This design comes from an exercise in tuning for small area on the open sky130 flow, not from production work. At most, simulation tests tie the RTL to the original design; equivalence was not proved. The series may have gaps, and a smaller design here may also do less where the tests do not look. Function not checked in run 10: the RTL went through the layout flow alone.

### Routing congestion map, run 1

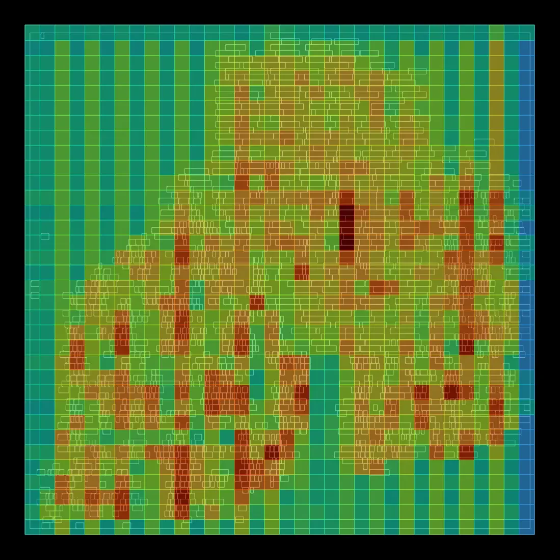
### Clock network drawn from the DEF, run 1

Scale bar: 50 um.
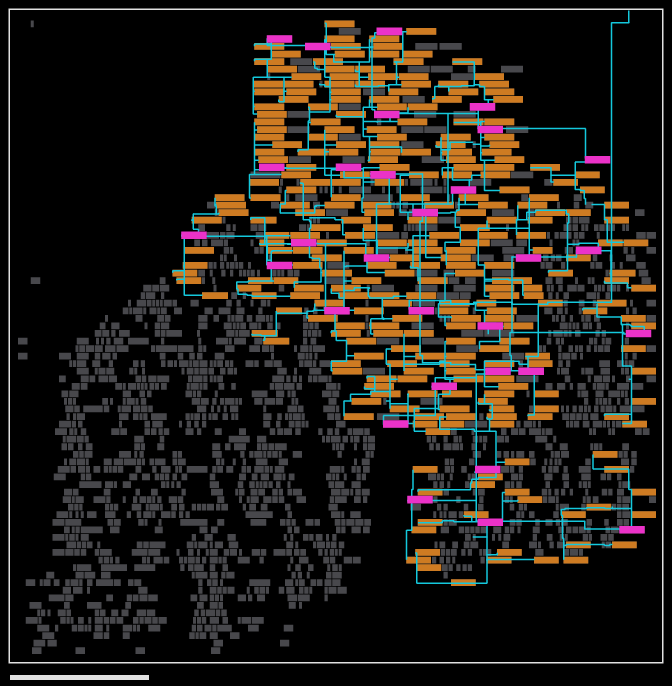
### Port wiring, run 1

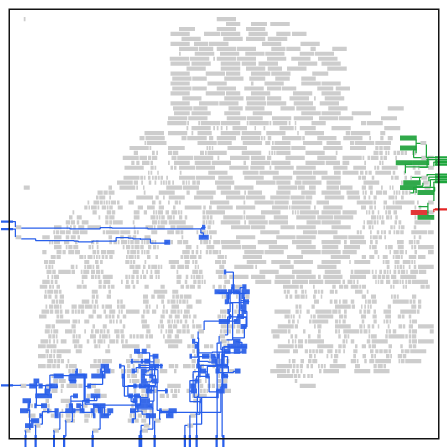
File: config.mk
export PLATFORM = sky130hd
export DESIGN_NAME = lcdControllerDemonstration
export DESIGN_NICKNAME = lcdControllerDemonstration
export VERILOG_FILES = /design/flow/design.v
export SDC_FILE = /design/flow/constraint.sdc
export NUM_CORES = 4
export LEC_CHECK = 0
export CAP_MARGIN = 20
export CORE_MARGIN = 2
export CORE_UTILIZATION = 35
export PLACE_DENSITY = 0.6
export SLEW_MARGIN = 20
File: run.sh
#!/bin/bash
# synth_recipe.tcl (not shown) runs the flow's synth.tcl, then flattens the netlist and writes it again
# the make line also repeats each setting of config.mk as NAME=value (left out here)
make -C /OpenROAD-flow-scripts/flow DESIGN_CONFIG=/design/flow/config.mk WORK_HOME=/design/flow/orfs CLKGATE_MAP_FILE= SYNTH_SCRIPT=/design/flow/synth_recipe.tcl finish
File: constraint.sdc
create_clock -name core_clock -period 20.0 [get_ports {clk}]
set_input_delay 4.0000 -clock core_clock [delete_from_list [all_inputs] [get_ports {clk}]]
set_output_delay 4.0000 -clock core_clock [all_outputs]
set_load 0.01 [all_outputs]
File: design.v
module bcdConterter
(
    input [15:0]in,
    output reg[3:0] tenThou,
    output reg[3:0] thou,
    output reg[3:0] hund,
    output reg[3:0] tens,
    output reg[3:0] ones
);
	integer i;
	reg [35:0]n;
	always@(in)
	begin
		n = 32'h00000000;
		n[15:0] = in;
		for(i = 0; i < 16; i = i + 1)
		begin
				if(n[19:16] > 4)
				begin
					n[19:16] = n[19:16] + 4'd3;
				end
				if(n[23:20] > 4)
				begin
					n[23:20] = n[23:20] + 4'd3;
				end
				if(n[27:24] > 4)
				begin
					n[27:24] = n[27:24] + 4'd3;
				end
				if(n[31:28] > 4)
				begin
					n[31:28] = n[31:28] + 4'd3;
				end
                if(n[35:32] > 4)
                begin
                    n[35:32] = n[35:32] + 4'd3;
                end
				n = n<<1;
		end
		ones = n[19:16];
		tens = n[23:20];
		hund = n[27:24];
		thou = n[31:28];
        tenThou = n[35:32];
	end
endmodule
module patternConverter
(
    input[3:0] bcdInput,
    output reg[7:0] lcdPattern
);
    localparam  zero = 4'b0000;
    localparam  one = 4'b0001;
    localparam  two = 4'b0010;
    localparam  three = 4'b0011;
    localparam  four = 4'b0100;
    localparam  five = 4'b0101;
    localparam  six = 4'b0110;
    localparam  seven = 4'b0111;
    localparam  eight = 4'b1000;
    localparam  nine = 4'b1001;
    localparam  outZero =  8'b00110000;
    localparam  outOne = 8'b00110001;
    localparam  outTwo = 8'b00110010;
    localparam  outThree = 8'b00110011;
    localparam  outFour = 8'b00110100;
    localparam  outFive = 8'b00110101;
    localparam  outSix = 8'b00110110;
    localparam  outSeven = 8'b00110111;
    localparam  outEight = 8'b00111000;
    localparam  outNine = 8'b00111001;
	localparam  error = 8'b00000000;
    always@(bcdInput)
    begin
        case(bcdInput)
            zero:
            begin
                lcdPattern = outZero;
            end
            one:
            begin
                lcdPattern = outOne;
            end
            two:
            begin
                lcdPattern = outTwo;
            end
            three:
            begin
                lcdPattern = outThree;
            end
            four:
            begin
                lcdPattern = outFour;
            end
            five:
            begin
                lcdPattern = outFive;
            end
            six:
            begin
                lcdPattern = outSix;
            end
            seven:
            begin
                lcdPattern = outSeven;
            end
            eight:
            begin
                lcdPattern = outEight;
            end
            nine:
            begin
                lcdPattern = outNine;
            end
            default:
            begin
                lcdPattern = error;
            end
        endcase
    end
endmodule
module lcdController
(
    input clk,
    input lcdOnIn,
    input[4:0] writeAddr,
    input[7:0] charCode,
    output[7:0] lcdBus,  
    output lcdOnOut,
    output lcdReadWriteSel,  
    output lcdRsSelect,  
    output lcdEnableOut,
    output errorLed
);
    wire[4:0] addrToRead_addrToRead;
    wire[7:0] dataIn_dataIn;
    lcdRegisterFile myRegisters(clk, writeAddr, charCode, addrToRead_addrToRead, dataIn_dataIn);
    lcdStateMachine myStateMachine(clk, lcdOnIn, dataIn_dataIn, lcdBus, addrToRead_addrToRead, lcdOnOut, lcdReadWriteSel, lcdRsSelect, lcdEnableOut, errorLed);
endmodule
module lcdRegisterFile
(
    input clk,
    input[4:0] writeAddr,
    input[7:0] dataIn,
    input[4:0] addrToRead,
    output reg[7:0] dataOut
);
    reg[7:0] charCode[31:0];  
    always@(posedge clk)
    begin
        charCode[writeAddr] <= dataIn;
        dataOut <= charCode[addrToRead];
    end
endmodule
module lcdStateMachine
(
    input clk,
    input lcdOnIn,  
    input[7:0] dataIn,
    output reg[7:0] lcdBus,  
    output reg[4:0] addrToRead,
    output lcdOnOut,
    output reg lcdReadWriteSel,  
    output reg lcdRsSelect,  
    output reg lcdEnableOut,
    output reg errorLed
);
    localparam  powerOn = 4'd0;
    localparam  functionSet = 4'd1;  
    localparam  displaySet = 4'd2;
    localparam  displayClear = 4'd3;
    localparam  entryModeSet = 4'd4;
    localparam  readBusyFlag = 4'd5;
    localparam  writeAddr = 4'd6;
    localparam  writeData = 4'd7;
    localparam  cursorShift = 4'd8;
    localparam  functionSet1 = 2'd0;
    localparam  functionSet2 = 2'd1;
    localparam  functionSet3 = 2'd2;
    localparam  functionSet4 = 2'd3;
    localparam  subState1 = 2'd0;
    localparam  subState2 = 2'd1;
    localparam  subState3 = 2'd2;
    localparam  FUNCTION_SET =  8'b00111000;
    localparam  DISPLAY_OFF = 8'b00001000;
    localparam  DISPLAY_ON = 8'b00001100;
    localparam  DISPLAY_CLEAR = 8'b00000001;
    localparam  ENTRY_MODE_SET = 8'b00000110;
    localparam  CURSOR_SHIFT = 8'b00010100;
    localparam  CURSOR_AT_HOME = 8'b00000010;
    localparam  wait100ms = 32'd5000000;
    localparam  wait20ms = 32'd1000000;
    localparam  wait5ms = 32'd250000;
    localparam  wait1ms = 32'd50000;
    localparam  wait50us = 32'd2500;
    localparam  wait100us = 32'd5000;
    localparam  wait150us = 32'd7500;
    localparam  wait260ns = 32'd26;
    localparam  wait40ns = 32'd2;
    reg[32:0] counter;
    reg[3:0] state;
    reg[1:0] subStates;
    reg[1:0] functionSetCase;
    reg displayOnOff;
    reg[6:0] addrCounter;
    assign lcdOnOut = lcdOnIn;
    always@(posedge clk, negedge lcdOnIn)
    begin
        if(lcdOnIn == 1'b0)
        begin
            state <= powerOn;
            counter <= 32'b0;
            displayOnOff <= 1'b0;
            lcdEnableOut <= 1'b0;
            functionSetCase <= 2'b00;
            errorLed <= 1'b0;
            lcdBus <= 8'h80;
            subStates <= 2'b00;
            addrCounter <= 7'h00;
        end
        else
        begin
            case(state)
                powerOn:
                begin
                    errorLed <= 1'b0;
                    lcdEnableOut <= 1'b0;
                    lcdRsSelect <= 1'b0;
                    lcdReadWriteSel <= 1'b0;
                    lcdBus <= lcdBus;  
                    if(counter == wait20ms)
                    begin
                        counter <= 32'b0;
                        state <= functionSet;
                    end
                    else
                    begin
                        counter <= counter + 1'b1;
                        state <= powerOn;
                    end
                end
                functionSet:
                begin
                    errorLed <= 1'b0;
                    case(functionSetCase)
                        functionSet1:
                        begin
                            lcdRsSelect <= 1'b0;
                            lcdReadWriteSel <= 1'b0;
                            case(subStates)
                                subState1:
                                begin
                                    lcdEnableOut <= 1'b0;
                                    lcdBus <= lcdBus;
                                    subStates <= subState2;
                                    functionSetCase <= functionSet1;
                                    state <= functionSet;
                                end
                                subState2:
                                begin
                                    lcdEnableOut <= 1'b1;
                                    lcdBus <= FUNCTION_SET;
                                    if(counter == wait260ns)
                                    begin
                                        counter <= 32'b0;
                                        subStates <= subState3;
                                        functionSetCase <= functionSet1;
                                        state <= functionSet;
                                    end
                                    else
                                    begin
                                        counter <= counter + 1'b1;
                                        subStates <= subState2;
                                        functionSetCase <= functionSet1;
                                        state <= functionSet;
                                    end
                                end
                                subState3:
                                begin
                                    lcdEnableOut <= 1'b0;
                                    lcdBus <= lcdBus;
                                    if(counter == wait5ms)
                                    begin
                                        counter <= 32'b0;
                                        subStates <= subState1;
                                        functionSetCase <= functionSet2;
                                        state <= functionSet;
                                    end
                                    else
                                    begin
                                        counter <= counter + 1'b1;
                                        subStates <= subState3;
                                        functionSetCase <= functionSet1;
                                        state <= functionSet;
                                    end
                                end
                            endcase
                        end
                        functionSet2:
                        begin
                            lcdRsSelect <= 1'b0;
                            lcdReadWriteSel <= 1'b0;
                            case(subStates)
                                subState1:
                                begin
                                    lcdEnableOut <= 1'b0;
                                    lcdBus <= lcdBus;
                                    subStates <= subState2;
                                    functionSetCase <= functionSet2;
                                    state <= functionSet;
                                end
                                subState2:
                                begin
                                    lcdEnableOut <= 1'b1;
                                    lcdBus <= FUNCTION_SET;
                                    if(counter == wait260ns)
                                    begin
                                        counter <= 32'b0;
                                        subStates <= subState3;
                                        functionSetCase <= functionSet2;
                                        state <= functionSet;
                                    end
                                    else
                                    begin
                                        counter <= counter + 1'b1;
                                        subStates <= subState2;
                                        functionSetCase <= functionSet2;
                                        state <= functionSet;
                                    end
                                end
                                subState3:
                                begin
                                    lcdEnableOut <= 1'b0;
                                    lcdBus <= lcdBus;
                                    if(counter == wait150us)
                                    begin
                                        counter <= 32'b0;
                                        subStates <= subState1;
                                        functionSetCase <= functionSet3;
                                        state <= functionSet;
                                    end
                                    else
                                    begin
                                        counter <= counter + 1'b1;
                                        subStates <= subState3;
                                        functionSetCase <= functionSet2;
                                        state <= functionSet;
                                    end
                                end
                            endcase
                        end
                        functionSet3:
                        begin
                            lcdRsSelect <= 1'b0;
                            lcdReadWriteSel <= 1'b0;
                            case(subStates)
                                subState1:
                                begin
                                    lcdEnableOut <= 1'b0;
                                    lcdBus <= lcdBus;
                                    subStates <= subState2;
                                    functionSetCase <= functionSet3;
                                    state <= functionSet;
                                end
                                subState2:
                                begin
                                    lcdEnableOut <= 1'b1;
                                    lcdBus <= FUNCTION_SET;
                                    if(counter == wait260ns)
                                    begin
                                        counter <= 32'b0;
                                        subStates <= subState3;
                                        functionSetCase <= functionSet3;
                                        state <= functionSet;
                                    end
                                    else
                                    begin
                                        counter <= counter + 1'b1;
                                        subStates <= subState2;
                                        functionSetCase <= functionSet3;
                                        state <= functionSet;
                                    end
                                end
                                subState3:
                                begin
                                    lcdEnableOut <= 1'b0;
                                    lcdBus <= lcdBus;
                                    if(counter == wait150us)
                                    begin
                                        counter <= 32'b0;
                                        subStates <= subState1;
                                        functionSetCase <= functionSet4;
                                        state <= functionSet;
                                    end
                                    else
                                    begin
                                        counter <= counter + 1'b1;
                                        subStates <= subState3;
                                        functionSetCase <= functionSet3;
                                        state <= functionSet;
                                    end
                                end
                            endcase
                        end
                        functionSet4:
                        begin
                            lcdRsSelect <= 1'b0;
                            lcdReadWriteSel <= 1'b0;
                            case(subStates)
                                subState1:
                                begin
                                    lcdEnableOut <= 1'b0;
                                    lcdBus <= lcdBus;
                                    subStates <= subState2;
                                    functionSetCase <= functionSet4;
                                    state <= functionSet;
                                end
                                subState2:
                                begin
                                    lcdEnableOut <= 1'b1;
                                    lcdBus <= FUNCTION_SET;
                                    if(counter == wait260ns)
                                    begin
                                        counter <= 32'b0;
                                        subStates <= subState3;
                                        functionSetCase <= functionSet4;
                                        state <= functionSet;
                                    end
                                    else
                                    begin
                                        counter <= counter + 1'b1;
                                        subStates <= subState2;
                                        functionSetCase <= functionSet4;
                                        state <= functionSet;
                                    end
                                end
                                subState3:
                                begin
                                    lcdEnableOut <= 1'b0;
                                    lcdBus <= lcdBus;
                                    if(counter == wait150us)
                                    begin
                                        counter <= 32'b0;
                                        state <= displaySet;
                                        subStates <= subState1;
                                    end
                                    else
                                    begin
                                        counter <= counter + 1'b1;
                                        subStates <= subState3;
                                        functionSetCase <= functionSet4;
                                        state <= functionSet;
                                    end
                                end
                            endcase
                        end
                    endcase
                end
                displaySet:
                begin
                    errorLed <= 1'b0;
                    lcdRsSelect <= 1'b0;
                    lcdReadWriteSel <= 1'b0;
                    if(displayOnOff == 1'b0)
                    begin
                        case(subStates)
                            subState1:
                            begin
                                lcdEnableOut <= 1'b0;
                                lcdBus <= lcdBus;
                                subStates <= subState2;
                                state <= displaySet;
                            end
                            subState2:
                            begin
                                lcdEnableOut <= 1'b1;
                                lcdBus <= DISPLAY_OFF;
                                if(counter == wait260ns)
                                begin
                                    counter <= 32'b0;
                                    subStates <= subState3;
                                    state <= displaySet;
                                end
                                else
                                begin
                                    counter <= counter + 1'b1;
                                    subStates <= subState2;
                                    state <= displaySet;
                                end
                            end
                            subState3:
                            begin
                                lcdEnableOut <= 1'b0;
                                lcdBus <= lcdBus;
                                if(counter == wait50us)
                                begin
                                    counter <= 32'b0;
                                    subStates <= subState1;
                                    state <= displayClear;
                                end
                                else
                                begin
                                    counter <= counter + 1'b1;
                                    subStates <= subState3;
                                    state <= displaySet;
                                end
                            end
                        endcase
                            end
                    else
                    begin
                        case(subStates)
                            subState1:
                            begin
                                lcdEnableOut <= 1'b0;
                                lcdBus <= lcdBus;
                                subStates <= subState2;
                                state <= displaySet;
                            end
                            subState2:
                            begin
                                lcdEnableOut <= 1'b1;
                                lcdBus <= DISPLAY_ON;
                                if(counter == wait260ns)
                                begin
                                    counter <= 32'b0;
                                    subStates <= subState3;
                                    state <= displaySet;
                                end
                                else
                                begin
                                    counter <= counter + 1'b1;
                                    subStates <= subState2;
                                    state <= displaySet;
                                end
                            end
                            subState3:
                            begin
                                lcdEnableOut <= 1'b0;
                                lcdBus <= lcdBus;
                                if(counter == wait50us)
                                begin
                                    counter <= 32'b0;
                                    subStates <= subState1;
                                    state <= displayClear;
                                end
                                else
                                begin
                                    counter <= counter + 1'b1;
                                    subStates <= subState3;
                                    state <= displaySet;
                                end
                            end
                        endcase
                    end
                end
                displayClear:
                begin
                    errorLed <= 1'b0;
                    lcdRsSelect <= 1'b0;
                    lcdReadWriteSel <= 1'b0;
                    if(displayOnOff == 1'b0)
                    begin
                        case(subStates)
                            subState1:
                            begin
                                lcdEnableOut <= 1'b0;
                                lcdBus <= lcdBus;
                                subStates <= subState2;
                                state <= displayClear;
                            end
                            subState2:
                            begin
                                lcdEnableOut <= 1'b1;
                                lcdBus <= DISPLAY_CLEAR;
                                if(counter == wait260ns)
                                begin
                                    counter <= 32'b0;
                                    subStates <= subState3;
                                    state <= displayClear;
                                end
                                else
                                begin
                                    counter <= counter + 1'b1;
                                    subStates <= subState2;
                                    state <= displayClear;
                                end
                            end
                            subState3:
                            begin
                                lcdEnableOut <= 1'b0;
                                lcdBus <= lcdBus;
                                if(counter == wait5ms)
                                begin
                                    counter <= 32'b0;
                                    subStates <= subState1;
                                    state <= entryModeSet;
                                end
                                else
                                begin
                                    counter <= counter + 1'b1;
                                    subStates <= subState3;
                                    state <= displayClear;
                                end
                            end
                        endcase
                    end
                    else
                        begin
                        case(subStates)
                            subState1:
                            begin
                                lcdEnableOut <= 1'b0;
                                lcdBus <= lcdBus;
                                subStates <= subState2;
                                state <= displayClear;
                            end
                            subState2:
                            begin
                                lcdEnableOut <= 1'b1;
                                lcdBus <= DISPLAY_CLEAR;
                                if(counter == wait260ns)
                                begin
                                    counter <= 32'b0;
                                    subStates <= subState3;
                                    state <= displayClear;
                                end
                                else
                                begin
                                    counter <= counter + 1'b1;
                                    subStates <= subState2;
                                    state <= displayClear;
                                end
                            end
                            subState3:
                            begin
                                lcdEnableOut <= 1'b0;
                                lcdBus <= lcdBus;
                                if(counter == wait5ms)
                                begin
                                    counter <= 32'b0;
                                    subStates <= subState1;
                                    state <= writeAddr;
                                end
                                else
                                begin
                                    counter <= counter + 1'b1;
                                    subStates <= subState3;
                                    state <= displayClear;
                                end
                            end
                        endcase
                    end
                end
                entryModeSet:
                begin
                    errorLed <= 1'b0;
                    lcdRsSelect <= 1'b0;
                    lcdReadWriteSel <= 1'b0;
                    case(subStates)
                        subState1:
                        begin
                            lcdEnableOut <= 1'b0;
                            lcdBus <= lcdBus;
                            subStates <= subState2;
                            state <= entryModeSet;
                        end
                        subState2:
                        begin
                            lcdEnableOut <= 1'b1;
                            lcdBus <= ENTRY_MODE_SET;
                            displayOnOff <= 1'b1;
                            if(counter == wait260ns)
                            begin
                                counter <= 32'b0;
                                subStates <= subState3;
                                state <= entryModeSet;
                            end
                            else
                            begin
                                counter <= counter + 1'b1;
                                subStates <= subState2;
                                state <= entryModeSet;
                            end
                        end
                        subState3:
                        begin
                            lcdEnableOut <= 1'b0;
                            lcdBus <= lcdBus;
                            if(counter == wait5ms)
                            begin
                                counter <= 32'b0;
                                subStates <= subState1;
                                state <= displaySet;
                            end
                            else
                            begin
                                counter <= counter + 1'b1;
                                subStates <= subState3;
                                state <= entryModeSet;
                            end
                        end
                    endcase
                end
                writeAddr:
                begin
                    errorLed <= 1'b0;
                    lcdRsSelect <= 1'b0;
                    lcdReadWriteSel <= 1'b0;
                    case(subStates)
                        subState1:
                        begin
                            lcdEnableOut <= 1'b0;
                            lcdBus <= lcdBus;
                            subStates <= subState2;
                            state <= writeAddr;
                        end
                        subState2:
                        begin
                            lcdEnableOut <= 1'b1;
                            addrToRead <= addrCounter[4:0];
                            if(addrCounter[4] == 1'b1)
                            begin
                                lcdBus <= {4'b1100, addrCounter[3:0]};
                                if(counter == wait260ns)
                                begin
                                    counter <= 32'b0;
                                    subStates <= subState3;
                                    state <= writeAddr;
                                end
                                else
                                begin
                                    counter <= counter + 1'b1;
                                    subStates <= subState2;
                                    state <= writeAddr;
                                end
                            end
                            else if(addrCounter[4] == 1'b0)
                            begin
                                lcdBus <= {1'b1, addrCounter};
                                if(counter == wait260ns)
                                begin
                                    counter <= 32'b0;
                                    subStates <= subState3;
                                    state <= writeAddr;
                                end
                                else
                                begin
                                    counter <= counter + 1'b1;
                                    subStates <= subState2;
                                    state <= writeAddr;
                                end
                            end
                        end
                        subState3:
                        begin
                            lcdEnableOut <= 1'b0;
                            lcdBus <= lcdBus;
                            if(counter == wait50us)
                            begin
                                counter <= 32'b0;
                                subStates <= subState1;
                                state <= writeData;
                            end
                            else
                            begin
                                counter <= counter + 1'b1;
                                subStates <= subState3;
                                state <= writeAddr;
                            end
                        end
                    endcase
                end
                writeData:
                begin
                    errorLed <= 1'b0;
                    lcdRsSelect <= 1'b1;
                    lcdReadWriteSel <= 1'b0;
                    case(subStates)
                        subState1:
                        begin
                            lcdEnableOut <= 1'b0;
                            lcdBus <= lcdBus;
                            subStates <= subState2;
                            state <= writeData;
                        end
                        subState2:
                        begin
                            lcdEnableOut <= 1'b1;
                            lcdBus <= dataIn;
                            if(counter == wait260ns)
                            begin
                                counter <= 32'b0;
                                subStates <= subState3;
                                state <= writeData;
                            end
                            else
                            begin
                                counter <= counter + 1'b1;
                                subStates <= subState2;
                                state <= writeData;
                            end
                        end
                        subState3:
                        begin
                            lcdEnableOut <= 1'b0;
                            lcdBus <= lcdBus;
                            if(counter == wait50us)
                            begin
                                counter <= 32'b0;
                                subStates <= subState1;
                                state <= cursorShift;
                            end
                            else
                            begin
                                counter <= counter + 1'b1;
                                subStates <= subState3;
                                state <= writeData;
                            end
                        end
                    endcase
                end
                cursorShift:
                begin
                    errorLed <= 1'b0;
                    if(addrCounter == 7'h1F)
                    begin
                        case(subStates)
                            subState1:
                            begin
                                lcdEnableOut <= 1'b0;
                                lcdBus <= lcdBus;
                                subStates <= subState2;
                                state <= cursorShift;
                            end
                            subState2:
                            begin
                                lcdEnableOut <= 1'b1;
                                lcdBus <= CURSOR_AT_HOME;
                                if(counter == wait260ns)
                                begin
                                    counter <= 32'b0;
                                    subStates <= subState3;
                                    state <= cursorShift;
                                end
                                else
                                begin
                                    counter <= counter + 1'b1;
                                    subStates <= subState2;
                                    state <= cursorShift;
                                end
                            end
                            subState3:
                            begin
                                lcdEnableOut <= 1'b0;
                                lcdBus <= lcdBus;
                                if(counter == wait50us)
                                begin
                                    counter <= 32'b0;
                                    addrCounter <= 7'h00;
                                    subStates <= subState1;
                                    state <= writeAddr;
                                end
                                else
                                begin
                                    counter <= counter + 1'b1;
                                    subStates <= subState3;
                                    state <= cursorShift;
                                end
                            end
                        endcase
                    end
                    else
                    begin
                        case(subStates)
                            subState1:
                            begin
                                lcdEnableOut <= 1'b0;
                                lcdBus <= lcdBus;
                                subStates <= subState2;
                                state <= cursorShift;
                            end
                            subState2:
                            begin
                                lcdEnableOut <= 1'b1;
                                lcdBus <= CURSOR_SHIFT;
                                if(counter == wait260ns)
                                begin
                                    counter <= 32'b0;
                                    subStates <= subState3;
                                    state <= cursorShift;
                                end
                                else
                                begin
                                    counter <= counter + 1'b1;
                                    subStates <= subState2;
                                    state <= cursorShift;
                                end
                            end
                            subState3:
                            begin
                                lcdEnableOut <= 1'b0;
                                lcdBus <= lcdBus;
                                if(counter == wait50us)
                                begin
                                    counter <= 32'b0;
                                    addrCounter <= addrCounter + 1'b1;
                                    subStates <= subState1;
                                    state <= writeAddr;
                                end
                                else
                                begin
                                    counter <= counter + 1'b1;
                                    subStates <= subState3;
                                    state <= cursorShift;
                                end
                            end
                        endcase
                    end
                end
                default:
                begin
                  errorLed <= 1'b1;
                end
            endcase
        end
    end
endmodule
module lcdControllerDemonstration
(
    input clk,
    input backLight,
    input lcdOnIn,
    input[15:0] in,
    output backLightOut,
    output[7:0] lcdBus,
    output lcdOnOut,
    output lcdReadWriteSel,
    output lcdRsSelect,
    output lcdEnableOut,
    output errorLed1,
    output errorLed2
);
    wire[3:0] tenThou_bcdInput1;
    wire[3:0] thou_bcdInput2;
    wire[3:0] hund_bcdInput3;
    wire[3:0] tens_bcdInput4;
    wire[3:0] ones_bcdInput5;
    wire[7:0] lcdPattern1_tenThou;
    wire[7:0] lcdPattern2_thou;
    wire[7:0] lcdPattern3_hund;
    wire[7:0] lcdPattern4_tens;
    wire[7:0] lcdPattern5_ones;
    wire[7:0] characterCode_charCode;
    wire[4:0] addr_writeAddr;
    assign backLightOut = backLight;
    bcdConterter myConverter(in, tenThou_bcdInput1, thou_bcdInput2, hund_bcdInput3, tens_bcdInput4, ones_bcdInput5);
    patternConverter converter1(tenThou_bcdInput1, lcdPattern1_tenThou);
    patternConverter converter2(thou_bcdInput2, lcdPattern2_thou);
    patternConverter converter3(hund_bcdInput3, lcdPattern3_hund);
    patternConverter converter4(tens_bcdInput4, lcdPattern4_tens);
    patternConverter converter5(ones_bcdInput5, lcdPattern5_ones);
    lcdInterface myInterface(clk, lcdOnIn, lcdPattern1_tenThou, lcdPattern2_thou, lcdPattern3_hund, lcdPattern4_tens, lcdPattern5_ones, characterCode_charCode, addr_writeAddr, errorLed1);
    lcdController myControler(clk, lcdOnIn, addr_writeAddr, characterCode_charCode, lcdBus, lcdOnOut, lcdReadWriteSel, lcdRsSelect, lcdEnableOut, errorLed2);
endmodule
module lcdInterface
(
    input clk,
    input rst,  
    input[7:0] tenThou,
    input[7:0] thou,
    input[7:0] hund,
    input[7:0] tens,
    input[7:0] ones,
    output reg[7:0] characterCode,
    output reg[4:0] addr,
    output reg errorLed
);
    localparam  tenThousand = 3'd0;
    localparam  thousand = 3'd1;
    localparam  hundred = 3'd2;
    localparam  ten = 3'd3;
    localparam  one = 3'd4;
    localparam  spin = 3'd5;
    reg[4:0] state;
    reg[4:0] counter;
    always @ (posedge clk, negedge rst)
    begin
        if(rst == 1'b0)
        begin
            state <= tenThousand;
            characterCode <= 8'h00;
            addr <= 5'd0;
            errorLed <= 1'b0;
        end
        else
        begin
            case(state)
                tenThousand:
                begin
                    errorLed <= 1'b0;
                    state <= thousand;
                    addr <= 5'd0;
                    characterCode <= tenThou;
                end
                thousand:
                begin
                    errorLed <= 1'b0;
                    state <= hundred;
                    addr <= 5'd1;
                    characterCode <= thou;
                end
                hundred:
                begin
                    errorLed <= 1'b0;
                    state <= ten;
                    addr <= 5'd2;
                    characterCode <= hund;
                end
                ten:
                begin
                    errorLed <= 1'b0;
                    state <= one;
                    addr <= 5'd3;
                    characterCode <= tens;
                end
                one:
                begin
                    errorLed <= 1'b0;
                    state <= spin;
                    addr <= 5'd4;
                    counter <= 5'd5;
                    characterCode <= ones;
                end
                spin:
                begin
                    if(counter == 5'd31)
                    begin
                        errorLed <= 1'b0;
                        state <= tenThousand;
                        addr <= counter;
                        characterCode <= 8'b10000000;
                    end
                    else
                    begin
                        errorLed <= 1'b0;
                        addr <= counter;
                        state <= spin;
                        counter <= counter + 1'b1;
                        characterCode <= 8'b10000000;
                    end
                end
                default:
                begin
                    errorLed <= 1'b1;
                end
            endcase
        end
    end
endmodule
==> impl_metrics.py, run 1 <==
metrics = {
    "outcome": {
        "status": "timing/DRC/antenna clean",
    },
    "logic_synthesis": {
        "synth_cells": 1825,
        "synth.distinct_cells": 118,
        "synth_ff_type": "edfxtp_1",
        "synth-compound-area-share": 0.204,
        "yosysTopAreaCell": "edfxtp_1",
        "muxShareOfSynthArea": 0.0937,
        "synth_warnings": 5,
        "ys_seq_area_frac": 0.433,
        "syn_avg_cell_area_sq_um": 10.2,
        "synth_most_common_cell": "edfxtp_1",
        "synth_top_family_by_area": "compound AO/OA/AOI/OAI gates",
    },
    "worst_setup_path": {
        "r2r-end": "myControler.myStateMachine.counter[24]",
        "max_stage_delay_ps": 800,
        "critPathSlowestCell": "o22ai_1",
        "rr_startpoint": "myControler.myStateMachine.counter[27]",
        "startpoint_type": "input pin",
        "reg2regPathDepth": 15,
        "crit_arrival_ps": 14850,
        "crit_fanout": 15,
        "crit_type": "in -> reg",
    },
    "clock_network": {
        "cts-root-buf": "clkbuf_16",
        "cts_buffers": 30,
        "clk_pin_slew_worst_paths_ps": 60,
        "post_cts_buffers": 0,
        "htreeDepth": 1,
    },
    "finish": {
        "multi_input_area_sq_um": 9880,
        "area_growth_pct": 9.27,
        "clk_share": 0.0469,
        "n_fill_cell": 5036,
        "sh_seq_area": 0.396,
        "clkbuf_count": 36,
        "largest_class": "multi-input combinational cells",
        "nets": 1841,
        "seq_cells": 283,
        "inv_count": 55,
        "buffer_area_frac": 0.0190,
        "multi_input_area_share": 0.485,
        "seq_area_sq_um": 8080,
        "antenna_cells": 2,
    },
    "sta": {
        "finClkSkew_ps": 21.1,
        "timing_hold_violations_final": 0,
        "finalHoldWorstSlack_ps": 477,
        "fmaxAchievable_mhz": 69.7,
        "rsz0062_at_grt": "no",
        "worst_slew_pin_slew_ps": 1040,
        "finalCritPeriodShare": 0.718,
    },
    "place": {
        "post-place-ws_ps": 5150,
        "portBuffers": 30,
        "gp_congestion": 0.847,
    },
    "floorplanning": {
        "die_area_sq_um": 55100,
        "start_util": 0.354,
        "coreArea_sq_um": 52700,
        "die_h_um": 235,
        "die_x_um": 235,
    },
    "global_route": {
        "grt_max_degree": 51,
        "grt_pass1_wl_um": 74300,
    },
    "route": {
        "wl_um": 45400,
        "vias_per_cell": 5.91,
        "num_vias": 14800,
        "drt-pass1-iter-count": 8,
        "first_iter_violations": 1422,
    },
    "min_path": {
        "hold_depth": 2,
        "hp-start": "myControler.myStateMachine.lcdBus[7]",
    },
    "flow_run": {
        "cap_violations": 0,
    },
}
Back to the opening pictures, 'Routing congestion map':
GR Util met2: 0.266
Core Util, Final: 0.387
wire length per cell: 18.1 um
met1 track demand over resource: 0.225

Back to the opening pictures, 'Clock network drawn from the DEF':
[flip-flops] orange | count: 283
[clock wires] cyan | length: 3400 um
[clock-net drivers] magenta | count: 30
routed clock nets	31

Back to the opening pictures, 'Port wiring':
port	color	direction	edge	end cells	buffers	wire
errorLed2	red	output	right	1	1	3.90 um
in	blue	input	13 bottom, 3 left	156	16	1720 um
lcdBus	green	output	right	8	8	159 um

[run 1: per-stage QoR]
step / std cells / utilization
after floorplan: 1825 / -
after global placement: 2443 / 0.368
after detailed placement: 2443 / 0.368
after CTS: 2499 / 0.387
after global routing: 2501 / 0.387
final: 2501 / 0.387
[run 1: state kept, by name, indices dropped and copies added (netlist names)]
register,cells
myInterface.addr,5
myControler.myStateMachine.subStates,2
myControler.myStateMachine.lcdBus,8
myControler.myStateMachine.functionSetCase,2
myControler.myRegisters.charCode,192
myInterface.state,3
myControler.myStateMachine.addrToRead,5
myControler.myStateMachine.counter,33
myInterface.counter,5
myControler.myStateMachine.displayOnOff,1
myInterface.characterCode,6
myInterface.errorLed,1
myControler.myStateMachine.lcdEnableOut,1
myControler.myStateMachine.lcdRsSelect,1
myControler.myStateMachine.addrCounter,7
myControler.myStateMachine.errorLed,1
myControler.myRegisters.dataOut,6
myControler.myStateMachine.state,4
[run 1: cells in the final DEF, fill, tap and decap left out, types with 19 or more instances in the layout]
cell type / n
xnor2_1: 23
a21oi_1: 75
and3_1: 41
nor4_1: 19
o22ai_1: 31
nand4_1: 28
nand2_1: 161
a31oi_1: 25
clkdlybuf4s50_1: 29
mux2i_1: 26
nor3_1: 54
nor2b_1: 20
inv_1: 53
clkbuf_16: 30
ha_1: 35
nor2_1: 176
o21ai_0: 117
nand2b_1: 19
dfrtp_1: 68
mux4_2: 60
a22oi_1: 22
nand3_1: 60
edfxtp_1: 203
[run 1: metal layers]
metal  part of all wire  global-route usage
met4              0.014              0.0345
met5                  0                   0
met3              0.045              0.0166
met1               0.46               0.225
met2               0.48               0.266
[run 1: tightest hold or removal path: stages, from the launching register on]
cell,delay (ps)
dfstp_2,370
nand2_1,40
o21ai_0,60
[run 1: cell families (layout without fill, tap and decap cells)]
group	Yosys count	count (layout)
flops	283	283
mux	98	98
compound gates	524	524
simple gates	680	680
other cells	1	3
buf+inv	167	153
fa+ha+maj	36	36
xor+xnor	36	36
### The metal 2 layer, run 1

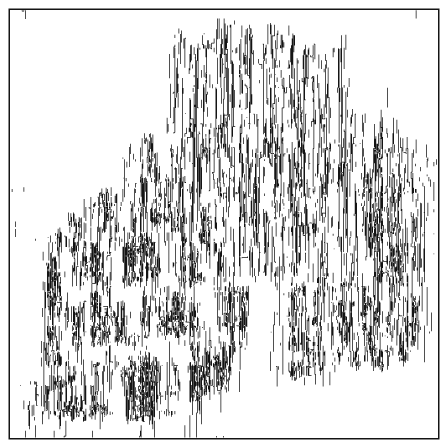

==> run 2: a larger rewrite; changed files in full <==
removed: run.sh
==> design.v <==
module lcdControllerDemonstration
(
    input clk,
    input backLight,
    input lcdOnIn,
    input[15:0] in,
    output backLightOut,
    output[7:0] lcdBus,
    output lcdOnOut,
    output lcdReadWriteSel,
    output lcdRsSelect,
    output lcdEnableOut,
    output errorLed1,
    output errorLed2
);
    localparam KADDR = 2'd0, KDATA = 2'd1, KSHIFT = 2'd2, KINIT = 2'd3;
    localparam IPOWER = 5'd22;
    function [3:0] add3(input [3:0] x);
        reg g, c0, c1, c2;
        begin
            g = x[3] | (x[2] & (x[1] | x[0]));
            add3[0] = x[0] ^ g;
            c0 = x[0] & g;
            add3[1] = x[1] ^ g ^ c0;
            c1 = (x[1] & g) | (x[1] & c0) | (g & c0);
            add3[2] = x[2] ^ c1;
            c2 = x[2] & c1;
            add3[3] = x[3] ^ c2;
        end
    endfunction
    function [3:0] digitOf(input [15:0] v, input [2:0] s);
        integer i;
        reg[35:0] n;
        begin
            n = 36'd0;
            n[15:0] = v;
            for(i = 0; i < 16; i = i + 1)
            begin
                n[19:16] = add3(n[19:16]);
                n[23:20] = add3(n[23:20]);
                n[27:24] = add3(n[27:24]);
                n[31:28] = add3(n[31:28]);
                n[35:32] = add3(n[35:32]);
                n = n << 1;
            end
            case(s)
                3'd0: digitOf = n[35:32];
                3'd1: digitOf = n[31:28];
                3'd2: digitOf = n[27:24];
                3'd3: digitOf = n[23:20];
                default: digitOf = n[19:16];
            endcase
        end
    endfunction
    reg[19:0] cnt;   
    reg[1:0]  kind;
    reg[4:0]  idx;
    wire init = (kind == KINIT);
    wire[2:0] a = idx[2:0];
    wire[3:0] bl = cnt[19:16];
    reg[19:0] last;
    always @*
    begin
        last = 20'h009E0;
        if(init)
            case(idx)
                5'd22: last = 20'hF4262;
                5'd23, 5'd28, 5'd29, 5'd31: last = 20'h3D0AC;
                5'd24, 5'd25, 5'd26: last = 20'h01D68;
                default: last = 20'h009E0;
            endcase
    end
    wire endStep = ((cnt & last) == last);
    wire early = (cnt[11:5] == 7'd0) & (~init | (cnt[19:12] == 8'd0)) &
                 ~(cnt[4] & cnt[3] & (cnt[2] | (cnt[1] & cnt[0])));
    wire[2:0] fine = cnt[3:1] + a;
    wire atS1 = cnt[11] & cnt[8] & cnt[7] & cnt[6] & ~cnt[4] & ~cnt[0] & (fine == 3'd6);
    wire atS2 = early & ~cnt[4] & cnt[0] & (fine == 3'd5);
    wire atS3 = early & ~cnt[4] & ~cnt[0] & (fine == 3'd7);
    wire ldDg = (kind == KADDR && atS1) || (kind == KDATA && atS2);
    wire ldBl = (kind == KADDR && endStep) || (kind == KDATA && atS3);
    wire[19:0] inc = cnt + 1'b1;
    always @(posedge clk, negedge lcdOnIn)
    begin
        if(lcdOnIn == 1'b0)
        begin
            cnt <= 20'd32;  
            kind <= KINIT;
            idx <= IPOWER;
        end
        else
        begin
            if(init)
                cnt <= endStep ? 20'd0 : inc;
            else
            begin
                cnt[11:0] <= endStep ? 12'd0 : inc[11:0];
                if(ldDg)
                    cnt[15:12] <= digitOf(in, a);
                if(ldBl)
                    cnt[19:16] <= cnt[15:12];
            end
            if(endStep)
            begin
                if(init || kind == KSHIFT)
                    idx <= idx + 1'b1;
                if(kind == KSHIFT || (init && idx == 5'd31))
                    kind <= KADDR;
                else if(!init)
                    kind <= kind + 1'b1;
            end
        end
    end
    wire low5 = ~idx[4] & ~idx[3] & ~(idx[2] & (idx[1] | idx[0]));
    reg[7:0] bus;
    always @*
    begin
        case(kind)
            KINIT:
                case(idx)
                    5'd23, 5'd24, 5'd25, 5'd26: bus = 8'h38;
                    5'd27: bus = 8'h08;
                    5'd28, 5'd31: bus = 8'h01;
                    5'd29: bus = 8'h06;
                    5'd30: bus = 8'h0C;
                    default: bus = 8'h80;
                endcase
            KADDR: bus = {1'b1, idx[4], 2'b00, idx[3:0]};
            KDATA: bus = low5 ? {4'h3, bl} : 8'h80;
            default: bus = (idx == 5'd31) ? 8'h02 : 8'h14;
        endcase
    end
    assign lcdBus = bus;
    assign lcdEnableOut = early;
    assign lcdRsSelect = (kind == KDATA) || (kind == KSHIFT && !endStep) ||
                         (kind == KADDR && endStep);
    assign lcdReadWriteSel = 1'b0;
    assign errorLed1 = 1'b0;
    assign errorLed2 = 1'b0;
    assign lcdOnOut = lcdOnIn;
    assign backLightOut = backLight;
endmodule
==> flow/run.sh <==
#!/bin/bash
# Layout flow: the standard flow, with two changes to synthesis only:
#  - ABC maps the logic with flow/abc_area.script (area oriented) instead of
#    ORFS's abc_area.script;
#  - adders are left to ABC (ADDER_MAP_FILE empty) instead of being mapped to
#    half/full adder cells first.
# Registers are mapped exactly as in the standard synthesis.
set -uo pipefail
WORK=$(pwd)
{
  echo 'proc abc {args} {'
  echo '  set i [lsearch -exact $args -script]'
  echo "  set args [lreplace \$args \$i [expr {\$i + 1}] -script $WORK/flow/abc_area.script]"
  echo '  yosys abc {*}$args'
  echo '}'
  cat "$WORK/synth_recipe.tcl"
} > "$WORK/my_synth.tcl"
bash standard.sh SYNTH_SCRIPT="$WORK/my_synth.tcl" ADDER_MAP_FILE= synth > "$WORK/synth.log" 2>&1 || exit 1
bash standard.sh SYNTH_SCRIPT="$WORK/my_synth.tcl" ADDER_MAP_FILE= BUFFER_PORTS_ARGS="-buffer_cell sky130_fd_sc_hd__buf_1" finish > "$WORK/layout.log" 2>&1 || exit 1
==> flow/abc_area.script <==
strash
&get -n
&deepsyn -T 60
&put
dch -f
amap
topo
==> standard.sh <==
#!/bin/bash
# synth_recipe.tcl (not shown) runs the flow's synth.tcl, then flattens the netlist and writes it again
# the make line also repeats each setting of config.mk as NAME=value (left out here)
make -C /OpenROAD-flow-scripts/flow DESIGN_CONFIG=/design/flow/config.mk WORK_HOME=/design/flow/orfs CLKGATE_MAP_FILE= SYNTH_SCRIPT=/design/flow/synth_recipe.tcl "${@:-finish}"
==> config.mk <==
export PLATFORM = sky130hd
export DESIGN_NAME = lcdControllerDemonstration
export DESIGN_NICKNAME = lcdControllerDemonstration
export VERILOG_FILES = /design/flow/design.v
export SDC_FILE = /design/flow/constraint.sdc
export NUM_CORES = 4
export LEC_CHECK = 0
export ABC_AREA = 1
export CAP_MARGIN = 20
export CORE_MARGIN = 2
export CORE_UTILIZATION = 35
export PLACE_DENSITY = 0.6
export SLEW_MARGIN = 20
### The metal 2 layer, run 2

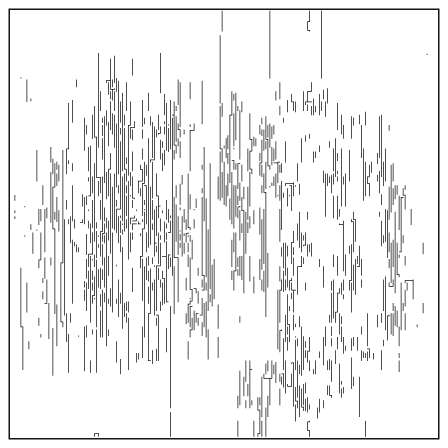
longest straight run	36.4 um
share of all routed wire	47%

==> impl_metrics.py, run 2 <==
metrics = {
    "sta": {
        "rsz0062_at_grt": "no",
        "worst_slew_pin_slew_ps": 747,
        "timing_hold_violations_final": 0,
        "fmaxAchievable_mhz": 70.4,
        "finalCritPeriodShare": 0.710,
        "finClkSkew_ps": 8.66,
    },
    "logic_synthesis": {
        "yosysTopAreaCell": "nor2_1",
        "synth_warnings": 1,
        "synth_cells": 536,
        "synth_ff_type": "dfrtp_1",
        "synth.distinct_cells": 37,
        "ys_seq_area_frac": 0.217,
        "syn_avg_cell_area_sq_um": 5.88,
    },
    "worst_setup_path": {
        "crit_type": "in -> reg",
        "crit_fanout": 6,
        "crit_arrival_ps": 14370,
        "critPathSlowestCell": "o21ai_0",
        "max_stage_delay_ps": 480,
    },
    "route": {
        "avgRoutedWirePerCell_um": 12.1,
        "num_vias": 3664,
        "first_iter_violations": 206,
    },
    "floorplanning": {
        "die_h_um": 98.9,
        "start_util": 0.361,
        "die_x_um": 98.9,
        "die_area_sq_um": 9780,
        "coreArea_sq_um": 8720,
    },
    "global_route": {
        "grt_max_degree": 29,
        "grt_pass1_wl_um": 14300,
    },
    "place": {
        "post-place-ws_ps": 5510,
        "gp_congestion": 0.893,
        "portBuffers": 28,
    },
    "finish": {
        "n_fill_cell": 918,
        "reg_top3": "cnt x20, idx x5, kind x2",
        "final_core_util": 0.392,
        "final_common_cell": "nor2_1",
        "largest_reg_flops": 20,
        "top_register": "cnt",
        "layout_common_cells": "nor2_1 (154), clkinv_1 (72), o21ai_0 (51)",
        "area_growth_pct": 8.46,
        "antenna_cells": 0,
    },
    "clock_network": {
        "htreeDepth": 1,
        "post_cts_buffers": 0,
        "clk_pin_slew_worst_paths_ps": 100,
        "cts_buffers": 3,
        "cts-root-buf": "clkbuf_8",
    },
    "outcome": {
        "status": "timing/DRC/antenna clean",
    },
    "flow_run": {
        "cap_violations": 0,
    },
}
### Sequential cells colored by netlist name, run 2

Scale bar: 20 um. Other cells in gray.
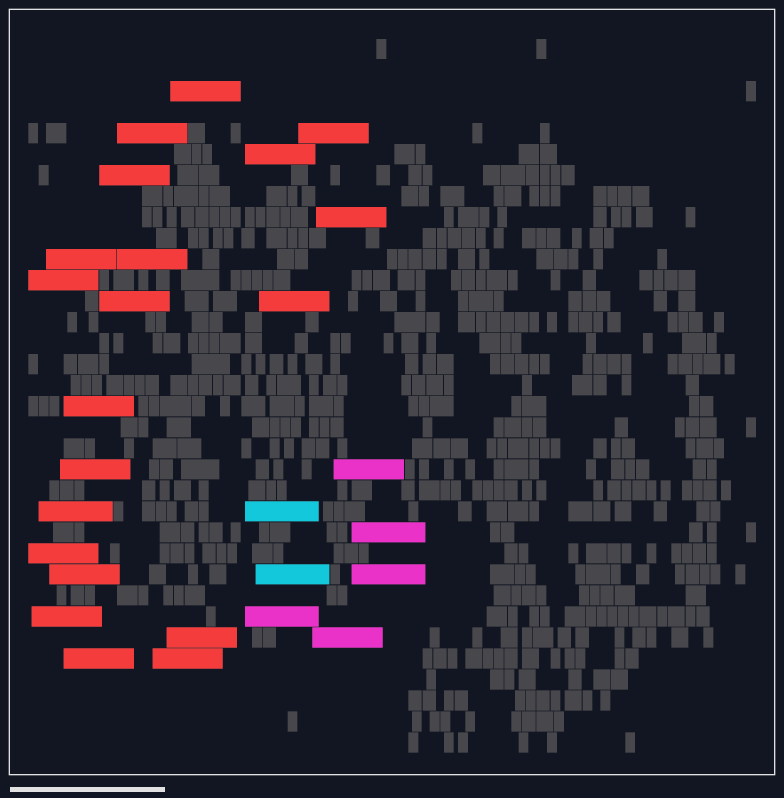
netlist name	color	placed flops
kind	cyan	2
idx	magenta	5
cnt	red	20

run 2: cell types whose count changed in the layout (fill, tap and decap cells not counted), moves of 38 or more:
| cell | change |
|---|---|
| nand2_1 | -116 |
| edfxtp_1 | -203 |
| clkinv_1 | +64 |
| nand3_1 | -56 |
| and3_1 | -39 |
| o21ai_0 | -66 |
| mux4_2 | -60 |
| nor3_1 | -38 |
| dfrtp_1 | -47 |
| inv_1 | -53 |
run 2: worst max-delay path, delay by kind of cell:
family / cells / cell delay [ps]
buffers and inverters: 11 / 1370
and+or+nand+nor: 30 / 4230
AOI/OAI and AO/OA: 24 / 4770
run 2: kinds of logic (layout without fill, tap and decap cells):
family / count (synthesis) / after routing / share of synthesized area
simple gates: 251 / 251 / 0.333
compound gates: 180 / 180 / 0.352
flops: 27 / 27 / 0.217
buf+inv: 77 / 105 / 0.0977
other cells: 1 / 3 / 0.00119
run 2: layout make-up:
| class | instances | area [sq um] | area share |
|---|---|---|---|
| clock inverter | 1 | 7.51 | 0.00220 |
| multi-input combinational | 434 | 2170 | 0.634 |
| inverter | 72 | 270 | 0.0791 |
| clock buffer | 3 | 41.3 | 0.0121 |
| tap | 108 | 135 | 0.0395 |
| sequential | 27 | 683 | 0.200 |
| timing repair buffer | 29 | 113 | 0.0329 |
run 2: per-stage QoR:
step                hold slack, ps  std cells  area (sq um)
finish                         475        674          3420
global route                   517        674          3420
CTS                            483        674          3420
detailed placement             468        670          3370
global placement               467        670          3370
floorplan                      434        538          3160
run 2: final timing paths:
kind	cells past startpoint	to	slack, ps	startpoint
max in group asynchronous	2	kind[0]	15990	lcdOnIn
max reg2reg	17	cnt[13]	15340	idx[1]
max	65	cnt[14]	5800	in[13]
min in group asynchronous	2	cnt[19]	3700	lcdOnIn
min	1	cnt[0]	470	cnt[0]
min reg2reg	1	cnt[0]	470	cnt[0]
run 2: metal layers:
metal  up-vias  wire (um)  track usage
li1       1945          -            -
met5         -          0            0
met1      1624       3860        0.219
met3        13        326       0.0121
met2        82       3830        0.298
met4         0        123       0.0485
### Clock network drawn from the DEF, run 2

Scale bar: 20 um.
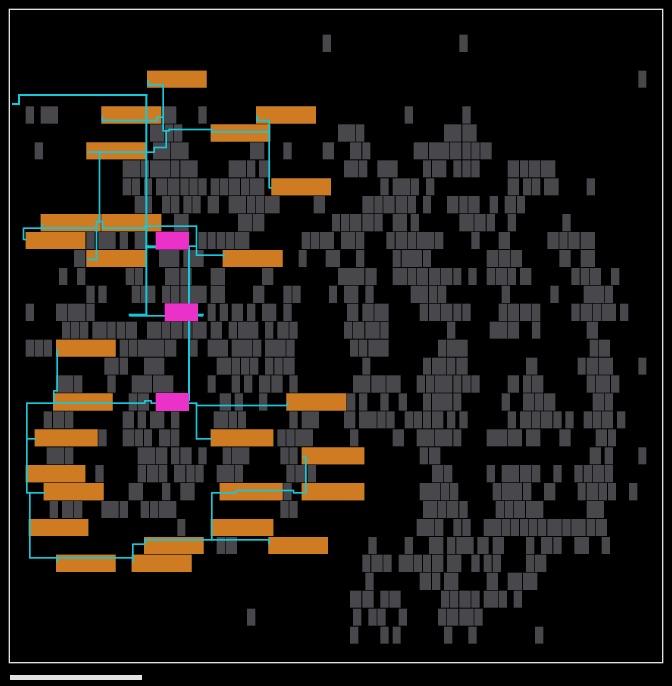

## Run 3: what changed since run 2
--- a/flow/run.sh
+++ b/flow/run.sh
@@ -17,3 +17,3 @@
 } > "$WORK/my_synth.tcl"
 bash standard.sh SYNTH_SCRIPT="$WORK/my_synth.tcl" ADDER_MAP_FILE= synth > "$WORK/synth.log" 2>&1 || exit 1
-bash standard.sh SYNTH_SCRIPT="$WORK/my_synth.tcl" ADDER_MAP_FILE= BUFFER_PORTS_ARGS="-buffer_cell sky130_fd_sc_hd__buf_1" finish > "$WORK/layout.log" 2>&1 || exit 1
+bash standard.sh SYNTH_SCRIPT="$WORK/my_synth.tcl" ADDER_MAP_FILE= finish > "$WORK/layout.log" 2>&1 || exit 1
### Clock network drawn from the DEF, run 3

Scale bar: 20 um.
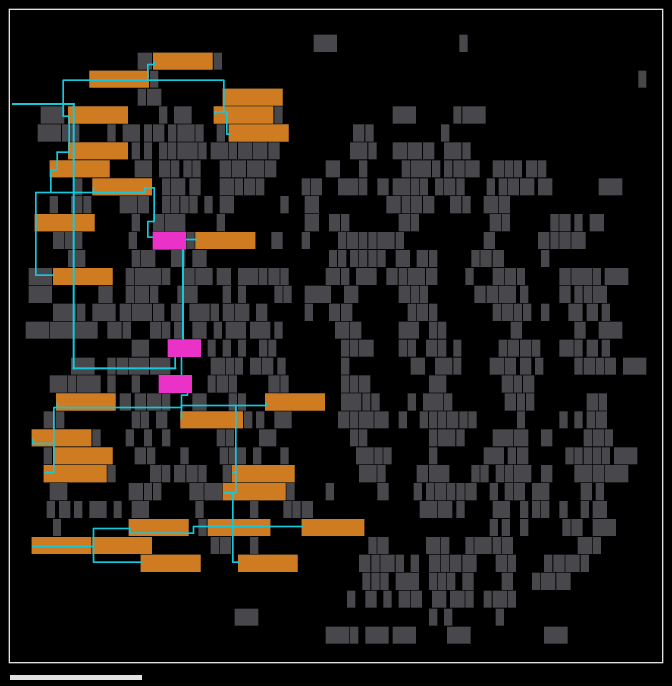
[flip-flops] orange | count: 27
[clock wires] cyan | length: 349 um
[clock-net drivers] magenta | count: 3
routed clock nets	4
clk_skew: 9.49 ps
worst skew pair latency: 280 ps

==> impl_metrics.py, run 3 <==
metrics = {
    "route": {
        "vias_per_cell": 5.31,
        "drc": 0,
        "ant_nets": 0,
        "drt-pass1-iter-count": 4,
        "first_iter_violations": 134,
        "num_vias": 3577,
        "wl_um": 8250,
    },
    "logic_synthesis": {
        "synth_top_area_frac": 0.183,
        "synth_edf_count": 0,
        "synth_ff_type": "dfrtp_1",
        "synth_warnings": 1,
        "synth_most_common_cell": "nor2_1",
        "synth-async-reset-ratio": 1.00,
        "synthTopCellsByCount": "nor2_1 (154), clkinv_1 (72), o21ai_0 (51)",
        "syn_area_sq_um": 3150,
        "syn_avg_cell_area_sq_um": 5.88,
        "synth.distinct_cells": 37,
        "ys_seq_area_frac": 0.217,
        "synthTopCellsByArea": "nor2_1 (18%), dfrtp_1 (17%), clkinv_1 (8.6%)",
        "yosysTopAreaCell": "nor2_1",
        "synth_cells": 536,
        "ys_ff_latch": 27,
    },
    "finish": {
        "final_cells": 674,
        "antenna_cells": 0,
        "stdcell_area_sq_um": 3590,
        "seq_area_sq_um": 683,
        "n_fill_cell": 942,
        "area_growth_pct": 13.9,
        "largest_reg_flops": 20,
        "multi_input_area_sq_um": 2170,
        "final_common_cell": "nor2_1",
        "reg_top3": "cnt x20, idx x5, kind x2",
        "top_register": "cnt",
        "layout_common_cells": "nor2_1 (154), clkinv_1 (72), o21ai_0 (51)",
        "nets": 586,
        "drive_gt1_frac": 0.0194,
    },
    "sta": {
        "worst_slew_pin_slew_ps": 664,
        "finalCritPeriodShare": 0.745,
        "setup_tns_ps": 0,
        "timing_hold_violations_final": 0,
        "finalHoldWorstSlack_ps": 469,
        "setup_viol": 0,
        "min_period_ps": 14910,
        "rsz0062_at_grt": "no",
        "maxSlewViolCount": 0,
        "relSlewSlack": 0.552,
        "fmaxAchievable_mhz": 67.1,
    },
    "clock_network": {
        "htreeDepth": 1,
        "clk_pin_slew_worst_paths_ps": 100,
        "clock_path_buffers": 2,
        "cts_resized": 0,
        "cts_tree": "built",
        "cts-root-buf": "clkbuf_8",
        "cts_hold_buffers": 0,
        "post_cts_buffers": 0,
        "cts_buffers": 3,
    },
    "global_route": {
        "grt_pass1_wl_um": 14400,
        "track_usage": 0.171,
        "grt_max_degree": 28,
        "grt_pass1_vias": 3350,
        "gr-total-overflow": 0,
        "antenna_found_initial": 0,
    },
    "outcome": {
        "status": "timing/DRC/antenna clean",
    },
    "min_path": {
        "hp-start": "cnt[0]",
        "hold_path_class": "reg -> reg",
        "hold_path_end": "cnt[0]",
        "hold_depth": 1,
    },
    "worst_setup_path": {
        "reg2regPathDepth": 17,
        "startpoint_type": "input pin",
        "worst-endpoint-required_ps": 20150,
        "rr_startpoint": "idx[1]",
        "reg2reg_slack_ps": 15300,
        "worstSetupEndpointType": "flip-flop",
        "cpMostUsedCell": "nor2_1",
        "crit_arrival_ps": 15060,
        "crit_fanout": 6,
        "max_stage_delay_ps": 490,
        "startpoint": "in[13]",
        "critPathSlowestCell": "o21ai_0",
        "r2r-end": "cnt[13]",
        "crit_type": "in -> reg",
    },
    "floorplanning": {
        "start_util": 0.361,
        "rows": 34,
        "die_x_um": 98.9,
        "die_area_sq_um": 9780,
        "die_h_um": 98.9,
        "coreArea_sq_um": 8720,
        "io_pins": 34,
    },
    "place": {
        "placed_area_sq_um": 3540,
        "dp_cells": 670,
        "hpwlAfterDp_um": 6720,
        "gp_congestion": 0.884,
        "portBuffers": 28,
    },
    "flow_run": {
        "cap_violations": 0,
    },
}
### Routing congestion map, run 3

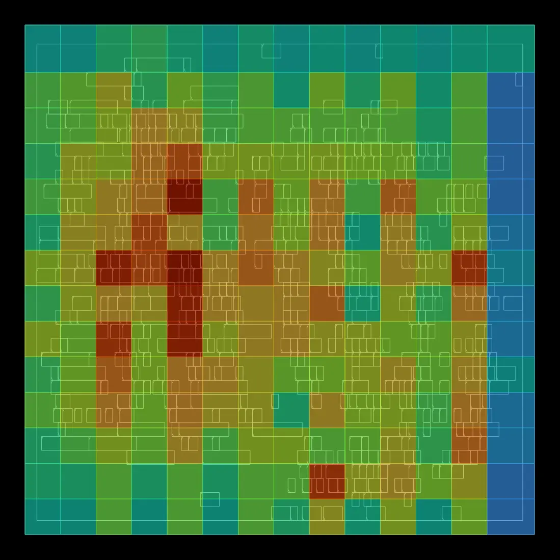
Core Util, Final: 0.412
wire length per cell: 12.2 um
met3 Track Usage GR: 0.0163
Most Crowded Layer GR: met2

run 3: per-layer routing:
layer	wire, um	vias up	GRT usage
met3	261	6	0.0163
met4	68	0	0.0421
li1	-	1920	-
met2	3930	63	0.308
met5	0	-	0
met1	4000	1588	0.219
run 3: worst max-delay path by stage:
stage | to | slack [ps] | depth (start not counted)
global placement | cnt[14] | 5420 | 65
floorplan | cnt[14] | 7130 | 64
CTS | cnt[14] | 5160 | 65
global route | cnt[14] | 3240 | 65
detailed placement | cnt[14] | 4920 | 65
finish | cnt[14] | 5090 | 65
run 3: cell type report:
class | instances | share of cell area
multi-input cells | 434 | 0.604
flip-flops and latches | 27 | 0.190
repair buffers | 29 | 0.0801
inverters | 72 | 0.0753
well taps | 108 | 0.0376
clock buffers | 3 | 0.0115
clock inverters | 1 | 0.00139
run 3: through the flow:
stage	utilization	setup slack (ps)
4_1_cts	0.412	5160
5_1_grt	0.412	3240
3_5_place_dp	0.406	4920
2_1_floorplan	-	7130
3_3_place_gp	0.406	5420
6_report	0.412	5090
run 3: cells by family (layout without fill, tap and decap cells):
group,Yosys count,in the layout,share of synthesized area
flip-flops,27,27,0.217
AND/OR/NAND/NOR,251,251,0.333
AO/OA/AOI/OAI,180,180,0.352
other,1,3,0.00119
buffers and inverters,77,105,0.0977
run 3: worst max-delay path: cells and delay by family:
family | cells | cell delay, ps
AO/OA/AOI/OAI | 24 | 4940
buffers and inverters | 11 | 1760
AND/OR/NAND/NOR | 30 | 4330
### The metal 2 layer, run 3

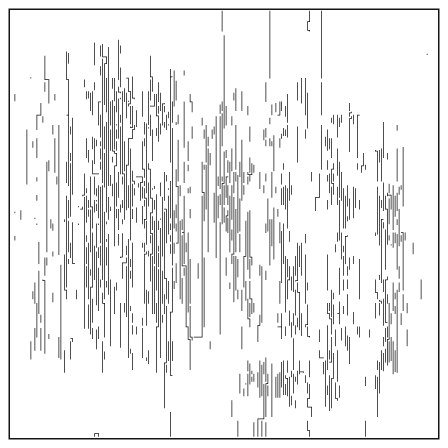

## Run 4: what changed since run 3
--- a/flow/run.sh
+++ b/flow/run.sh
@@ -16,4 +16,4 @@
   cat "$WORK/synth_recipe.tcl"
 } > "$WORK/my_synth.tcl"
-bash standard.sh SYNTH_SCRIPT="$WORK/my_synth.tcl" ADDER_MAP_FILE= synth > "$WORK/synth.log" 2>&1 || exit 1
-bash standard.sh SYNTH_SCRIPT="$WORK/my_synth.tcl" ADDER_MAP_FILE= finish > "$WORK/layout.log" 2>&1 || exit 1
+bash standard.sh SYNTH_SCRIPT="$WORK/my_synth.tcl" ADDER_MAP_FILE= MIN_BUF_CELL_AND_PORTS="sky130_fd_sc_hd__buf_1 A X" synth > "$WORK/synth.log" 2>&1 || exit 1
+bash standard.sh SYNTH_SCRIPT="$WORK/my_synth.tcl" ADDER_MAP_FILE= MIN_BUF_CELL_AND_PORTS="sky130_fd_sc_hd__buf_1 A X" BUFFER_PORTS_ARGS="-buffer_cell sky130_fd_sc_hd__buf_1" finish > "$WORK/layout.log" 2>&1 || exit 1
--- a/config.mk
+++ b/config.mk
@@ -10,4 +10,6 @@
 export CORE_MARGIN = 2
 export CORE_UTILIZATION = 35
+export CTS_BUF_LIST = sky130_fd_sc_hd__clkbuf_8
+export CTS_CLUSTER_SIZE = 40
 export PLACE_DENSITY = 0.6
 export SLEW_MARGIN = 20
### The metal 2 layer, run 4

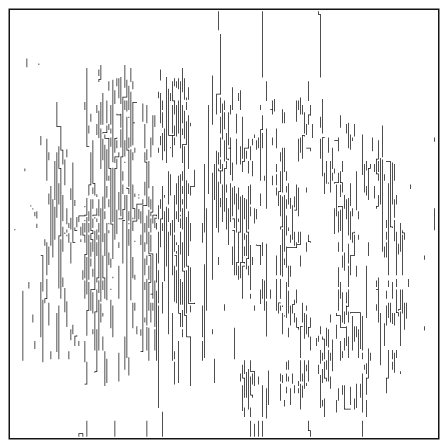
wire length on this layer	3900 um
main direction	vertical
share of all routed wire	47%
longest straight run	37.4 um
nets with wire on the layer	502

==> impl_metrics.py, run 4 <==
metrics = {
    "sta": {
        "finClkSkew_ps": 1.59,
        "min_period_ps": 14290,
        "relSlewSlack": 0.535,
        "fmaxAchievable_mhz": 70.0,
        "setup_slack_ps": 5710,
        "setup_viol": 0,
        "worst_slew_pin_slew_ps": 688,
        "finalCritPeriodShare": 0.714,
        "timing_hold_violations_final": 0,
        "setup_tns_ps": 0,
        "maxSlewViolCount": 0,
        "rsz0062_at_grt": "no",
    },
    "clock_network": {
        "cts-root-buf": "clkbuf_8",
        "post_cts_buffers": 0,
        "htreeDepth": 1,
        "cts_buffers": 3,
        "clock_path_buffers": 2,
        "cts_resized": 0,
        "cts_hold_buffers": 0,
        "clkSinkCount": 27,
        "insertion_delay_ps": 280,
        "cts_tree": "built",
        "clk_pin_slew_worst_paths_ps": 100,
    },
    "logic_synthesis": {
        "synth_ff_type": "dfrtp_1",
        "ys_seq_area_frac": 0.218,
        "ys_ff_latch": 27,
        "synth_top_area_frac": 0.185,
        "synthTopCellsByArea": "nor2_1 (18%), dfrtp_1 (17%), clkinv_1 (8.6%)",
        "synth_most_common_cell": "nor2_1",
        "synth_edf_count": 0,
        "synth_cells": 536,
        "synth-async-reset-ratio": 1.00,
        "yosysTopAreaCell": "nor2_1",
        "syn_avg_cell_area_sq_um": 5.85,
        "synthTopCellsByCount": "nor2_1 (154), clkinv_1 (72), o21ai_0 (51)",
        "synth_warnings": 1,
        "syn_area_sq_um": 3130,
        "synth.distinct_cells": 37,
    },
    "global_route": {
        "gr-total-overflow": 0,
        "grt_pass1_vias": 3535,
        "track_usage": 0.177,
        "grt_pass1_wl_um": 14900,
        "antenna_found_initial": 0,
        "grt_max_degree": 29,
    },
    "route": {
        "first_iter_violations": 132,
        "wl_um": 8260,
        "vias_per_cell": 5.41,
        "num_vias": 3649,
        "drt-pass1-iter-count": 4,
        "avgRoutedWirePerCell_um": 12.3,
        "ant_nets": 0,
        "drc": 0,
    },
    "floorplanning": {
        "start_util": 0.359,
        "io_pins": 34,
        "die_area_sq_um": 9720,
        "die_x_um": 98.6,
        "die_h_um": 98.6,
    },
    "min_path": {
        "hold_path_class": "reg -> reg",
    },
    "finish": {
        "multi_input_area_sq_um": 2170,
        "layout_common_cells": "nor2_1 (154), clkinv_1 (72), o21ai_0 (51)",
        "antenna_cells": 0,
        "drive_gt1_frac": 0.0194,
        "seq_area_sq_um": 683,
        "area_growth_pct": 9.11,
        "largest_reg_flops": 20,
        "n_fill_cell": 948,
        "final_common_cell": "nor2_1",
        "reg_top3": "cnt x20, idx x5, kind x2",
        "stdcell_area_sq_um": 3420,
        "nets": 586,
        "top_register": "cnt",
        "final_core_util": 0.392,
    },
    "flow_run": {
        "cap_violations": 0,
    },
    "place": {
        "portBuffers": 28,
        "hpwlAfterDp_um": 6810,
        "post-place-ws_ps": 5490,
        "placed_area_sq_um": 3370,
        "gp_congestion": 0.955,
    },
    "worst_setup_path": {
        "max_stage_delay_ps": 460,
        "worstSetupEndpointType": "flip-flop",
        "worst-endpoint-required_ps": 20160,
        "startpoint_type": "input pin",
        "crit_arrival_ps": 14450,
        "crit_fanout": 6,
        "crit_type": "in -> reg",
        "cpMostUsedCell": "nor2_1",
        "critPathSlowestCell": "o21ai_0",
    },
    "outcome": {
        "status": "timing/DRC/antenna clean",
    },
}
### Cell placement, run 4

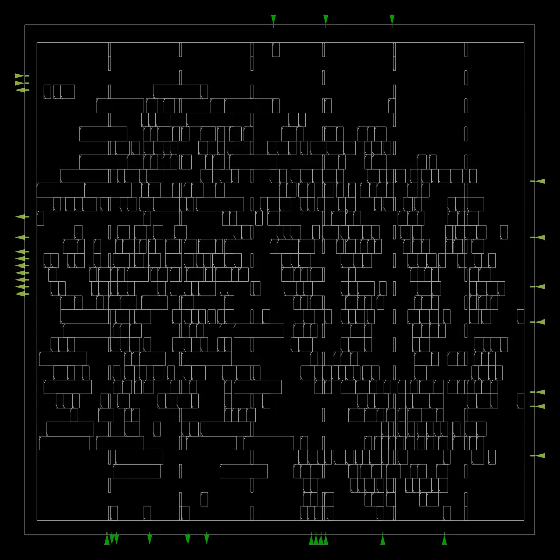
sequential cell count: 27
row cnt: 34
core box area: 8720 sq um

run 4: changes by cell type in the layout (fill, tap and decap cells not counted), sizes merged:
cell / change
buf: +28
clkdlybuf4s50: -28
clkinv: -1
clkinvlp: +1
run 4: cells by family (layout without fill, tap and decap cells):
kind of cell | after synthesis | count (layout) | share of synthesized area
buffers and inverters | 77 | 105 | 0.0923
flip-flops | 27 | 27 | 0.218
other | 1 | 3 | 0.00120
AO/OA/AOI/OAI | 180 | 180 | 0.354
AND/OR/NAND/NOR | 251 | 251 | 0.335
run 4: critical path, delay by kind of cell:
| family | cells | cell delay, ps |
|---|---|---|
| buffers and inverters | 11 | 1400 |
| AOI/OAI and AO/OA | 24 | 4850 |
| and+or+nand+nor | 30 | 4200 |
run 4: area by class of cell:
cell class,instances,area share
clock buffer,3,0.0121
clock inverter,1,0.00220
inverter,72,0.0791
multi-input combinational,434,0.634
sequential,27,0.200
tap,108,0.0395
timing repair buffer,29,0.0329
run 4: final timing paths:
kind                           end    start  depth (start not counted)  slack, ps
hold reg to reg             cnt[0]   cnt[0]                          1        490
setup reg to reg           cnt[13]   idx[1]                         17      15240
hold / removal              cnt[0]   cnt[0]                          1        490
setup / recovery           cnt[14]   in[13]                         65       5710
max in group asynchronous  kind[0]  lcdOnIn                          2      15990
min in group asynchronous  cnt[19]  lcdOnIn                          2       3700
run 4: metal layers:
layer | track usage | wire, um
met1 | 0.226 | 3830
met2 | 0.311 | 3900
met3 | 0.0184 | 379
met4 | 0.0622 | 151
met5 | 0 | 0
run 4: per-stage QoR:
stage | hold slack [ps] | cells
finish | 491 | 674
global route | 523 | 674
CTS | 491 | 674
detailed placement | 476 | 670
global placement | 476 | 670
floorplan | 434 | 538
### Port wiring, run 4

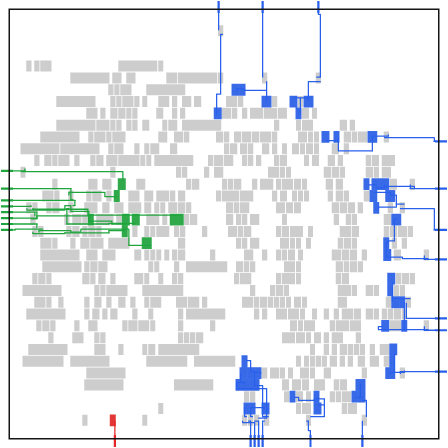

## Run 5: what changed since run 4
--- a/design.v
+++ b/design.v
@@ -14,5 +14,5 @@
     output errorLed2
 );
-    localparam KADDR = 2'd0, KDATA = 2'd1, KSHIFT = 2'd2, KINIT = 2'd3;
+    localparam KADDR = 2'd1, KDATA = 2'd3, KSHIFT = 2'd2, KINIT = 2'd0;
     localparam IPOWER = 5'd22;
     function [3:0] add3(input [3:0] x);
@@ -105,8 +105,10 @@
                 if(init || kind == KSHIFT)
                     idx <= idx + 1'b1;
-                if(kind == KSHIFT || (init && idx == 5'd31))
-                    kind <= KADDR;
-                else if(!init)
-                    kind <= kind + 1'b1;
+                case(kind)
+                    KADDR: kind <= KDATA;
+                    KDATA: kind <= KSHIFT;
+                    KSHIFT: kind <= KADDR;
+                    default: kind <= (idx == 5'd31) ? KADDR : KINIT;
+                endcase
             end
         end
@@ -128,5 +130,6 @@
             KADDR: bus = {1'b1, idx[4], 2'b00, idx[3:0]};
             KDATA: bus = low5 ? {4'h3, bl} : 8'h80;
-            default: bus = (idx == 5'd31) ? 8'h02 : 8'h14;
+            KSHIFT: bus = (idx == 5'd31) ? 8'h02 : 8'h14;
+            default: bus = 8'h80;
         endcase
     end
==> flow/abc_area.script (replaced) <==
strash
&get -n
&deepsyn -I 3 -T 40 -t
&put
dch -f
amap
topo
--- a/config.mk
+++ b/config.mk
@@ -10,6 +10,7 @@
 export CORE_MARGIN = 2
 export CORE_UTILIZATION = 35
-export CTS_BUF_LIST = sky130_fd_sc_hd__clkbuf_8
-export CTS_CLUSTER_SIZE = 40
+export CTS_BUF_LIST = sky130_fd_sc_hd__clkbuf_16
+export CTS_CLUSTER_DIAMETER = 500
+export CTS_CLUSTER_SIZE = 50
 export PLACE_DENSITY = 0.6
 export SLEW_MARGIN = 20
### Port wiring, run 5

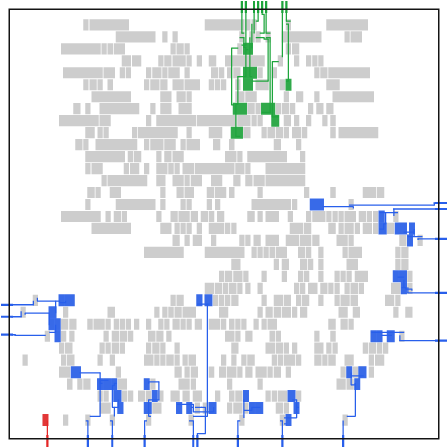
port	color	direction	edge	end cells	buffers	wire
errorLed2	red	output	bottom	1	0	3.60 um
lcdBus	green	output	top	8	8	170 um
in	blue	input	8 bottom, 5 right, 3 left	41	16	292 um
I/O Pins: 34
IO Port Bufs: 28

==> impl_metrics.py, run 5 <==
metrics = {
    "outcome": {
        "status": "timing/DRC/antenna clean",
    },
    "logic_synthesis": {
        "synth_warnings": 1,
        "synthSimpleGateAreaFrac": 0.320,
        "muxShareOfSynthArea": 0,
        "synth-async-reset-ratio": 1.00,
        "ys_ff_latch": 27,
        "synth.distinct_cells": 40,
        "synth_cells": 523,
        "synth_top_area_frac": 0.202,
        "ys_seq_area_frac": 0.224,
        "synth_xor_area_frac": 0,
        "syn_area_sq_um": 3040,
        "synth_ff_type": "dfrtp_1",
        "synthTopCellsByArea": "nor2_1 (20%), dfrtp_1 (19%), a21oi_1 (10%)",
        "synthTopCellsByCount": "nor2_1 (164), clkinv_1 (79), a21oi_1 (62)",
        "synth_most_common_cell": "nor2_1",
        "synth-compound-area-share": 0.350,
        "synth_top_family_by_area": "compound AO/OA/AOI/OAI gates",
        "yosysTopAreaCell": "nor2_1",
    },
    "route": {
        "ant_nets": 0,
        "vias_per_cell": 5.29,
        "num_vias": 3495,
        "avgRoutedWirePerCell_um": 11.7,
        "drt-pass1-iter-count": 5,
        "wl_um": 7760,
        "first_iter_violations": 199,
    },
    "finish": {
        "final_common_cell": "nor2_1",
        "nets": 573,
        "area_growth_pct": 10.6,
        "largest_reg_flops": 20,
        "antenna_cells": 0,
        "reg_top3": "cnt x20, idx x5, kind x2",
        "drive_gt1_frac": 0.0181,
        "final_core_util": 0.392,
    },
    "clock_network": {
        "clock_path_buffers": 2,
        "htreeDepth": 1,
        "cts_tree": "built",
        "insertion_delay_ps": 270,
        "clkSinkCount": 27,
        "cts-root-buf": "clkbuf_16",
        "post_cts_buffers": 0,
        "clk_pin_slew_worst_paths_ps": 70,
    },
    "sta": {
        "finalCritPeriodShare": 0.687,
        "min_period_ps": 13750,
        "setup_viol": 0,
        "timing_hold_violations_final": 0,
        "finalHoldWorstSlack_ps": 428,
        "setup_tns_ps": 0,
        "relSlewSlack": 0.465,
        "maxSlewViolCount": 0,
        "worst_slew_pin_slew_ps": 793,
    },
    "worst_setup_path": {
        "rr_startpoint": "kind[1]",
        "startpoint": "in[13]",
        "worst-endpoint-required_ps": 20140,
        "reg2regPathDepth": 21,
        "crit_type": "in -> reg",
        "worstSetupEndpointType": "flip-flop",
        "cpMostUsedCell": "nor2_1",
        "max_stage_delay_ps": 340,
        "startpoint_type": "input pin",
        "critPathSlowestCell": "nor2_1",
    },
    "floorplanning": {
        "rows": 34,
        "die_x_um": 97.2,
        "coreArea_sq_um": 8590,
    },
    "global_route": {
        "gr-total-overflow": 0,
        "antenna_found_initial": 0,
        "grt_pass1_wl_um": 13700,
        "grt_max_degree": 29,
        "grt_pass1_vias": 3136,
        "track_usage": 0.166,
    },
    "flow_run": {
        "cap_violations": 0,
    },
    "min_path": {
        "hp-start": "cnt[0]",
        "hold_depth": 1,
    },
    "place": {
        "hpwlAfterDp_um": 6320,
    },
}
### The metal 2 layer, run 5

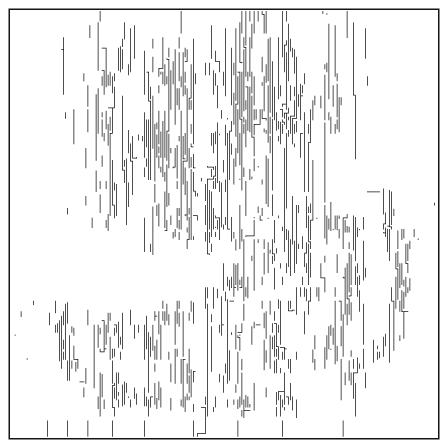
wire length on this layer	3400 um
main direction	vertical
longest straight run	26.9 um

run 5: per-stage QoR:
stage	cell area, sq um	cells	setup WS [ps]
4_1_cts	3360	661	6220
3_5_place_dp	3280	657	5950
5_1_grt	3360	661	4550
2_1_floorplan	3050	525	7630
6_report	3360	661	6250
3_3_place_gp	3280	657	6460
run 5: critical path: cells and delay by family:
family	cells	cell delay, ps
AND/OR/NAND/NOR	29	4190
AO/OA/AOI/OAI	25	4030
buffers and inverters	13	1620
run 5: per-layer routing:
metal	vias to the layer above	wire length (um)	global-route usage
met4	0	64	0.0203
met5	-	0	0
met2	52	3400	0.272
li1	1884	-	-
met1	1550	4070	0.242
met3	9	216	0.0187
run 5: final timing paths:
path | endpoint | slack [ps]
min in group asynchronous | idx[0] | 3710
worst max register to register | cnt[18] | 15260
worst min register to register | cnt[0] | 430
worst min-delay path | cnt[0] | 430
max in group asynchronous | cnt[5] | 15960
worst max-delay path | cnt[14] | 6250
run 5: layout make-up:
type | instances | area (sq um)
tap | 108 | 135
fill | 958 | 5230
clock inverter | 1 | 7.51
sequential | 27 | 681
clock buffer | 3 | 75.1
multi-input combinational | 413 | 2050
inverter | 79 | 297
timing repair buffer | 30 | 120
run 5: kinds of logic (layout without fill, tap and decap cells):
| family | Yosys count | count (layout) |
|---|---|---|
| buffers and inverters | 85 | 113 |
| DFF | 27 | 27 |
| AOI/OAI and AO/OA | 174 | 174 |
| and+or+nand+nor | 236 | 236 |
| other | 1 | 3 |
### Clock network drawn from the DEF, run 5

Scale bar: 20 um.
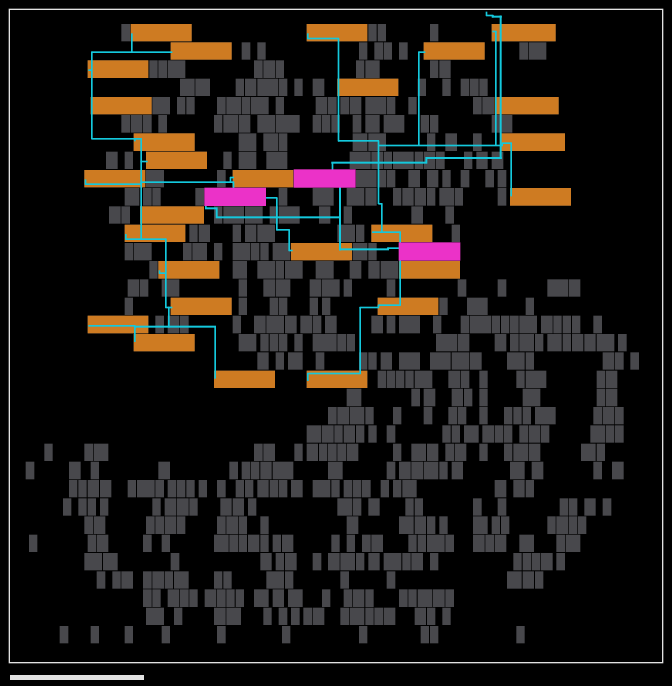

## Run 6: what changed since run 5
--- a/config.mk
+++ b/config.mk
@@ -10,7 +10,5 @@
 export CORE_MARGIN = 2
 export CORE_UTILIZATION = 35
-export CTS_BUF_LIST = sky130_fd_sc_hd__clkbuf_16
-export CTS_CLUSTER_DIAMETER = 500
-export CTS_CLUSTER_SIZE = 50
+export GPL_TIMING_DRIVEN = 0
 export PLACE_DENSITY = 0.6
 export SLEW_MARGIN = 20
### Clock network drawn from the DEF, run 6

Scale bar: 20 um.
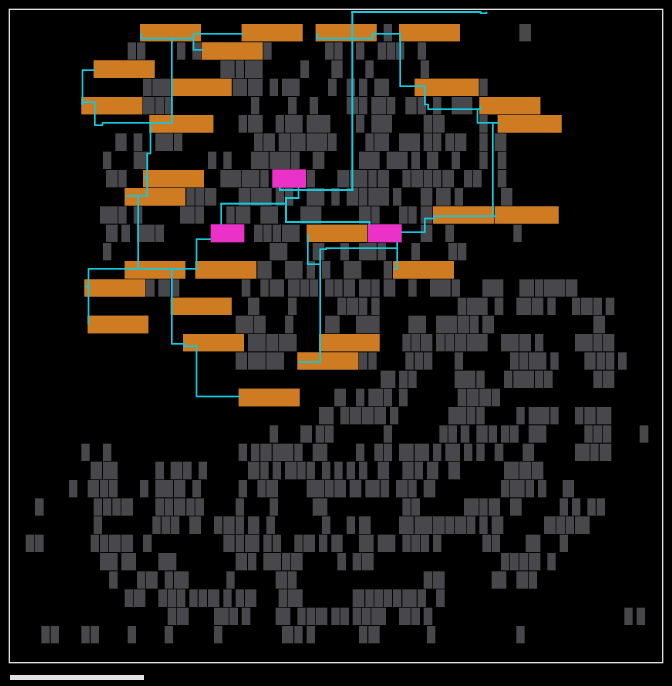
[clock-net drivers] magenta | count: 3
[clock wires] cyan | length: 364 um
[flip-flops] orange | count: 27
routed clock nets	4

### The metal 2 layer, run 6

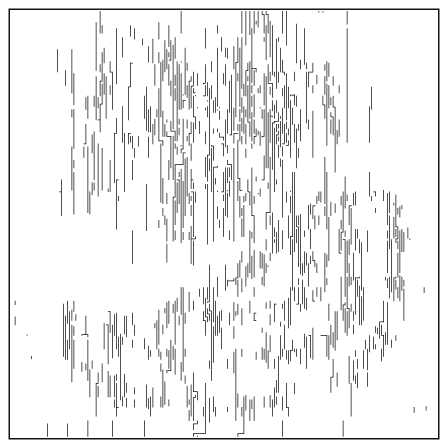
main direction	vertical
longest straight run	25.8 um
share of all routed wire	45%
wire length on this layer	3460 um

==> impl_metrics.py, run 6 <==
metrics = {
    "worst_setup_path": {
        "startpoint": "in[13]",
        "reg2regPathDepth": 20,
        "critPathSlowestCell": "nor2_1",
        "r2r-end": "cnt[18]",
        "reg2reg_slack_ps": 15060,
        "max_stage_delay_ps": 360,
        "startpoint_type": "input pin",
        "crit_type": "in -> reg",
        "rr_startpoint": "kind[1]",
    },
    "sta": {
        "rsz0062_at_grt": "no",
        "fmaxAchievable_mhz": 71.8,
        "maxSlewViolCount": 0,
        "finalCritPeriodShare": 0.696,
        "setup_viol": 0,
        "setup_slack_ps": 6080,
        "relSlewSlack": 0.432,
        "finClkSkew_ps": 2.66,
    },
    "logic_synthesis": {
        "synth_top_area_frac": 0.202,
        "yosysTopAreaCell": "nor2_1",
        "synth.distinct_cells": 40,
        "synth_most_common_cell": "nor2_1",
        "synthTopCellsByCount": "nor2_1 (164), clkinv_1 (79), a21oi_1 (62)",
        "synth_edf_count": 0,
        "synth_ff_type": "dfrtp_1",
        "synth-async-reset-ratio": 1.00,
        "synth_cells": 523,
        "ys_seq_area_frac": 0.224,
        "synth_warnings": 1,
        "syn_area_sq_um": 3040,
    },
    "global_route": {
        "grt_max_degree": 29,
        "grt_pass1_wl_um": 14200,
        "gr-total-overflow": 0,
        "antenna_found_initial": 0,
    },
    "floorplanning": {
        "io_pins": 34,
        "coreArea_sq_um": 8590,
        "die_x_um": 97.2,
        "die_h_um": 97.2,
        "rows": 34,
    },
    "place": {
        "post-place-ws_ps": 5820,
        "dp_cells": 662,
        "hpwlAfterDp_um": 6310,
        "placed_area_sq_um": 3290,
    },
    "finish": {
        "final_common_cell": "nor2_1",
        "nets": 578,
        "multi_input_area_sq_um": 2050,
        "final_cells": 666,
        "reg_top3": "cnt x20, idx x5, kind x2",
        "seq_area_sq_um": 681,
        "area_growth_pct": 9.91,
        "n_fill_cell": 971,
    },
    "clock_network": {
        "insertion_delay_ps": 280,
        "cts_buffers": 3,
        "cts_resized": 0,
        "post_cts_buffers": 0,
        "clkSinkCount": 27,
        "htreeDepth": 1,
        "cts_tree": "built",
        "cts_hold_buffers": 0,
    },
    "route": {
        "first_iter_violations": 198,
        "drc": 0,
        "ant_nets": 0,
        "wl_um": 7670,
        "vias_per_cell": 5.34,
    },
    "outcome": {
        "status": "timing/DRC/antenna clean",
    },
}
run 6: final cells by class:
class,instances,area share
sequential,27,0.204
clock buffer,3,0.0124
inverter,79,0.0887
timing repair buffer,29,0.0329
multi-input combinational,413,0.613
clock inverter,1,0.00225
tap,108,0.0404
buffer,6,0.00674
run 6: worst min path at each step:
stage / cells past startpoint / start / end / slack [ps]
3_3_place_gp: 1 / cnt[0] / cnt[0] / 430
5_1_grt: 1 / cnt[0] / cnt[0] / 470
6_report: 1 / cnt[0] / cnt[0] / 440
4_1_cts: 1 / cnt[0] / cnt[0] / 440
2_1_floorplan: 1 / cnt[0] / cnt[0] / 410
3_5_place_dp: 1 / cnt[0] / cnt[0] / 430
run 6: logic make-up after synthesis:
group,synth area share
AOI/OAI and AO/OA,0.350
and+or+nand+nor,0.320
other,0.00123
buffers and inverters,0.105
DFF,0.224
run 6: routing by layer:
layer	vias up	wire length (um)	GRT usage	share of wire
li1	1881	-	-	-
met2	64	3460	0.286	0.45
met4	0	78	0.0299	0.010
met1	1604	3880	0.237	0.51
met5	-	0	0	0
met3	8	254	0.0194	0.033
run 6: critical path: cells and delay by family:
kind / cells / cell delay [ps]
and+or+nand+nor: 29 / 4290
AOI/OAI and AO/OA: 25 / 4110
buffers and inverters: 13 / 1690
### Port wiring, run 6

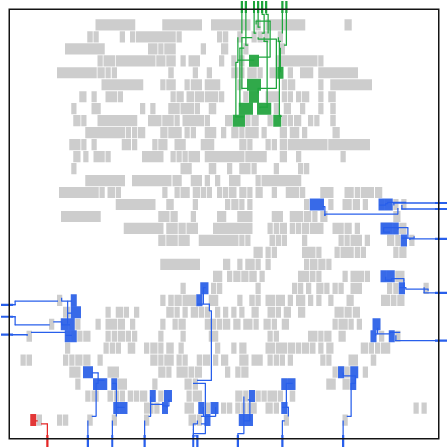

## Run 7: what changed since run 6
--- a/config.mk
+++ b/config.mk
@@ -10,5 +10,4 @@
 export CORE_MARGIN = 2
 export CORE_UTILIZATION = 35
-export GPL_TIMING_DRIVEN = 0
 export PLACE_DENSITY = 0.6
 export SLEW_MARGIN = 20
### Port wiring, run 7

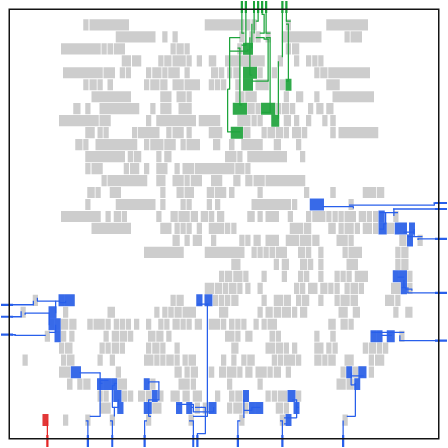
port	color	direction	edge	end cells	buffers	wire
lcdBus	green	output	top	8	8	170 um
errorLed2	red	output	bottom	1	0	3.60 um
in	blue	input	8 bottom, 5 right, 3 left	41	16	292 um

==> impl_metrics.py, run 7 <==
metrics = {
    "outcome": {
        "status": "timing/DRC/antenna clean",
    },
    "worst_setup_path": {
        "critPathSlowestCell": "nor2_1",
        "max_stage_delay_ps": 340,
        "cpMostUsedCell": "nor2_1",
        "crit_arrival_ps": 13890,
        "worst-endpoint-required_ps": 20160,
    },
    "sta": {
        "finClkSkew_ps": 4.89,
        "relSlewSlack": 0.446,
        "timing_hold_violations_final": 0,
        "setup_slack_ps": 6270,
        "finalCritPeriodShare": 0.686,
    },
    "finish": {
        "multi_input_area_sq_um": 2050,
        "largest_reg_flops": 20,
        "layout_common_cells": "nor2_1 (164), clkinv_1 (79), a21oi_1 (62)",
        "reg_top3": "cnt x20, idx x5, kind x2",
        "final_cells": 661,
    },
    "route": {
        "drt-pass1-iter-count": 5,
        "ant_nets": 0,
        "avgRoutedWirePerCell_um": 11.7,
        "wl_um": 7750,
    },
    "logic_synthesis": {
        "ys_seq_area_frac": 0.224,
        "syn_area_sq_um": 3040,
        "synth_most_common_cell": "nor2_1",
        "synth_edf_count": 0,
        "ys_ff_latch": 27,
        "synthTopCellsByCount": "nor2_1 (164), clkinv_1 (79), a21oi_1 (62)",
    },
    "clock_network": {
        "cts_hold_buffers": 0,
        "cts_tree": "built",
        "clk_pin_slew_worst_paths_ps": 100,
        "cts_buffers": 3,
        "clkSinkCount": 27,
        "insertion_delay_ps": 280,
        "cts-root-buf": "clkbuf_8",
    },
    "floorplanning": {
        "die_h_um": 97.2,
        "rows": 34,
        "io_pins": 34,
    },
    "place": {
        "dp_cells": 657,
        "portBuffers": 28,
    },
    "min_path": {
        "hold_path_class": "reg -> reg",
    },
    "global_route": {
        "grt_pass1_vias": 3149,
        "gr-total-overflow": 0,
        "grt_pass1_wl_um": 13600,
    },
}
### The metal 2 layer, run 7

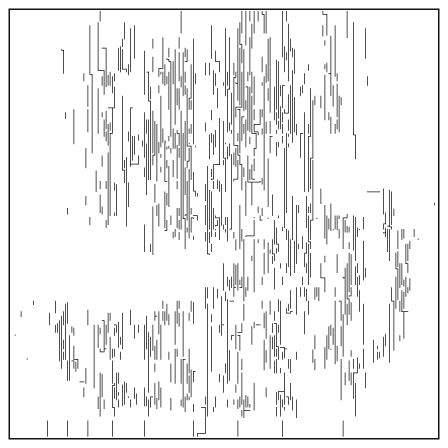
share of all routed wire	44%
nets with wire on the layer	497
wire length on this layer	3430 um

[run 7: cell counts after synthesis]
No cell type changed its count.
[run 7: per-layer routing]
layer  GRT usage  part of all wire  vias up
met1       0.242              0.53     1567
met2       0.272              0.44       49
met5           0                 0        -
met3      0.0165             0.027        4
met4      0.0182            0.0049        0
li1            -                 -     1882
[run 7: layout make-up]
type,instances,share of cell area
clock buffers,3,0.0124
clock inverters,1,0.00225
inverters,79,0.0890
multi-input cells,413,0.615
flip-flops and latches,27,0.204
well taps,108,0.0406
repair buffers,30,0.0361
[run 7: kinds of logic (layout without fill, tap and decap cells)]
family / count (synthesis) / after routing / synth area share
buffers and inverters: 85 / 113 / 0.105
AOI/OAI and AO/OA: 174 / 174 / 0.350
and+or+nand+nor: 236 / 236 / 0.320
other: 1 / 3 / 0.00123
DFF: 27 / 27 / 0.224
[run 7: worst max-delay path, delay by kind of cell]
kind,cells,cell delay (ps)
and+or+nand+nor,29,4200
AOI/OAI and AO/OA,25,4030
buffers and inverters,13,1620
[run 7: path summary, 6_finish.rpt]
check,to,cells past startpoint,slack (ps),from
max reg2reg,cnt[18],21,15240,kind[1]
min reg2reg,cnt[0],1,430,cnt[0]
max in group asynchronous,cnt[5],2,15980,lcdOnIn
min,cnt[0],1,430,cnt[0]
max,cnt[14],67,6270,in[13]
min in group asynchronous,idx[0],2,3700,lcdOnIn
[run 7: metrics by stage]
| step | util | instance area, sq um |
|---|---|---|
| floorplan | - | 3050 |
| global placement | 0.382 | 3280 |
| detailed placement | 0.382 | 3280 |
| CTS | 0.388 | 3330 |
| global route | 0.388 | 3330 |
| finish | 0.388 | 3330 |
## Run 8: what changed since run 7
--- a/config.mk
+++ b/config.mk
@@ -7,7 +7,7 @@
 export LEC_CHECK = 0
 export ABC_AREA = 1
-export CAP_MARGIN = 20
+export CAP_MARGIN = 0
 export CORE_MARGIN = 2
 export CORE_UTILIZATION = 35
 export PLACE_DENSITY = 0.6
-export SLEW_MARGIN = 20
+export SLEW_MARGIN = 0
### Routing congestion map, run 8

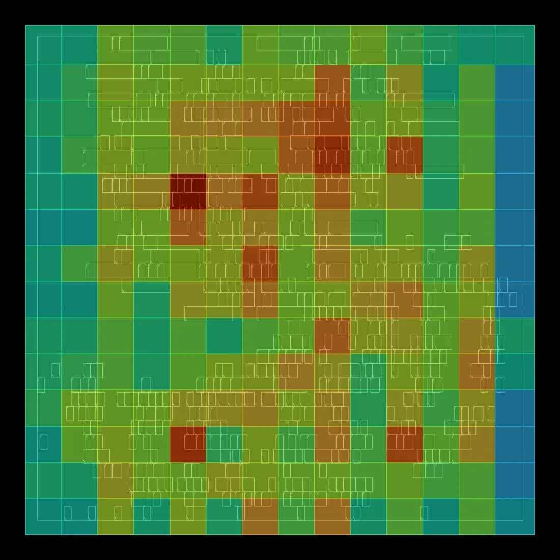
wire length per cell: 11.7 um
Core Util, Final: 0.388
met1 track demand over resource: 0.242

==> impl_metrics.py, run 8 <==
metrics = {
    "global_route": {
        "track_usage": 0.165,
    },
    "worst_setup_path": {
        "crit_fanout": 7,
        "max_stage_delay_ps": 340,
        "rr_startpoint": "kind[1]",
        "critPathSlowestCell": "nor2_1",
        "reg2reg_slack_ps": 15240,
        "reg2regPathDepth": 21,
        "path_delay_family": "simple AND/OR/NAND/NOR gates",
        "crit_arrival_ps": 13890,
        "startpoint_type": "input pin",
    },
    "clock_network": {
        "insertion_delay_ps": 280,
        "clkSinkCount": 27,
        "cts_resized": 0,
    },
    "route": {
        "wl_um": 7750,
        "ant_nets": 0,
        "met2_wirelength_um": 3430,
        "top_layer": "met4",
        "drc": 0,
    },
    "sta": {
        "min_period_ps": 13730,
        "setup_tns_ps": 0,
        "rsz0062_at_grt": "no",
        "finalCritPeriodShare": 0.686,
    },
    "place": {
        "gp_congestion": 0.883,
        "dp_cells": 657,
    },
    "finish": {
        "final_common_cell": "nor2_1",
        "final_cells": 661,
        "largest_reg_flops": 20,
        "reg_top3": "cnt x20, idx x5, kind x2",
        "antenna_cells": 0,
        "top_register": "cnt",
    },
    "logic_synthesis": {
        "synth-async-reset-ratio": 1.00,
        "synth_cells": 523,
        "ys_seq_area_frac": 0.224,
        "synth_edf_count": 0,
        "synth_top_area_frac": 0.202,
        "synthTopCellsByArea": "nor2_1 (20%), dfrtp_1 (19%), a21oi_1 (10%)",
    },
    "min_path": {
        "hold_depth": 1,
        "hp-start": "cnt[0]",
    },
    "outcome": {
        "status": "timing/DRC/antenna clean",
    },
    "flow_run": {
        "cap_violations": 0,
    },
    "floorplanning": {
        "start_util": 0.354,
        "die_area_sq_um": 9450,
        "die_x_um": 97.2,
    },
}
### Sequential cells colored by netlist name, run 8

Scale bar: 20 um. Other cells in gray.
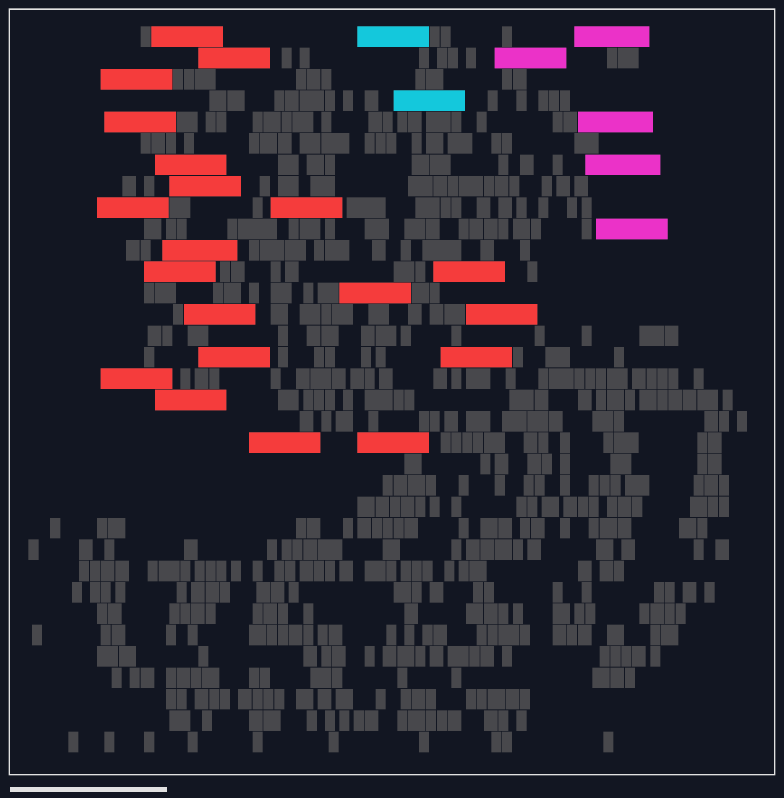
netlist name	color	placed flops
kind	cyan	2
cnt	red	20
idx	magenta	5

[run 8: cell counts after synthesis]
No cell type changed its count.
[run 8: layer usage]
| metal | global-route usage | vias up |
|---|---|---|
| li1 | - | 1882 |
| met5 | 0 | - |
| met3 | 0.0165 | 4 |
| met2 | 0.272 | 49 |
| met1 | 0.242 | 1567 |
| met4 | 0.0182 | 0 |
[run 8: worst max path at each step]
stage | start | cells after the start | to | slack, ps
after global placement | in[13] | 67 | cnt[14] | 6460
final | in[13] | 67 | cnt[14] | 6270
after floorplan | in[13] | 66 | cnt[14] | 7630
after detailed placement | in[13] | 67 | cnt[14] | 5950
after global routing | in[13] | 67 | cnt[14] | 4570
after CTS | in[13] | 67 | cnt[14] | 6240
[run 8: cell type report]
cell class | instances | area, sq um
Fill cell | 967 | 5260
Sequential cell | 27 | 681
Timing Repair Buffer | 30 | 120
Inverter | 79 | 297
Tap cell | 108 | 135
Clock inverter | 1 | 7.51
Clock buffer | 3 | 41.3
Multi-Input combinational cell | 413 | 2050
[run 8: kinds of logic (layout without fill, tap and decap cells)]
kind of cell           after synthesis  count (layout)  share of synthesized area
and+or+nand+nor                    236             236                      0.320
DFF                                 27              27                      0.224
AOI/OAI and AO/OA                  174             174                      0.350
other                                1               3                    0.00123
buffers and inverters               85             113                      0.105
[run 8: worst register-to-register path, stage by stage (launching register included)]
cell      delay [ps]
dfrtp_1          470
nor2_1           550
clkinv_1         350
nor2_1           240
o21ai_0          230
nor3_1           430
nor2_1           140
a31oi_1          180
a211oi_1          70
o311ai_0         110
buf_4            200
clkinv_1         300
nor2_1           250
clkinv_1         190
a21oi_1          210
nor2_1            90
o21a_1           140
o21a_1           130
o21ai_0          110
clkinv_1         120
o21ai_0           80
o21a_1           140
[run 8: metrics by stage]
stage	instance area, sq um	util	hold WS (ps)	setup WS (ps)
floorplan	3050	-	411	7630
global placement	3280	0.382	422	6460
detailed placement	3280	0.382	422	5950
CTS	3330	0.388	437	6240
global route	3330	0.388	483	4570
finish	3330	0.388	433	6270
### Cell placement, run 8

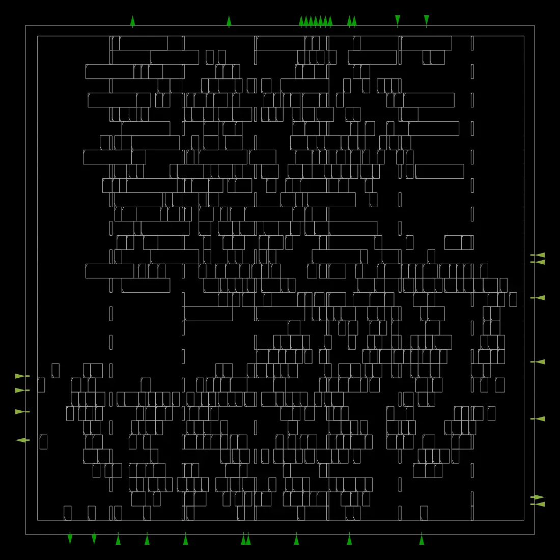

## Run 9: what changed since run 8
--- a/flow/run.sh
+++ b/flow/run.sh
@@ -16,4 +16,4 @@
   cat "$WORK/synth_recipe.tcl"
 } > "$WORK/my_synth.tcl"
-bash standard.sh SYNTH_SCRIPT="$WORK/my_synth.tcl" ADDER_MAP_FILE= MIN_BUF_CELL_AND_PORTS="sky130_fd_sc_hd__buf_1 A X" synth > "$WORK/synth.log" 2>&1 || exit 1
-bash standard.sh SYNTH_SCRIPT="$WORK/my_synth.tcl" ADDER_MAP_FILE= MIN_BUF_CELL_AND_PORTS="sky130_fd_sc_hd__buf_1 A X" BUFFER_PORTS_ARGS="-buffer_cell sky130_fd_sc_hd__buf_1" finish > "$WORK/layout.log" 2>&1 || exit 1
+bash standard.sh SYNTH_SCRIPT="$WORK/my_synth.tcl" ADDER_MAP_FILE= synth > "$WORK/synth.log" 2>&1 || exit 1
+bash standard.sh SYNTH_SCRIPT="$WORK/my_synth.tcl" ADDER_MAP_FILE= finish > "$WORK/layout.log" 2>&1 || exit 1
--- a/config.mk
+++ b/config.mk
@@ -7,7 +7,7 @@
 export LEC_CHECK = 0
 export ABC_AREA = 1
-export CAP_MARGIN = 0
+export CAP_MARGIN = 20
 export CORE_MARGIN = 2
 export CORE_UTILIZATION = 35
 export PLACE_DENSITY = 0.6
-export SLEW_MARGIN = 0
+export SLEW_MARGIN = 20
### Cell placement, run 9

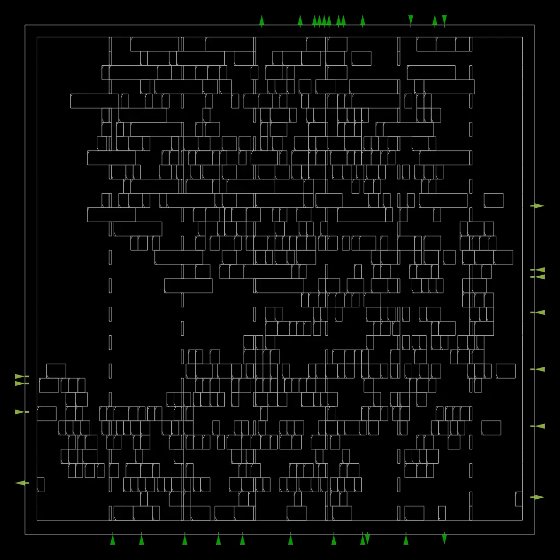
fraction of area in registers: 0.194
Final Instance Count excl. Fillers: 661
Fillers: 925

==> impl_metrics.py, run 9 <==
metrics = {
    "finish": {
        "final_common_cell": "nor2_1",
        "final_core_util": 0.408,
        "area_growth_pct": 14.6,
        "nets": 573,
        "antenna_cells": 0,
        "largest_reg_flops": 20,
        "top_register": "cnt",
        "layout_common_cells": "nor2_1 (164), clkinv_1 (79), a21oi_1 (62)",
    },
    "route": {
        "vias_per_cell": 5.43,
        "avgRoutedWirePerCell_um": 11.7,
        "wl_um": 7740,
        "num_vias": 3590,
    },
    "sta": {
        "setup_viol": 0,
        "min_period_ps": 14260,
        "fmaxAchievable_mhz": 70.1,
    },
    "logic_synthesis": {
        "synth-async-reset-ratio": 1.00,
        "synthTopCellsByArea": "nor2_1 (20%), dfrtp_1 (19%), a21oi_1 (10%)",
        "synth_cells": 523,
        "synth.distinct_cells": 41,
        "ys_seq_area_frac": 0.222,
        "synth_edf_count": 0,
        "syn_area_sq_um": 3060,
        "ys_ff_latch": 27,
    },
    "clock_network": {
        "htreeDepth": 1,
        "clk_pin_slew_worst_paths_ps": 110,
        "cts-root-buf": "clkbuf_8",
        "cts_tree": "built",
        "cts_resized": 0,
        "clkSinkCount": 27,
        "cts_buffers": 3,
        "post_cts_buffers": 0,
    },
    "floorplanning": {
        "coreArea_sq_um": 8590,
    },
    "outcome": {
        "status": "timing/DRC/antenna clean",
    },
    "min_path": {
        "hold_depth": 1,
        "hold_path_class": "reg -> reg",
    },
    "worst_setup_path": {
        "crit_type": "in -> reg",
        "reg2regPathDepth": 21,
    },
    "global_route": {
        "antenna_found_initial": 0,
        "grt_pass1_vias": 3130,
    },
    "place": {
        "hpwlAfterDp_um": 6380,
    },
}
### Clock network drawn from the DEF, run 9

Scale bar: 20 um.
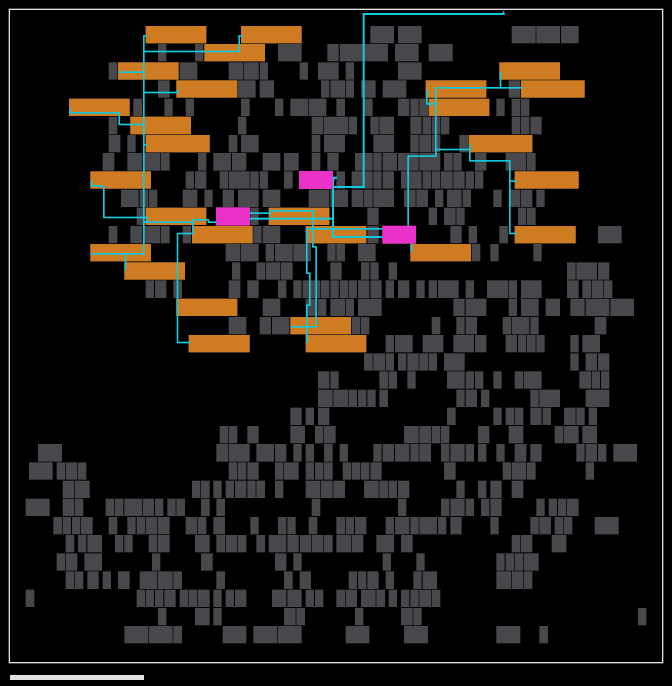
[clock-net drivers] magenta | count: 3
[clock wires] cyan | length: 370 um
[flip-flops] orange | count: 27
routed clock nets	4

-- run 9: cell types whose count changed in the layout (fill, tap and decap cells not counted), sizes merged --
cell / delta
inv: +1
clkinvlp: -1
buf: -28
clkdlybuf4s50: +28
-- run 9: metrics by stage --
step                      hold WS (ps)  std cells  instance area, sq um  worst slack (ps)
after floorplan                    411        525                  3070              7630
after global placement             425        657                  3460              5930
after detailed placement           429        657                  3460              5450
after CTS                          445        661                  3510              5720
after global routing               465        661                  3510              4100
final                              442        661                  3510              5740
-- run 9: worst max-delay path by stage --
stage,from,endpoint,slack (ps),cells past startpoint
CTS,in[13],cnt[14],5720,67
finish,in[13],cnt[14],5740,67
detailed placement,in[13],cnt[14],5450,67
global placement,in[13],cnt[14],5930,67
floorplan,in[13],cnt[14],7630,66
global route,in[13],cnt[14],4100,67
-- run 9: final cells by class --
cell class	instances	area, sq um
multi-input combinational	413	2050
fill	925	5090
timing repair buffer	30	295
tap	108	135
clock buffer	3	41.3
inverter	79	297
sequential	27	681
clock inverter	1	8.76
-- run 9: logic make-up after synthesis --
family          Yosys count  synth area share
flops                    27             0.222
other cells               1           0.00123
simple gates            236             0.318
buf+inv                  85             0.110
compound gates          174             0.348
-- run 9: critical path: cells and delay by family --
| family | cells | cell delay [ps] |
|---|---|---|
| simple gates | 29 | 4260 |
| compound gates | 25 | 4110 |
| buf+inv | 13 | 2020 |
-- run 9: per-layer routing --
| layer | share of wire | track usage | wire, um |
|---|---|---|---|
| met5 | 0 | 0 | 0 |
| met4 | 0.0044 | 0.0150 | 34 |
| met3 | 0.048 | 0.0187 | 368 |
| met2 | 0.43 | 0.263 | 3340 |
| met1 | 0.52 | 0.244 | 4000 |
### Port wiring, run 9

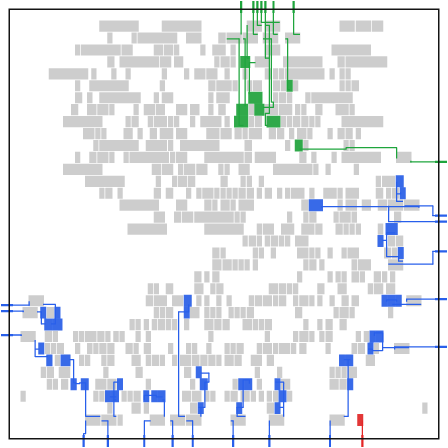

## Run 10: what changed since run 9
--- a/design.v
+++ b/design.v
@@ -14,5 +14,5 @@
     output errorLed2
 );
-    localparam KADDR = 2'd1, KDATA = 2'd3, KSHIFT = 2'd2, KINIT = 2'd0;
+    localparam KADDR = 2'd0, KDATA = 2'd1, KSHIFT = 2'd2, KINIT = 2'd3;
     localparam IPOWER = 5'd22;
     function [3:0] add3(input [3:0] x);
@@ -53,10 +53,11 @@
         end
     endfunction
-    reg[19:0] cnt;   
+    reg[19:0] cnt;
     reg[1:0]  kind;
     reg[4:0]  idx;
+    reg[3:0]  dg;    
+    reg[3:0]  bl;    
     wire init = (kind == KINIT);
     wire[2:0] a = idx[2:0];
-    wire[3:0] bl = cnt[19:16];
     reg[19:0] last;
     always @*
@@ -65,5 +66,5 @@
         if(init)
             case(idx)
-                5'd22: last = 20'hF4262;
+                5'd22: last = 20'hF4242;
                 5'd23, 5'd28, 5'd29, 5'd31: last = 20'h3D0AC;
                 5'd24, 5'd25, 5'd26: last = 20'h01D68;
@@ -72,45 +73,42 @@
     end
     wire endStep = ((cnt & last) == last);
-    wire early = (cnt[11:5] == 7'd0) & (~init | (cnt[19:12] == 8'd0)) &
-                 ~(cnt[4] & cnt[3] & (cnt[2] | (cnt[1] & cnt[0])));
-    wire[2:0] fine = cnt[3:1] + a;
-    wire atS1 = cnt[11] & cnt[8] & cnt[7] & cnt[6] & ~cnt[4] & ~cnt[0] & (fine == 3'd6);
-    wire atS2 = early & ~cnt[4] & cnt[0] & (fine == 3'd5);
-    wire atS3 = early & ~cnt[4] & ~cnt[0] & (fine == 3'd7);
-    wire ldDg = (kind == KADDR && atS1) || (kind == KDATA && atS2);
-    wire ldBl = (kind == KADDR && endStep) || (kind == KDATA && atS3);
-    wire[19:0] inc = cnt + 1'b1;
     always @(posedge clk, negedge lcdOnIn)
     begin
         if(lcdOnIn == 1'b0)
         begin
-            cnt <= 20'd32;  
+            cnt <= 20'd0;
             kind <= KINIT;
             idx <= IPOWER;
         end
+        else if(endStep)
+        begin
+            cnt <= 20'd0;
+            if(init || kind == KSHIFT)
+                idx <= idx + 1'b1;
+            if(kind == KSHIFT || (init && idx == 5'd31))
+                kind <= KADDR;
+            else if(!init)
+                kind <= kind + 1'b1;
+        end
         else
-        begin
-            if(init)
-                cnt <= endStep ? 20'd0 : inc;
-            else
-            begin
-                cnt[11:0] <= endStep ? 12'd0 : inc[11:0];
-                if(ldDg)
-                    cnt[15:12] <= digitOf(in, a);
-                if(ldBl)
-                    cnt[19:16] <= cnt[15:12];
-            end
-            if(endStep)
-            begin
-                if(init || kind == KSHIFT)
-                    idx <= idx + 1'b1;
-                case(kind)
-                    KADDR: kind <= KDATA;
-                    KDATA: kind <= KSHIFT;
-                    KSHIFT: kind <= KADDR;
-                    default: kind <= (idx == 5'd31) ? KADDR : KINIT;
-                endcase
-            end
-        end
+            cnt <= cnt + 1'b1;
+    end
+    reg[11:0] s1pos, s2pos, s3pos;
+    always @*
+        case(a)
+            3'd0: begin s1pos = 12'd2508; s2pos = 12'd11; s3pos = 12'd14; end
+            3'd1: begin s1pos = 12'd2510; s2pos = 12'd9;  s3pos = 12'd12; end
+            3'd2: begin s1pos = 12'd2512; s2pos = 12'd7;  s3pos = 12'd10; end
+            3'd3: begin s1pos = 12'd2514; s2pos = 12'd5;  s3pos = 12'd8;  end
+            default: begin s1pos = 12'd2516; s2pos = 12'd3; s3pos = 12'd6; end
+        endcase
+    always @(posedge clk)
+    begin
+        if((kind == KADDR && cnt[11:0] == s1pos) ||
+           (kind == KDATA && cnt[11:0] == s2pos))
+            dg <= digitOf(in, a);
+        if((kind == KADDR && endStep) ||
+           (kind == KDATA && cnt[11:0] == s3pos))
+            bl <= dg;
     end
     wire low5 = ~idx[4] & ~idx[3] & ~(idx[2] & (idx[1] | idx[0]));
@@ -130,10 +128,10 @@
             KADDR: bus = {1'b1, idx[4], 2'b00, idx[3:0]};
             KDATA: bus = low5 ? {4'h3, bl} : 8'h80;
-            KSHIFT: bus = (idx == 5'd31) ? 8'h02 : 8'h14;
-            default: bus = 8'h80;
+            default: bus = (idx == 5'd31) ? 8'h02 : 8'h14;
         endcase
     end
+    wire early = (cnt[19:5] == 15'd0) & ~(cnt[4] & cnt[3] & (cnt[2] | (cnt[1] & cnt[0])));
     assign lcdBus = bus;
-    assign lcdEnableOut = early;
+    assign lcdEnableOut = early & ~(init && idx == IPOWER);
     assign lcdRsSelect = (kind == KDATA) || (kind == KSHIFT && !endStep) ||
                          (kind == KADDR && endStep);
==> flow/abc_area.script (replaced) <==
strash
balance
rewrite
refactor
balance
rewrite
rewrite -z
balance
refactor -z
rewrite -z
balance
dch -f
amap
topo
### Port wiring, run 10

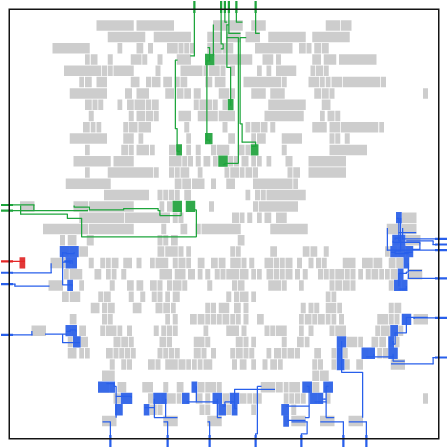
port	color	direction	edge	end cells	buffers	wire
errorLed2	red	output	left	1	0	3.20 um
in	blue	input	7 bottom, 6 right, 3 left	46	16	374 um
lcdBus	green	output	6 top, 2 left	8	8	301 um

==> impl_metrics.py, run 10 <==
metrics = {
    "outcome": {
        "status": "timing/DRC/antenna clean",
    },
    "logic_synthesis": {
        "synth_top_area_frac": 0.184,
        "synth_cells": 564,
        "synthTopCellsByCount": "nor2_1 (168), clkinv_1 (91), a21oi_1 (64)",
        "synthTopCellsByArea": "nor2_1 (18%), dfrtp_1 (16%), clkinv_1 (9.9%)",
        "syn_area_sq_um": 3430,
        "synth_warnings": 1,
        "ys_ff_latch": 35,
    },
    "flow_run": {
        "cap_violations": 0,
    },
    "global_route": {
        "grt_pass1_wl_um": 14300,
        "track_usage": 0.163,
        "antenna_found_initial": 0,
    },
    "route": {
        "first_iter_violations": 152,
        "drt-pass1-iter-count": 5,
        "num_vias": 3739,
        "top_layer": "met4",
    },
    "worst_setup_path": {
        "r2r-end": "idx[4]",
        "crit_fanout": 5,
        "startpoint_type": "input pin",
    },
    "floorplanning": {
        "io_pins": 34,
        "die_area_sq_um": 10600,
        "die_x_um": 103,
        "rows": 36,
    },
    "sta": {
        "min_period_ps": 14740,
        "worst_slew_pin_slew_ps": 949,
        "finalCritPeriodShare": 0.737,
        "maxSlewViolCount": 0,
        "relSlewSlack": 0.362,
    },
    "clock_network": {
        "cts_resized": 0,
        "cts-root-buf": "clkbuf_8",
        "post_cts_buffers": 0,
    },
    "finish": {
        "final_cells": 732,
        "area_growth_pct": 15.1,
        "reg_top3": "cnt x20, idx x5",
        "drive_gt1_frac": 0.0234,
        "top_register": "cnt",
        "layout_common_cells": "nor2_1 (168), clkinv_1 (91), a21oi_1 (64)",
    },
}
### Sequential cells colored by netlist name, run 10

Scale bar: 20 um. Other sequential cells in the stronger gray, the rest of the logic in the fainter gray.
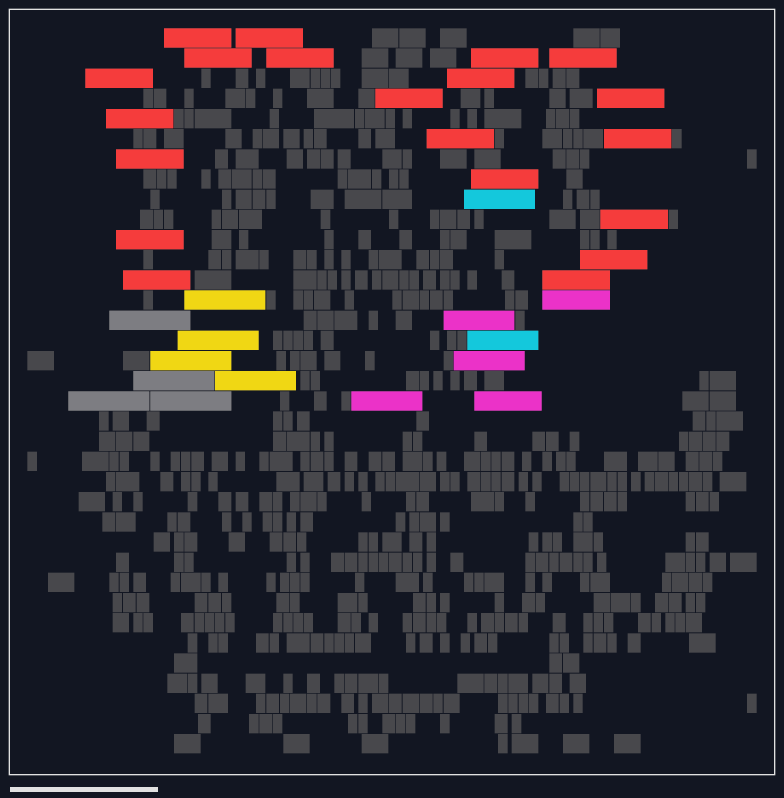
netlist name	color	placed flops
cnt	red	20
idx	magenta	5
kind	cyan	2
bl	yellow	4
not colored	4
fraction of area in registers: 0.233
Core Util, Final: 0.410
FF+latch area: 922 sq um

## run 10: cell types whose count changed after synthesis, moves of 8 or more
| cell | before | now |
|---|---|---|
| a31oi_1 | 20 | 6 |
| nor3_1 | 11 | 20 |
| edfxtp_1 | 0 | 8 |
| clkinv_1 | 79 | 91 |
| nand2_1 | 31 | 41 |
## run 10: how the worst max path moves through the flow
stage / from / end / slack, ps / cells past startpoint
CTS: in[13] / dg[2] / 5140 / 62
global route: in[13] / dg[2] / 3420 / 64
detailed placement: in[13] / dg[2] / 4880 / 62
floorplan: in[14] / dg[2] / 7060 / 62
finish: in[13] / dg[2] / 5260 / 62
global placement: in[13] / dg[2] / 5350 / 63
## run 10: critical path, delay by kind of cell
kind / cells / cell delay, ps
and+or+nand+nor: 36 / 5730
AOI/OAI and AO/OA: 19 / 3860
xor gates and xnor gates: 1 / 230
buffers and inverters: 6 / 1090
## run 10: cell families (layout without fill, tap and decap cells)
| family | after synthesis | after routing | synth area share |
|---|---|---|---|
| simple gates | 271 | 271 | 0.335 |
| compound gates | 160 | 160 | 0.282 |
| other cells | 1 | 3 | 0.00109 |
| flops | 35 | 35 | 0.269 |
| xor+xnor | 1 | 1 | 0.00255 |
| buf+inv | 96 | 129 | 0.110 |
## run 10: metal layers
layer,vias up,GRT usage
li1,1999,-
met1,1654,0.227
met2,70,0.267
met3,16,0.0258
met4,0,0.0385
met5,-,0
## run 10: final cells by class
| type | instances | area [sq um] | share of cell area |
|---|---|---|---|
| clock inverters | 1 | 5.00 | 0.00127 |
| inverters | 91 | 342 | 0.0864 |
| multi-input cells | 435 | 2150 | 0.543 |
| clock buffers | 7 | 76.3 | 0.0193 |
| flip-flops and latches | 35 | 922 | 0.233 |
| well taps | 133 | 166 | 0.0421 |
| repair buffers | 30 | 295 | 0.0747 |

## Gallery

Routing congestion map.
panel A
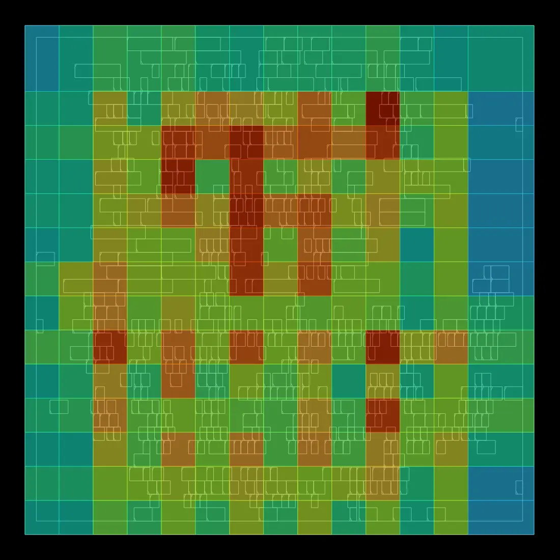
panel B
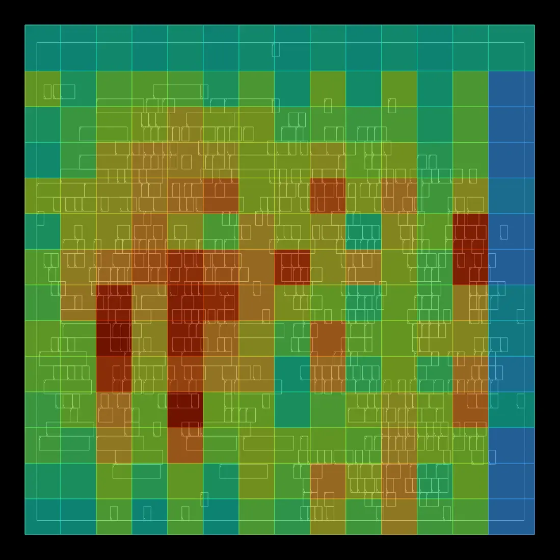
panel C
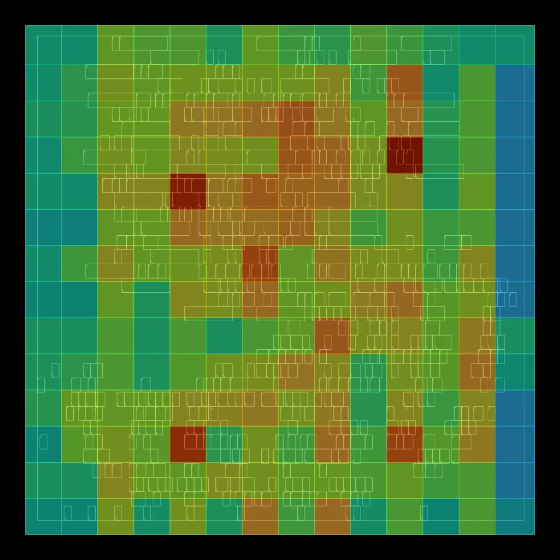
panel B -> run 4
panel A -> run 10
panel C -> run 5

-- afterwards: timing with drivers on the ports --
The results above use ideal ports. As a check the final layouts listed here were re-extracted and re-timed, cells and wires unchanged.
Step 1 (the two cells are an assumption about what drives the block):
set clk [get_ports {clk}]
set_driving_cell -lib_cell sky130_fd_sc_hd__clkbuf_16 $clk
set_driving_cell -lib_cell sky130_fd_sc_hd__buf_2 [delete_from_list [all_inputs] $clk]
Step 2 moves the port delays by t, midway between the first and last clock arrival at a register: inputs arrive t later, outputs are due t later. That takes back most of the time a late clock gives input paths.
Three values: no drivers, after step 1, after step 2; two values: the first two.
run	shift t [ns]	slack for setup (ns)	hold slack, ns	worst setup path after step 2	worst register clock-pin slew, ns
run 1	0.615	5.646 / 5.675 / 5.060	0.477 / 0.477 / 0.477	input to register	0.07 / 0.07
run 2	0.308	5.798 / 5.799 / 5.491	0.475 / 0.475 / 0.475	input to register	0.10 / 0.10
run 3	0.298	5.091 / 5.089 / 4.791	0.469 / 0.469 / 0.469	input to register	0.10 / 0.10
run 4	0.305	5.711 / 5.718 / 5.413	0.491 / 0.491 / 0.491	input to register	0.10 / 0.10
run 5	0.297	6.253 / 6.263 / 5.966	0.428 / 0.428 / 0.428	input to register	0.07 / 0.07
run 6	0.303	6.077 / 6.074 / 5.770	0.435 / 0.435 / 0.435	input to register	0.10 / 0.10
run 7	0.305	6.274 / 6.279 / 5.973	0.433 / 0.433 / 0.433	input to register	0.10 / 0.10
run 8	0.305	6.274 / 6.279 / 5.973	0.433 / 0.433 / 0.433	input to register	0.10 / 0.10
run 9	0.306	5.736 / 5.741 / 5.435	0.442 / 0.442 / 0.442	input to register	0.11 / 0.11
run 10	0.309	5.256 / 5.255 / 4.945	0.421 / 0.421 / 0.421	input to register	0.07 / 0.07
After both steps every run listed still meets setup and hold. For run 1, which loses most, drivers alone change the setup slack by +0.029 ns; drivers and shift together by -0.586 ns.
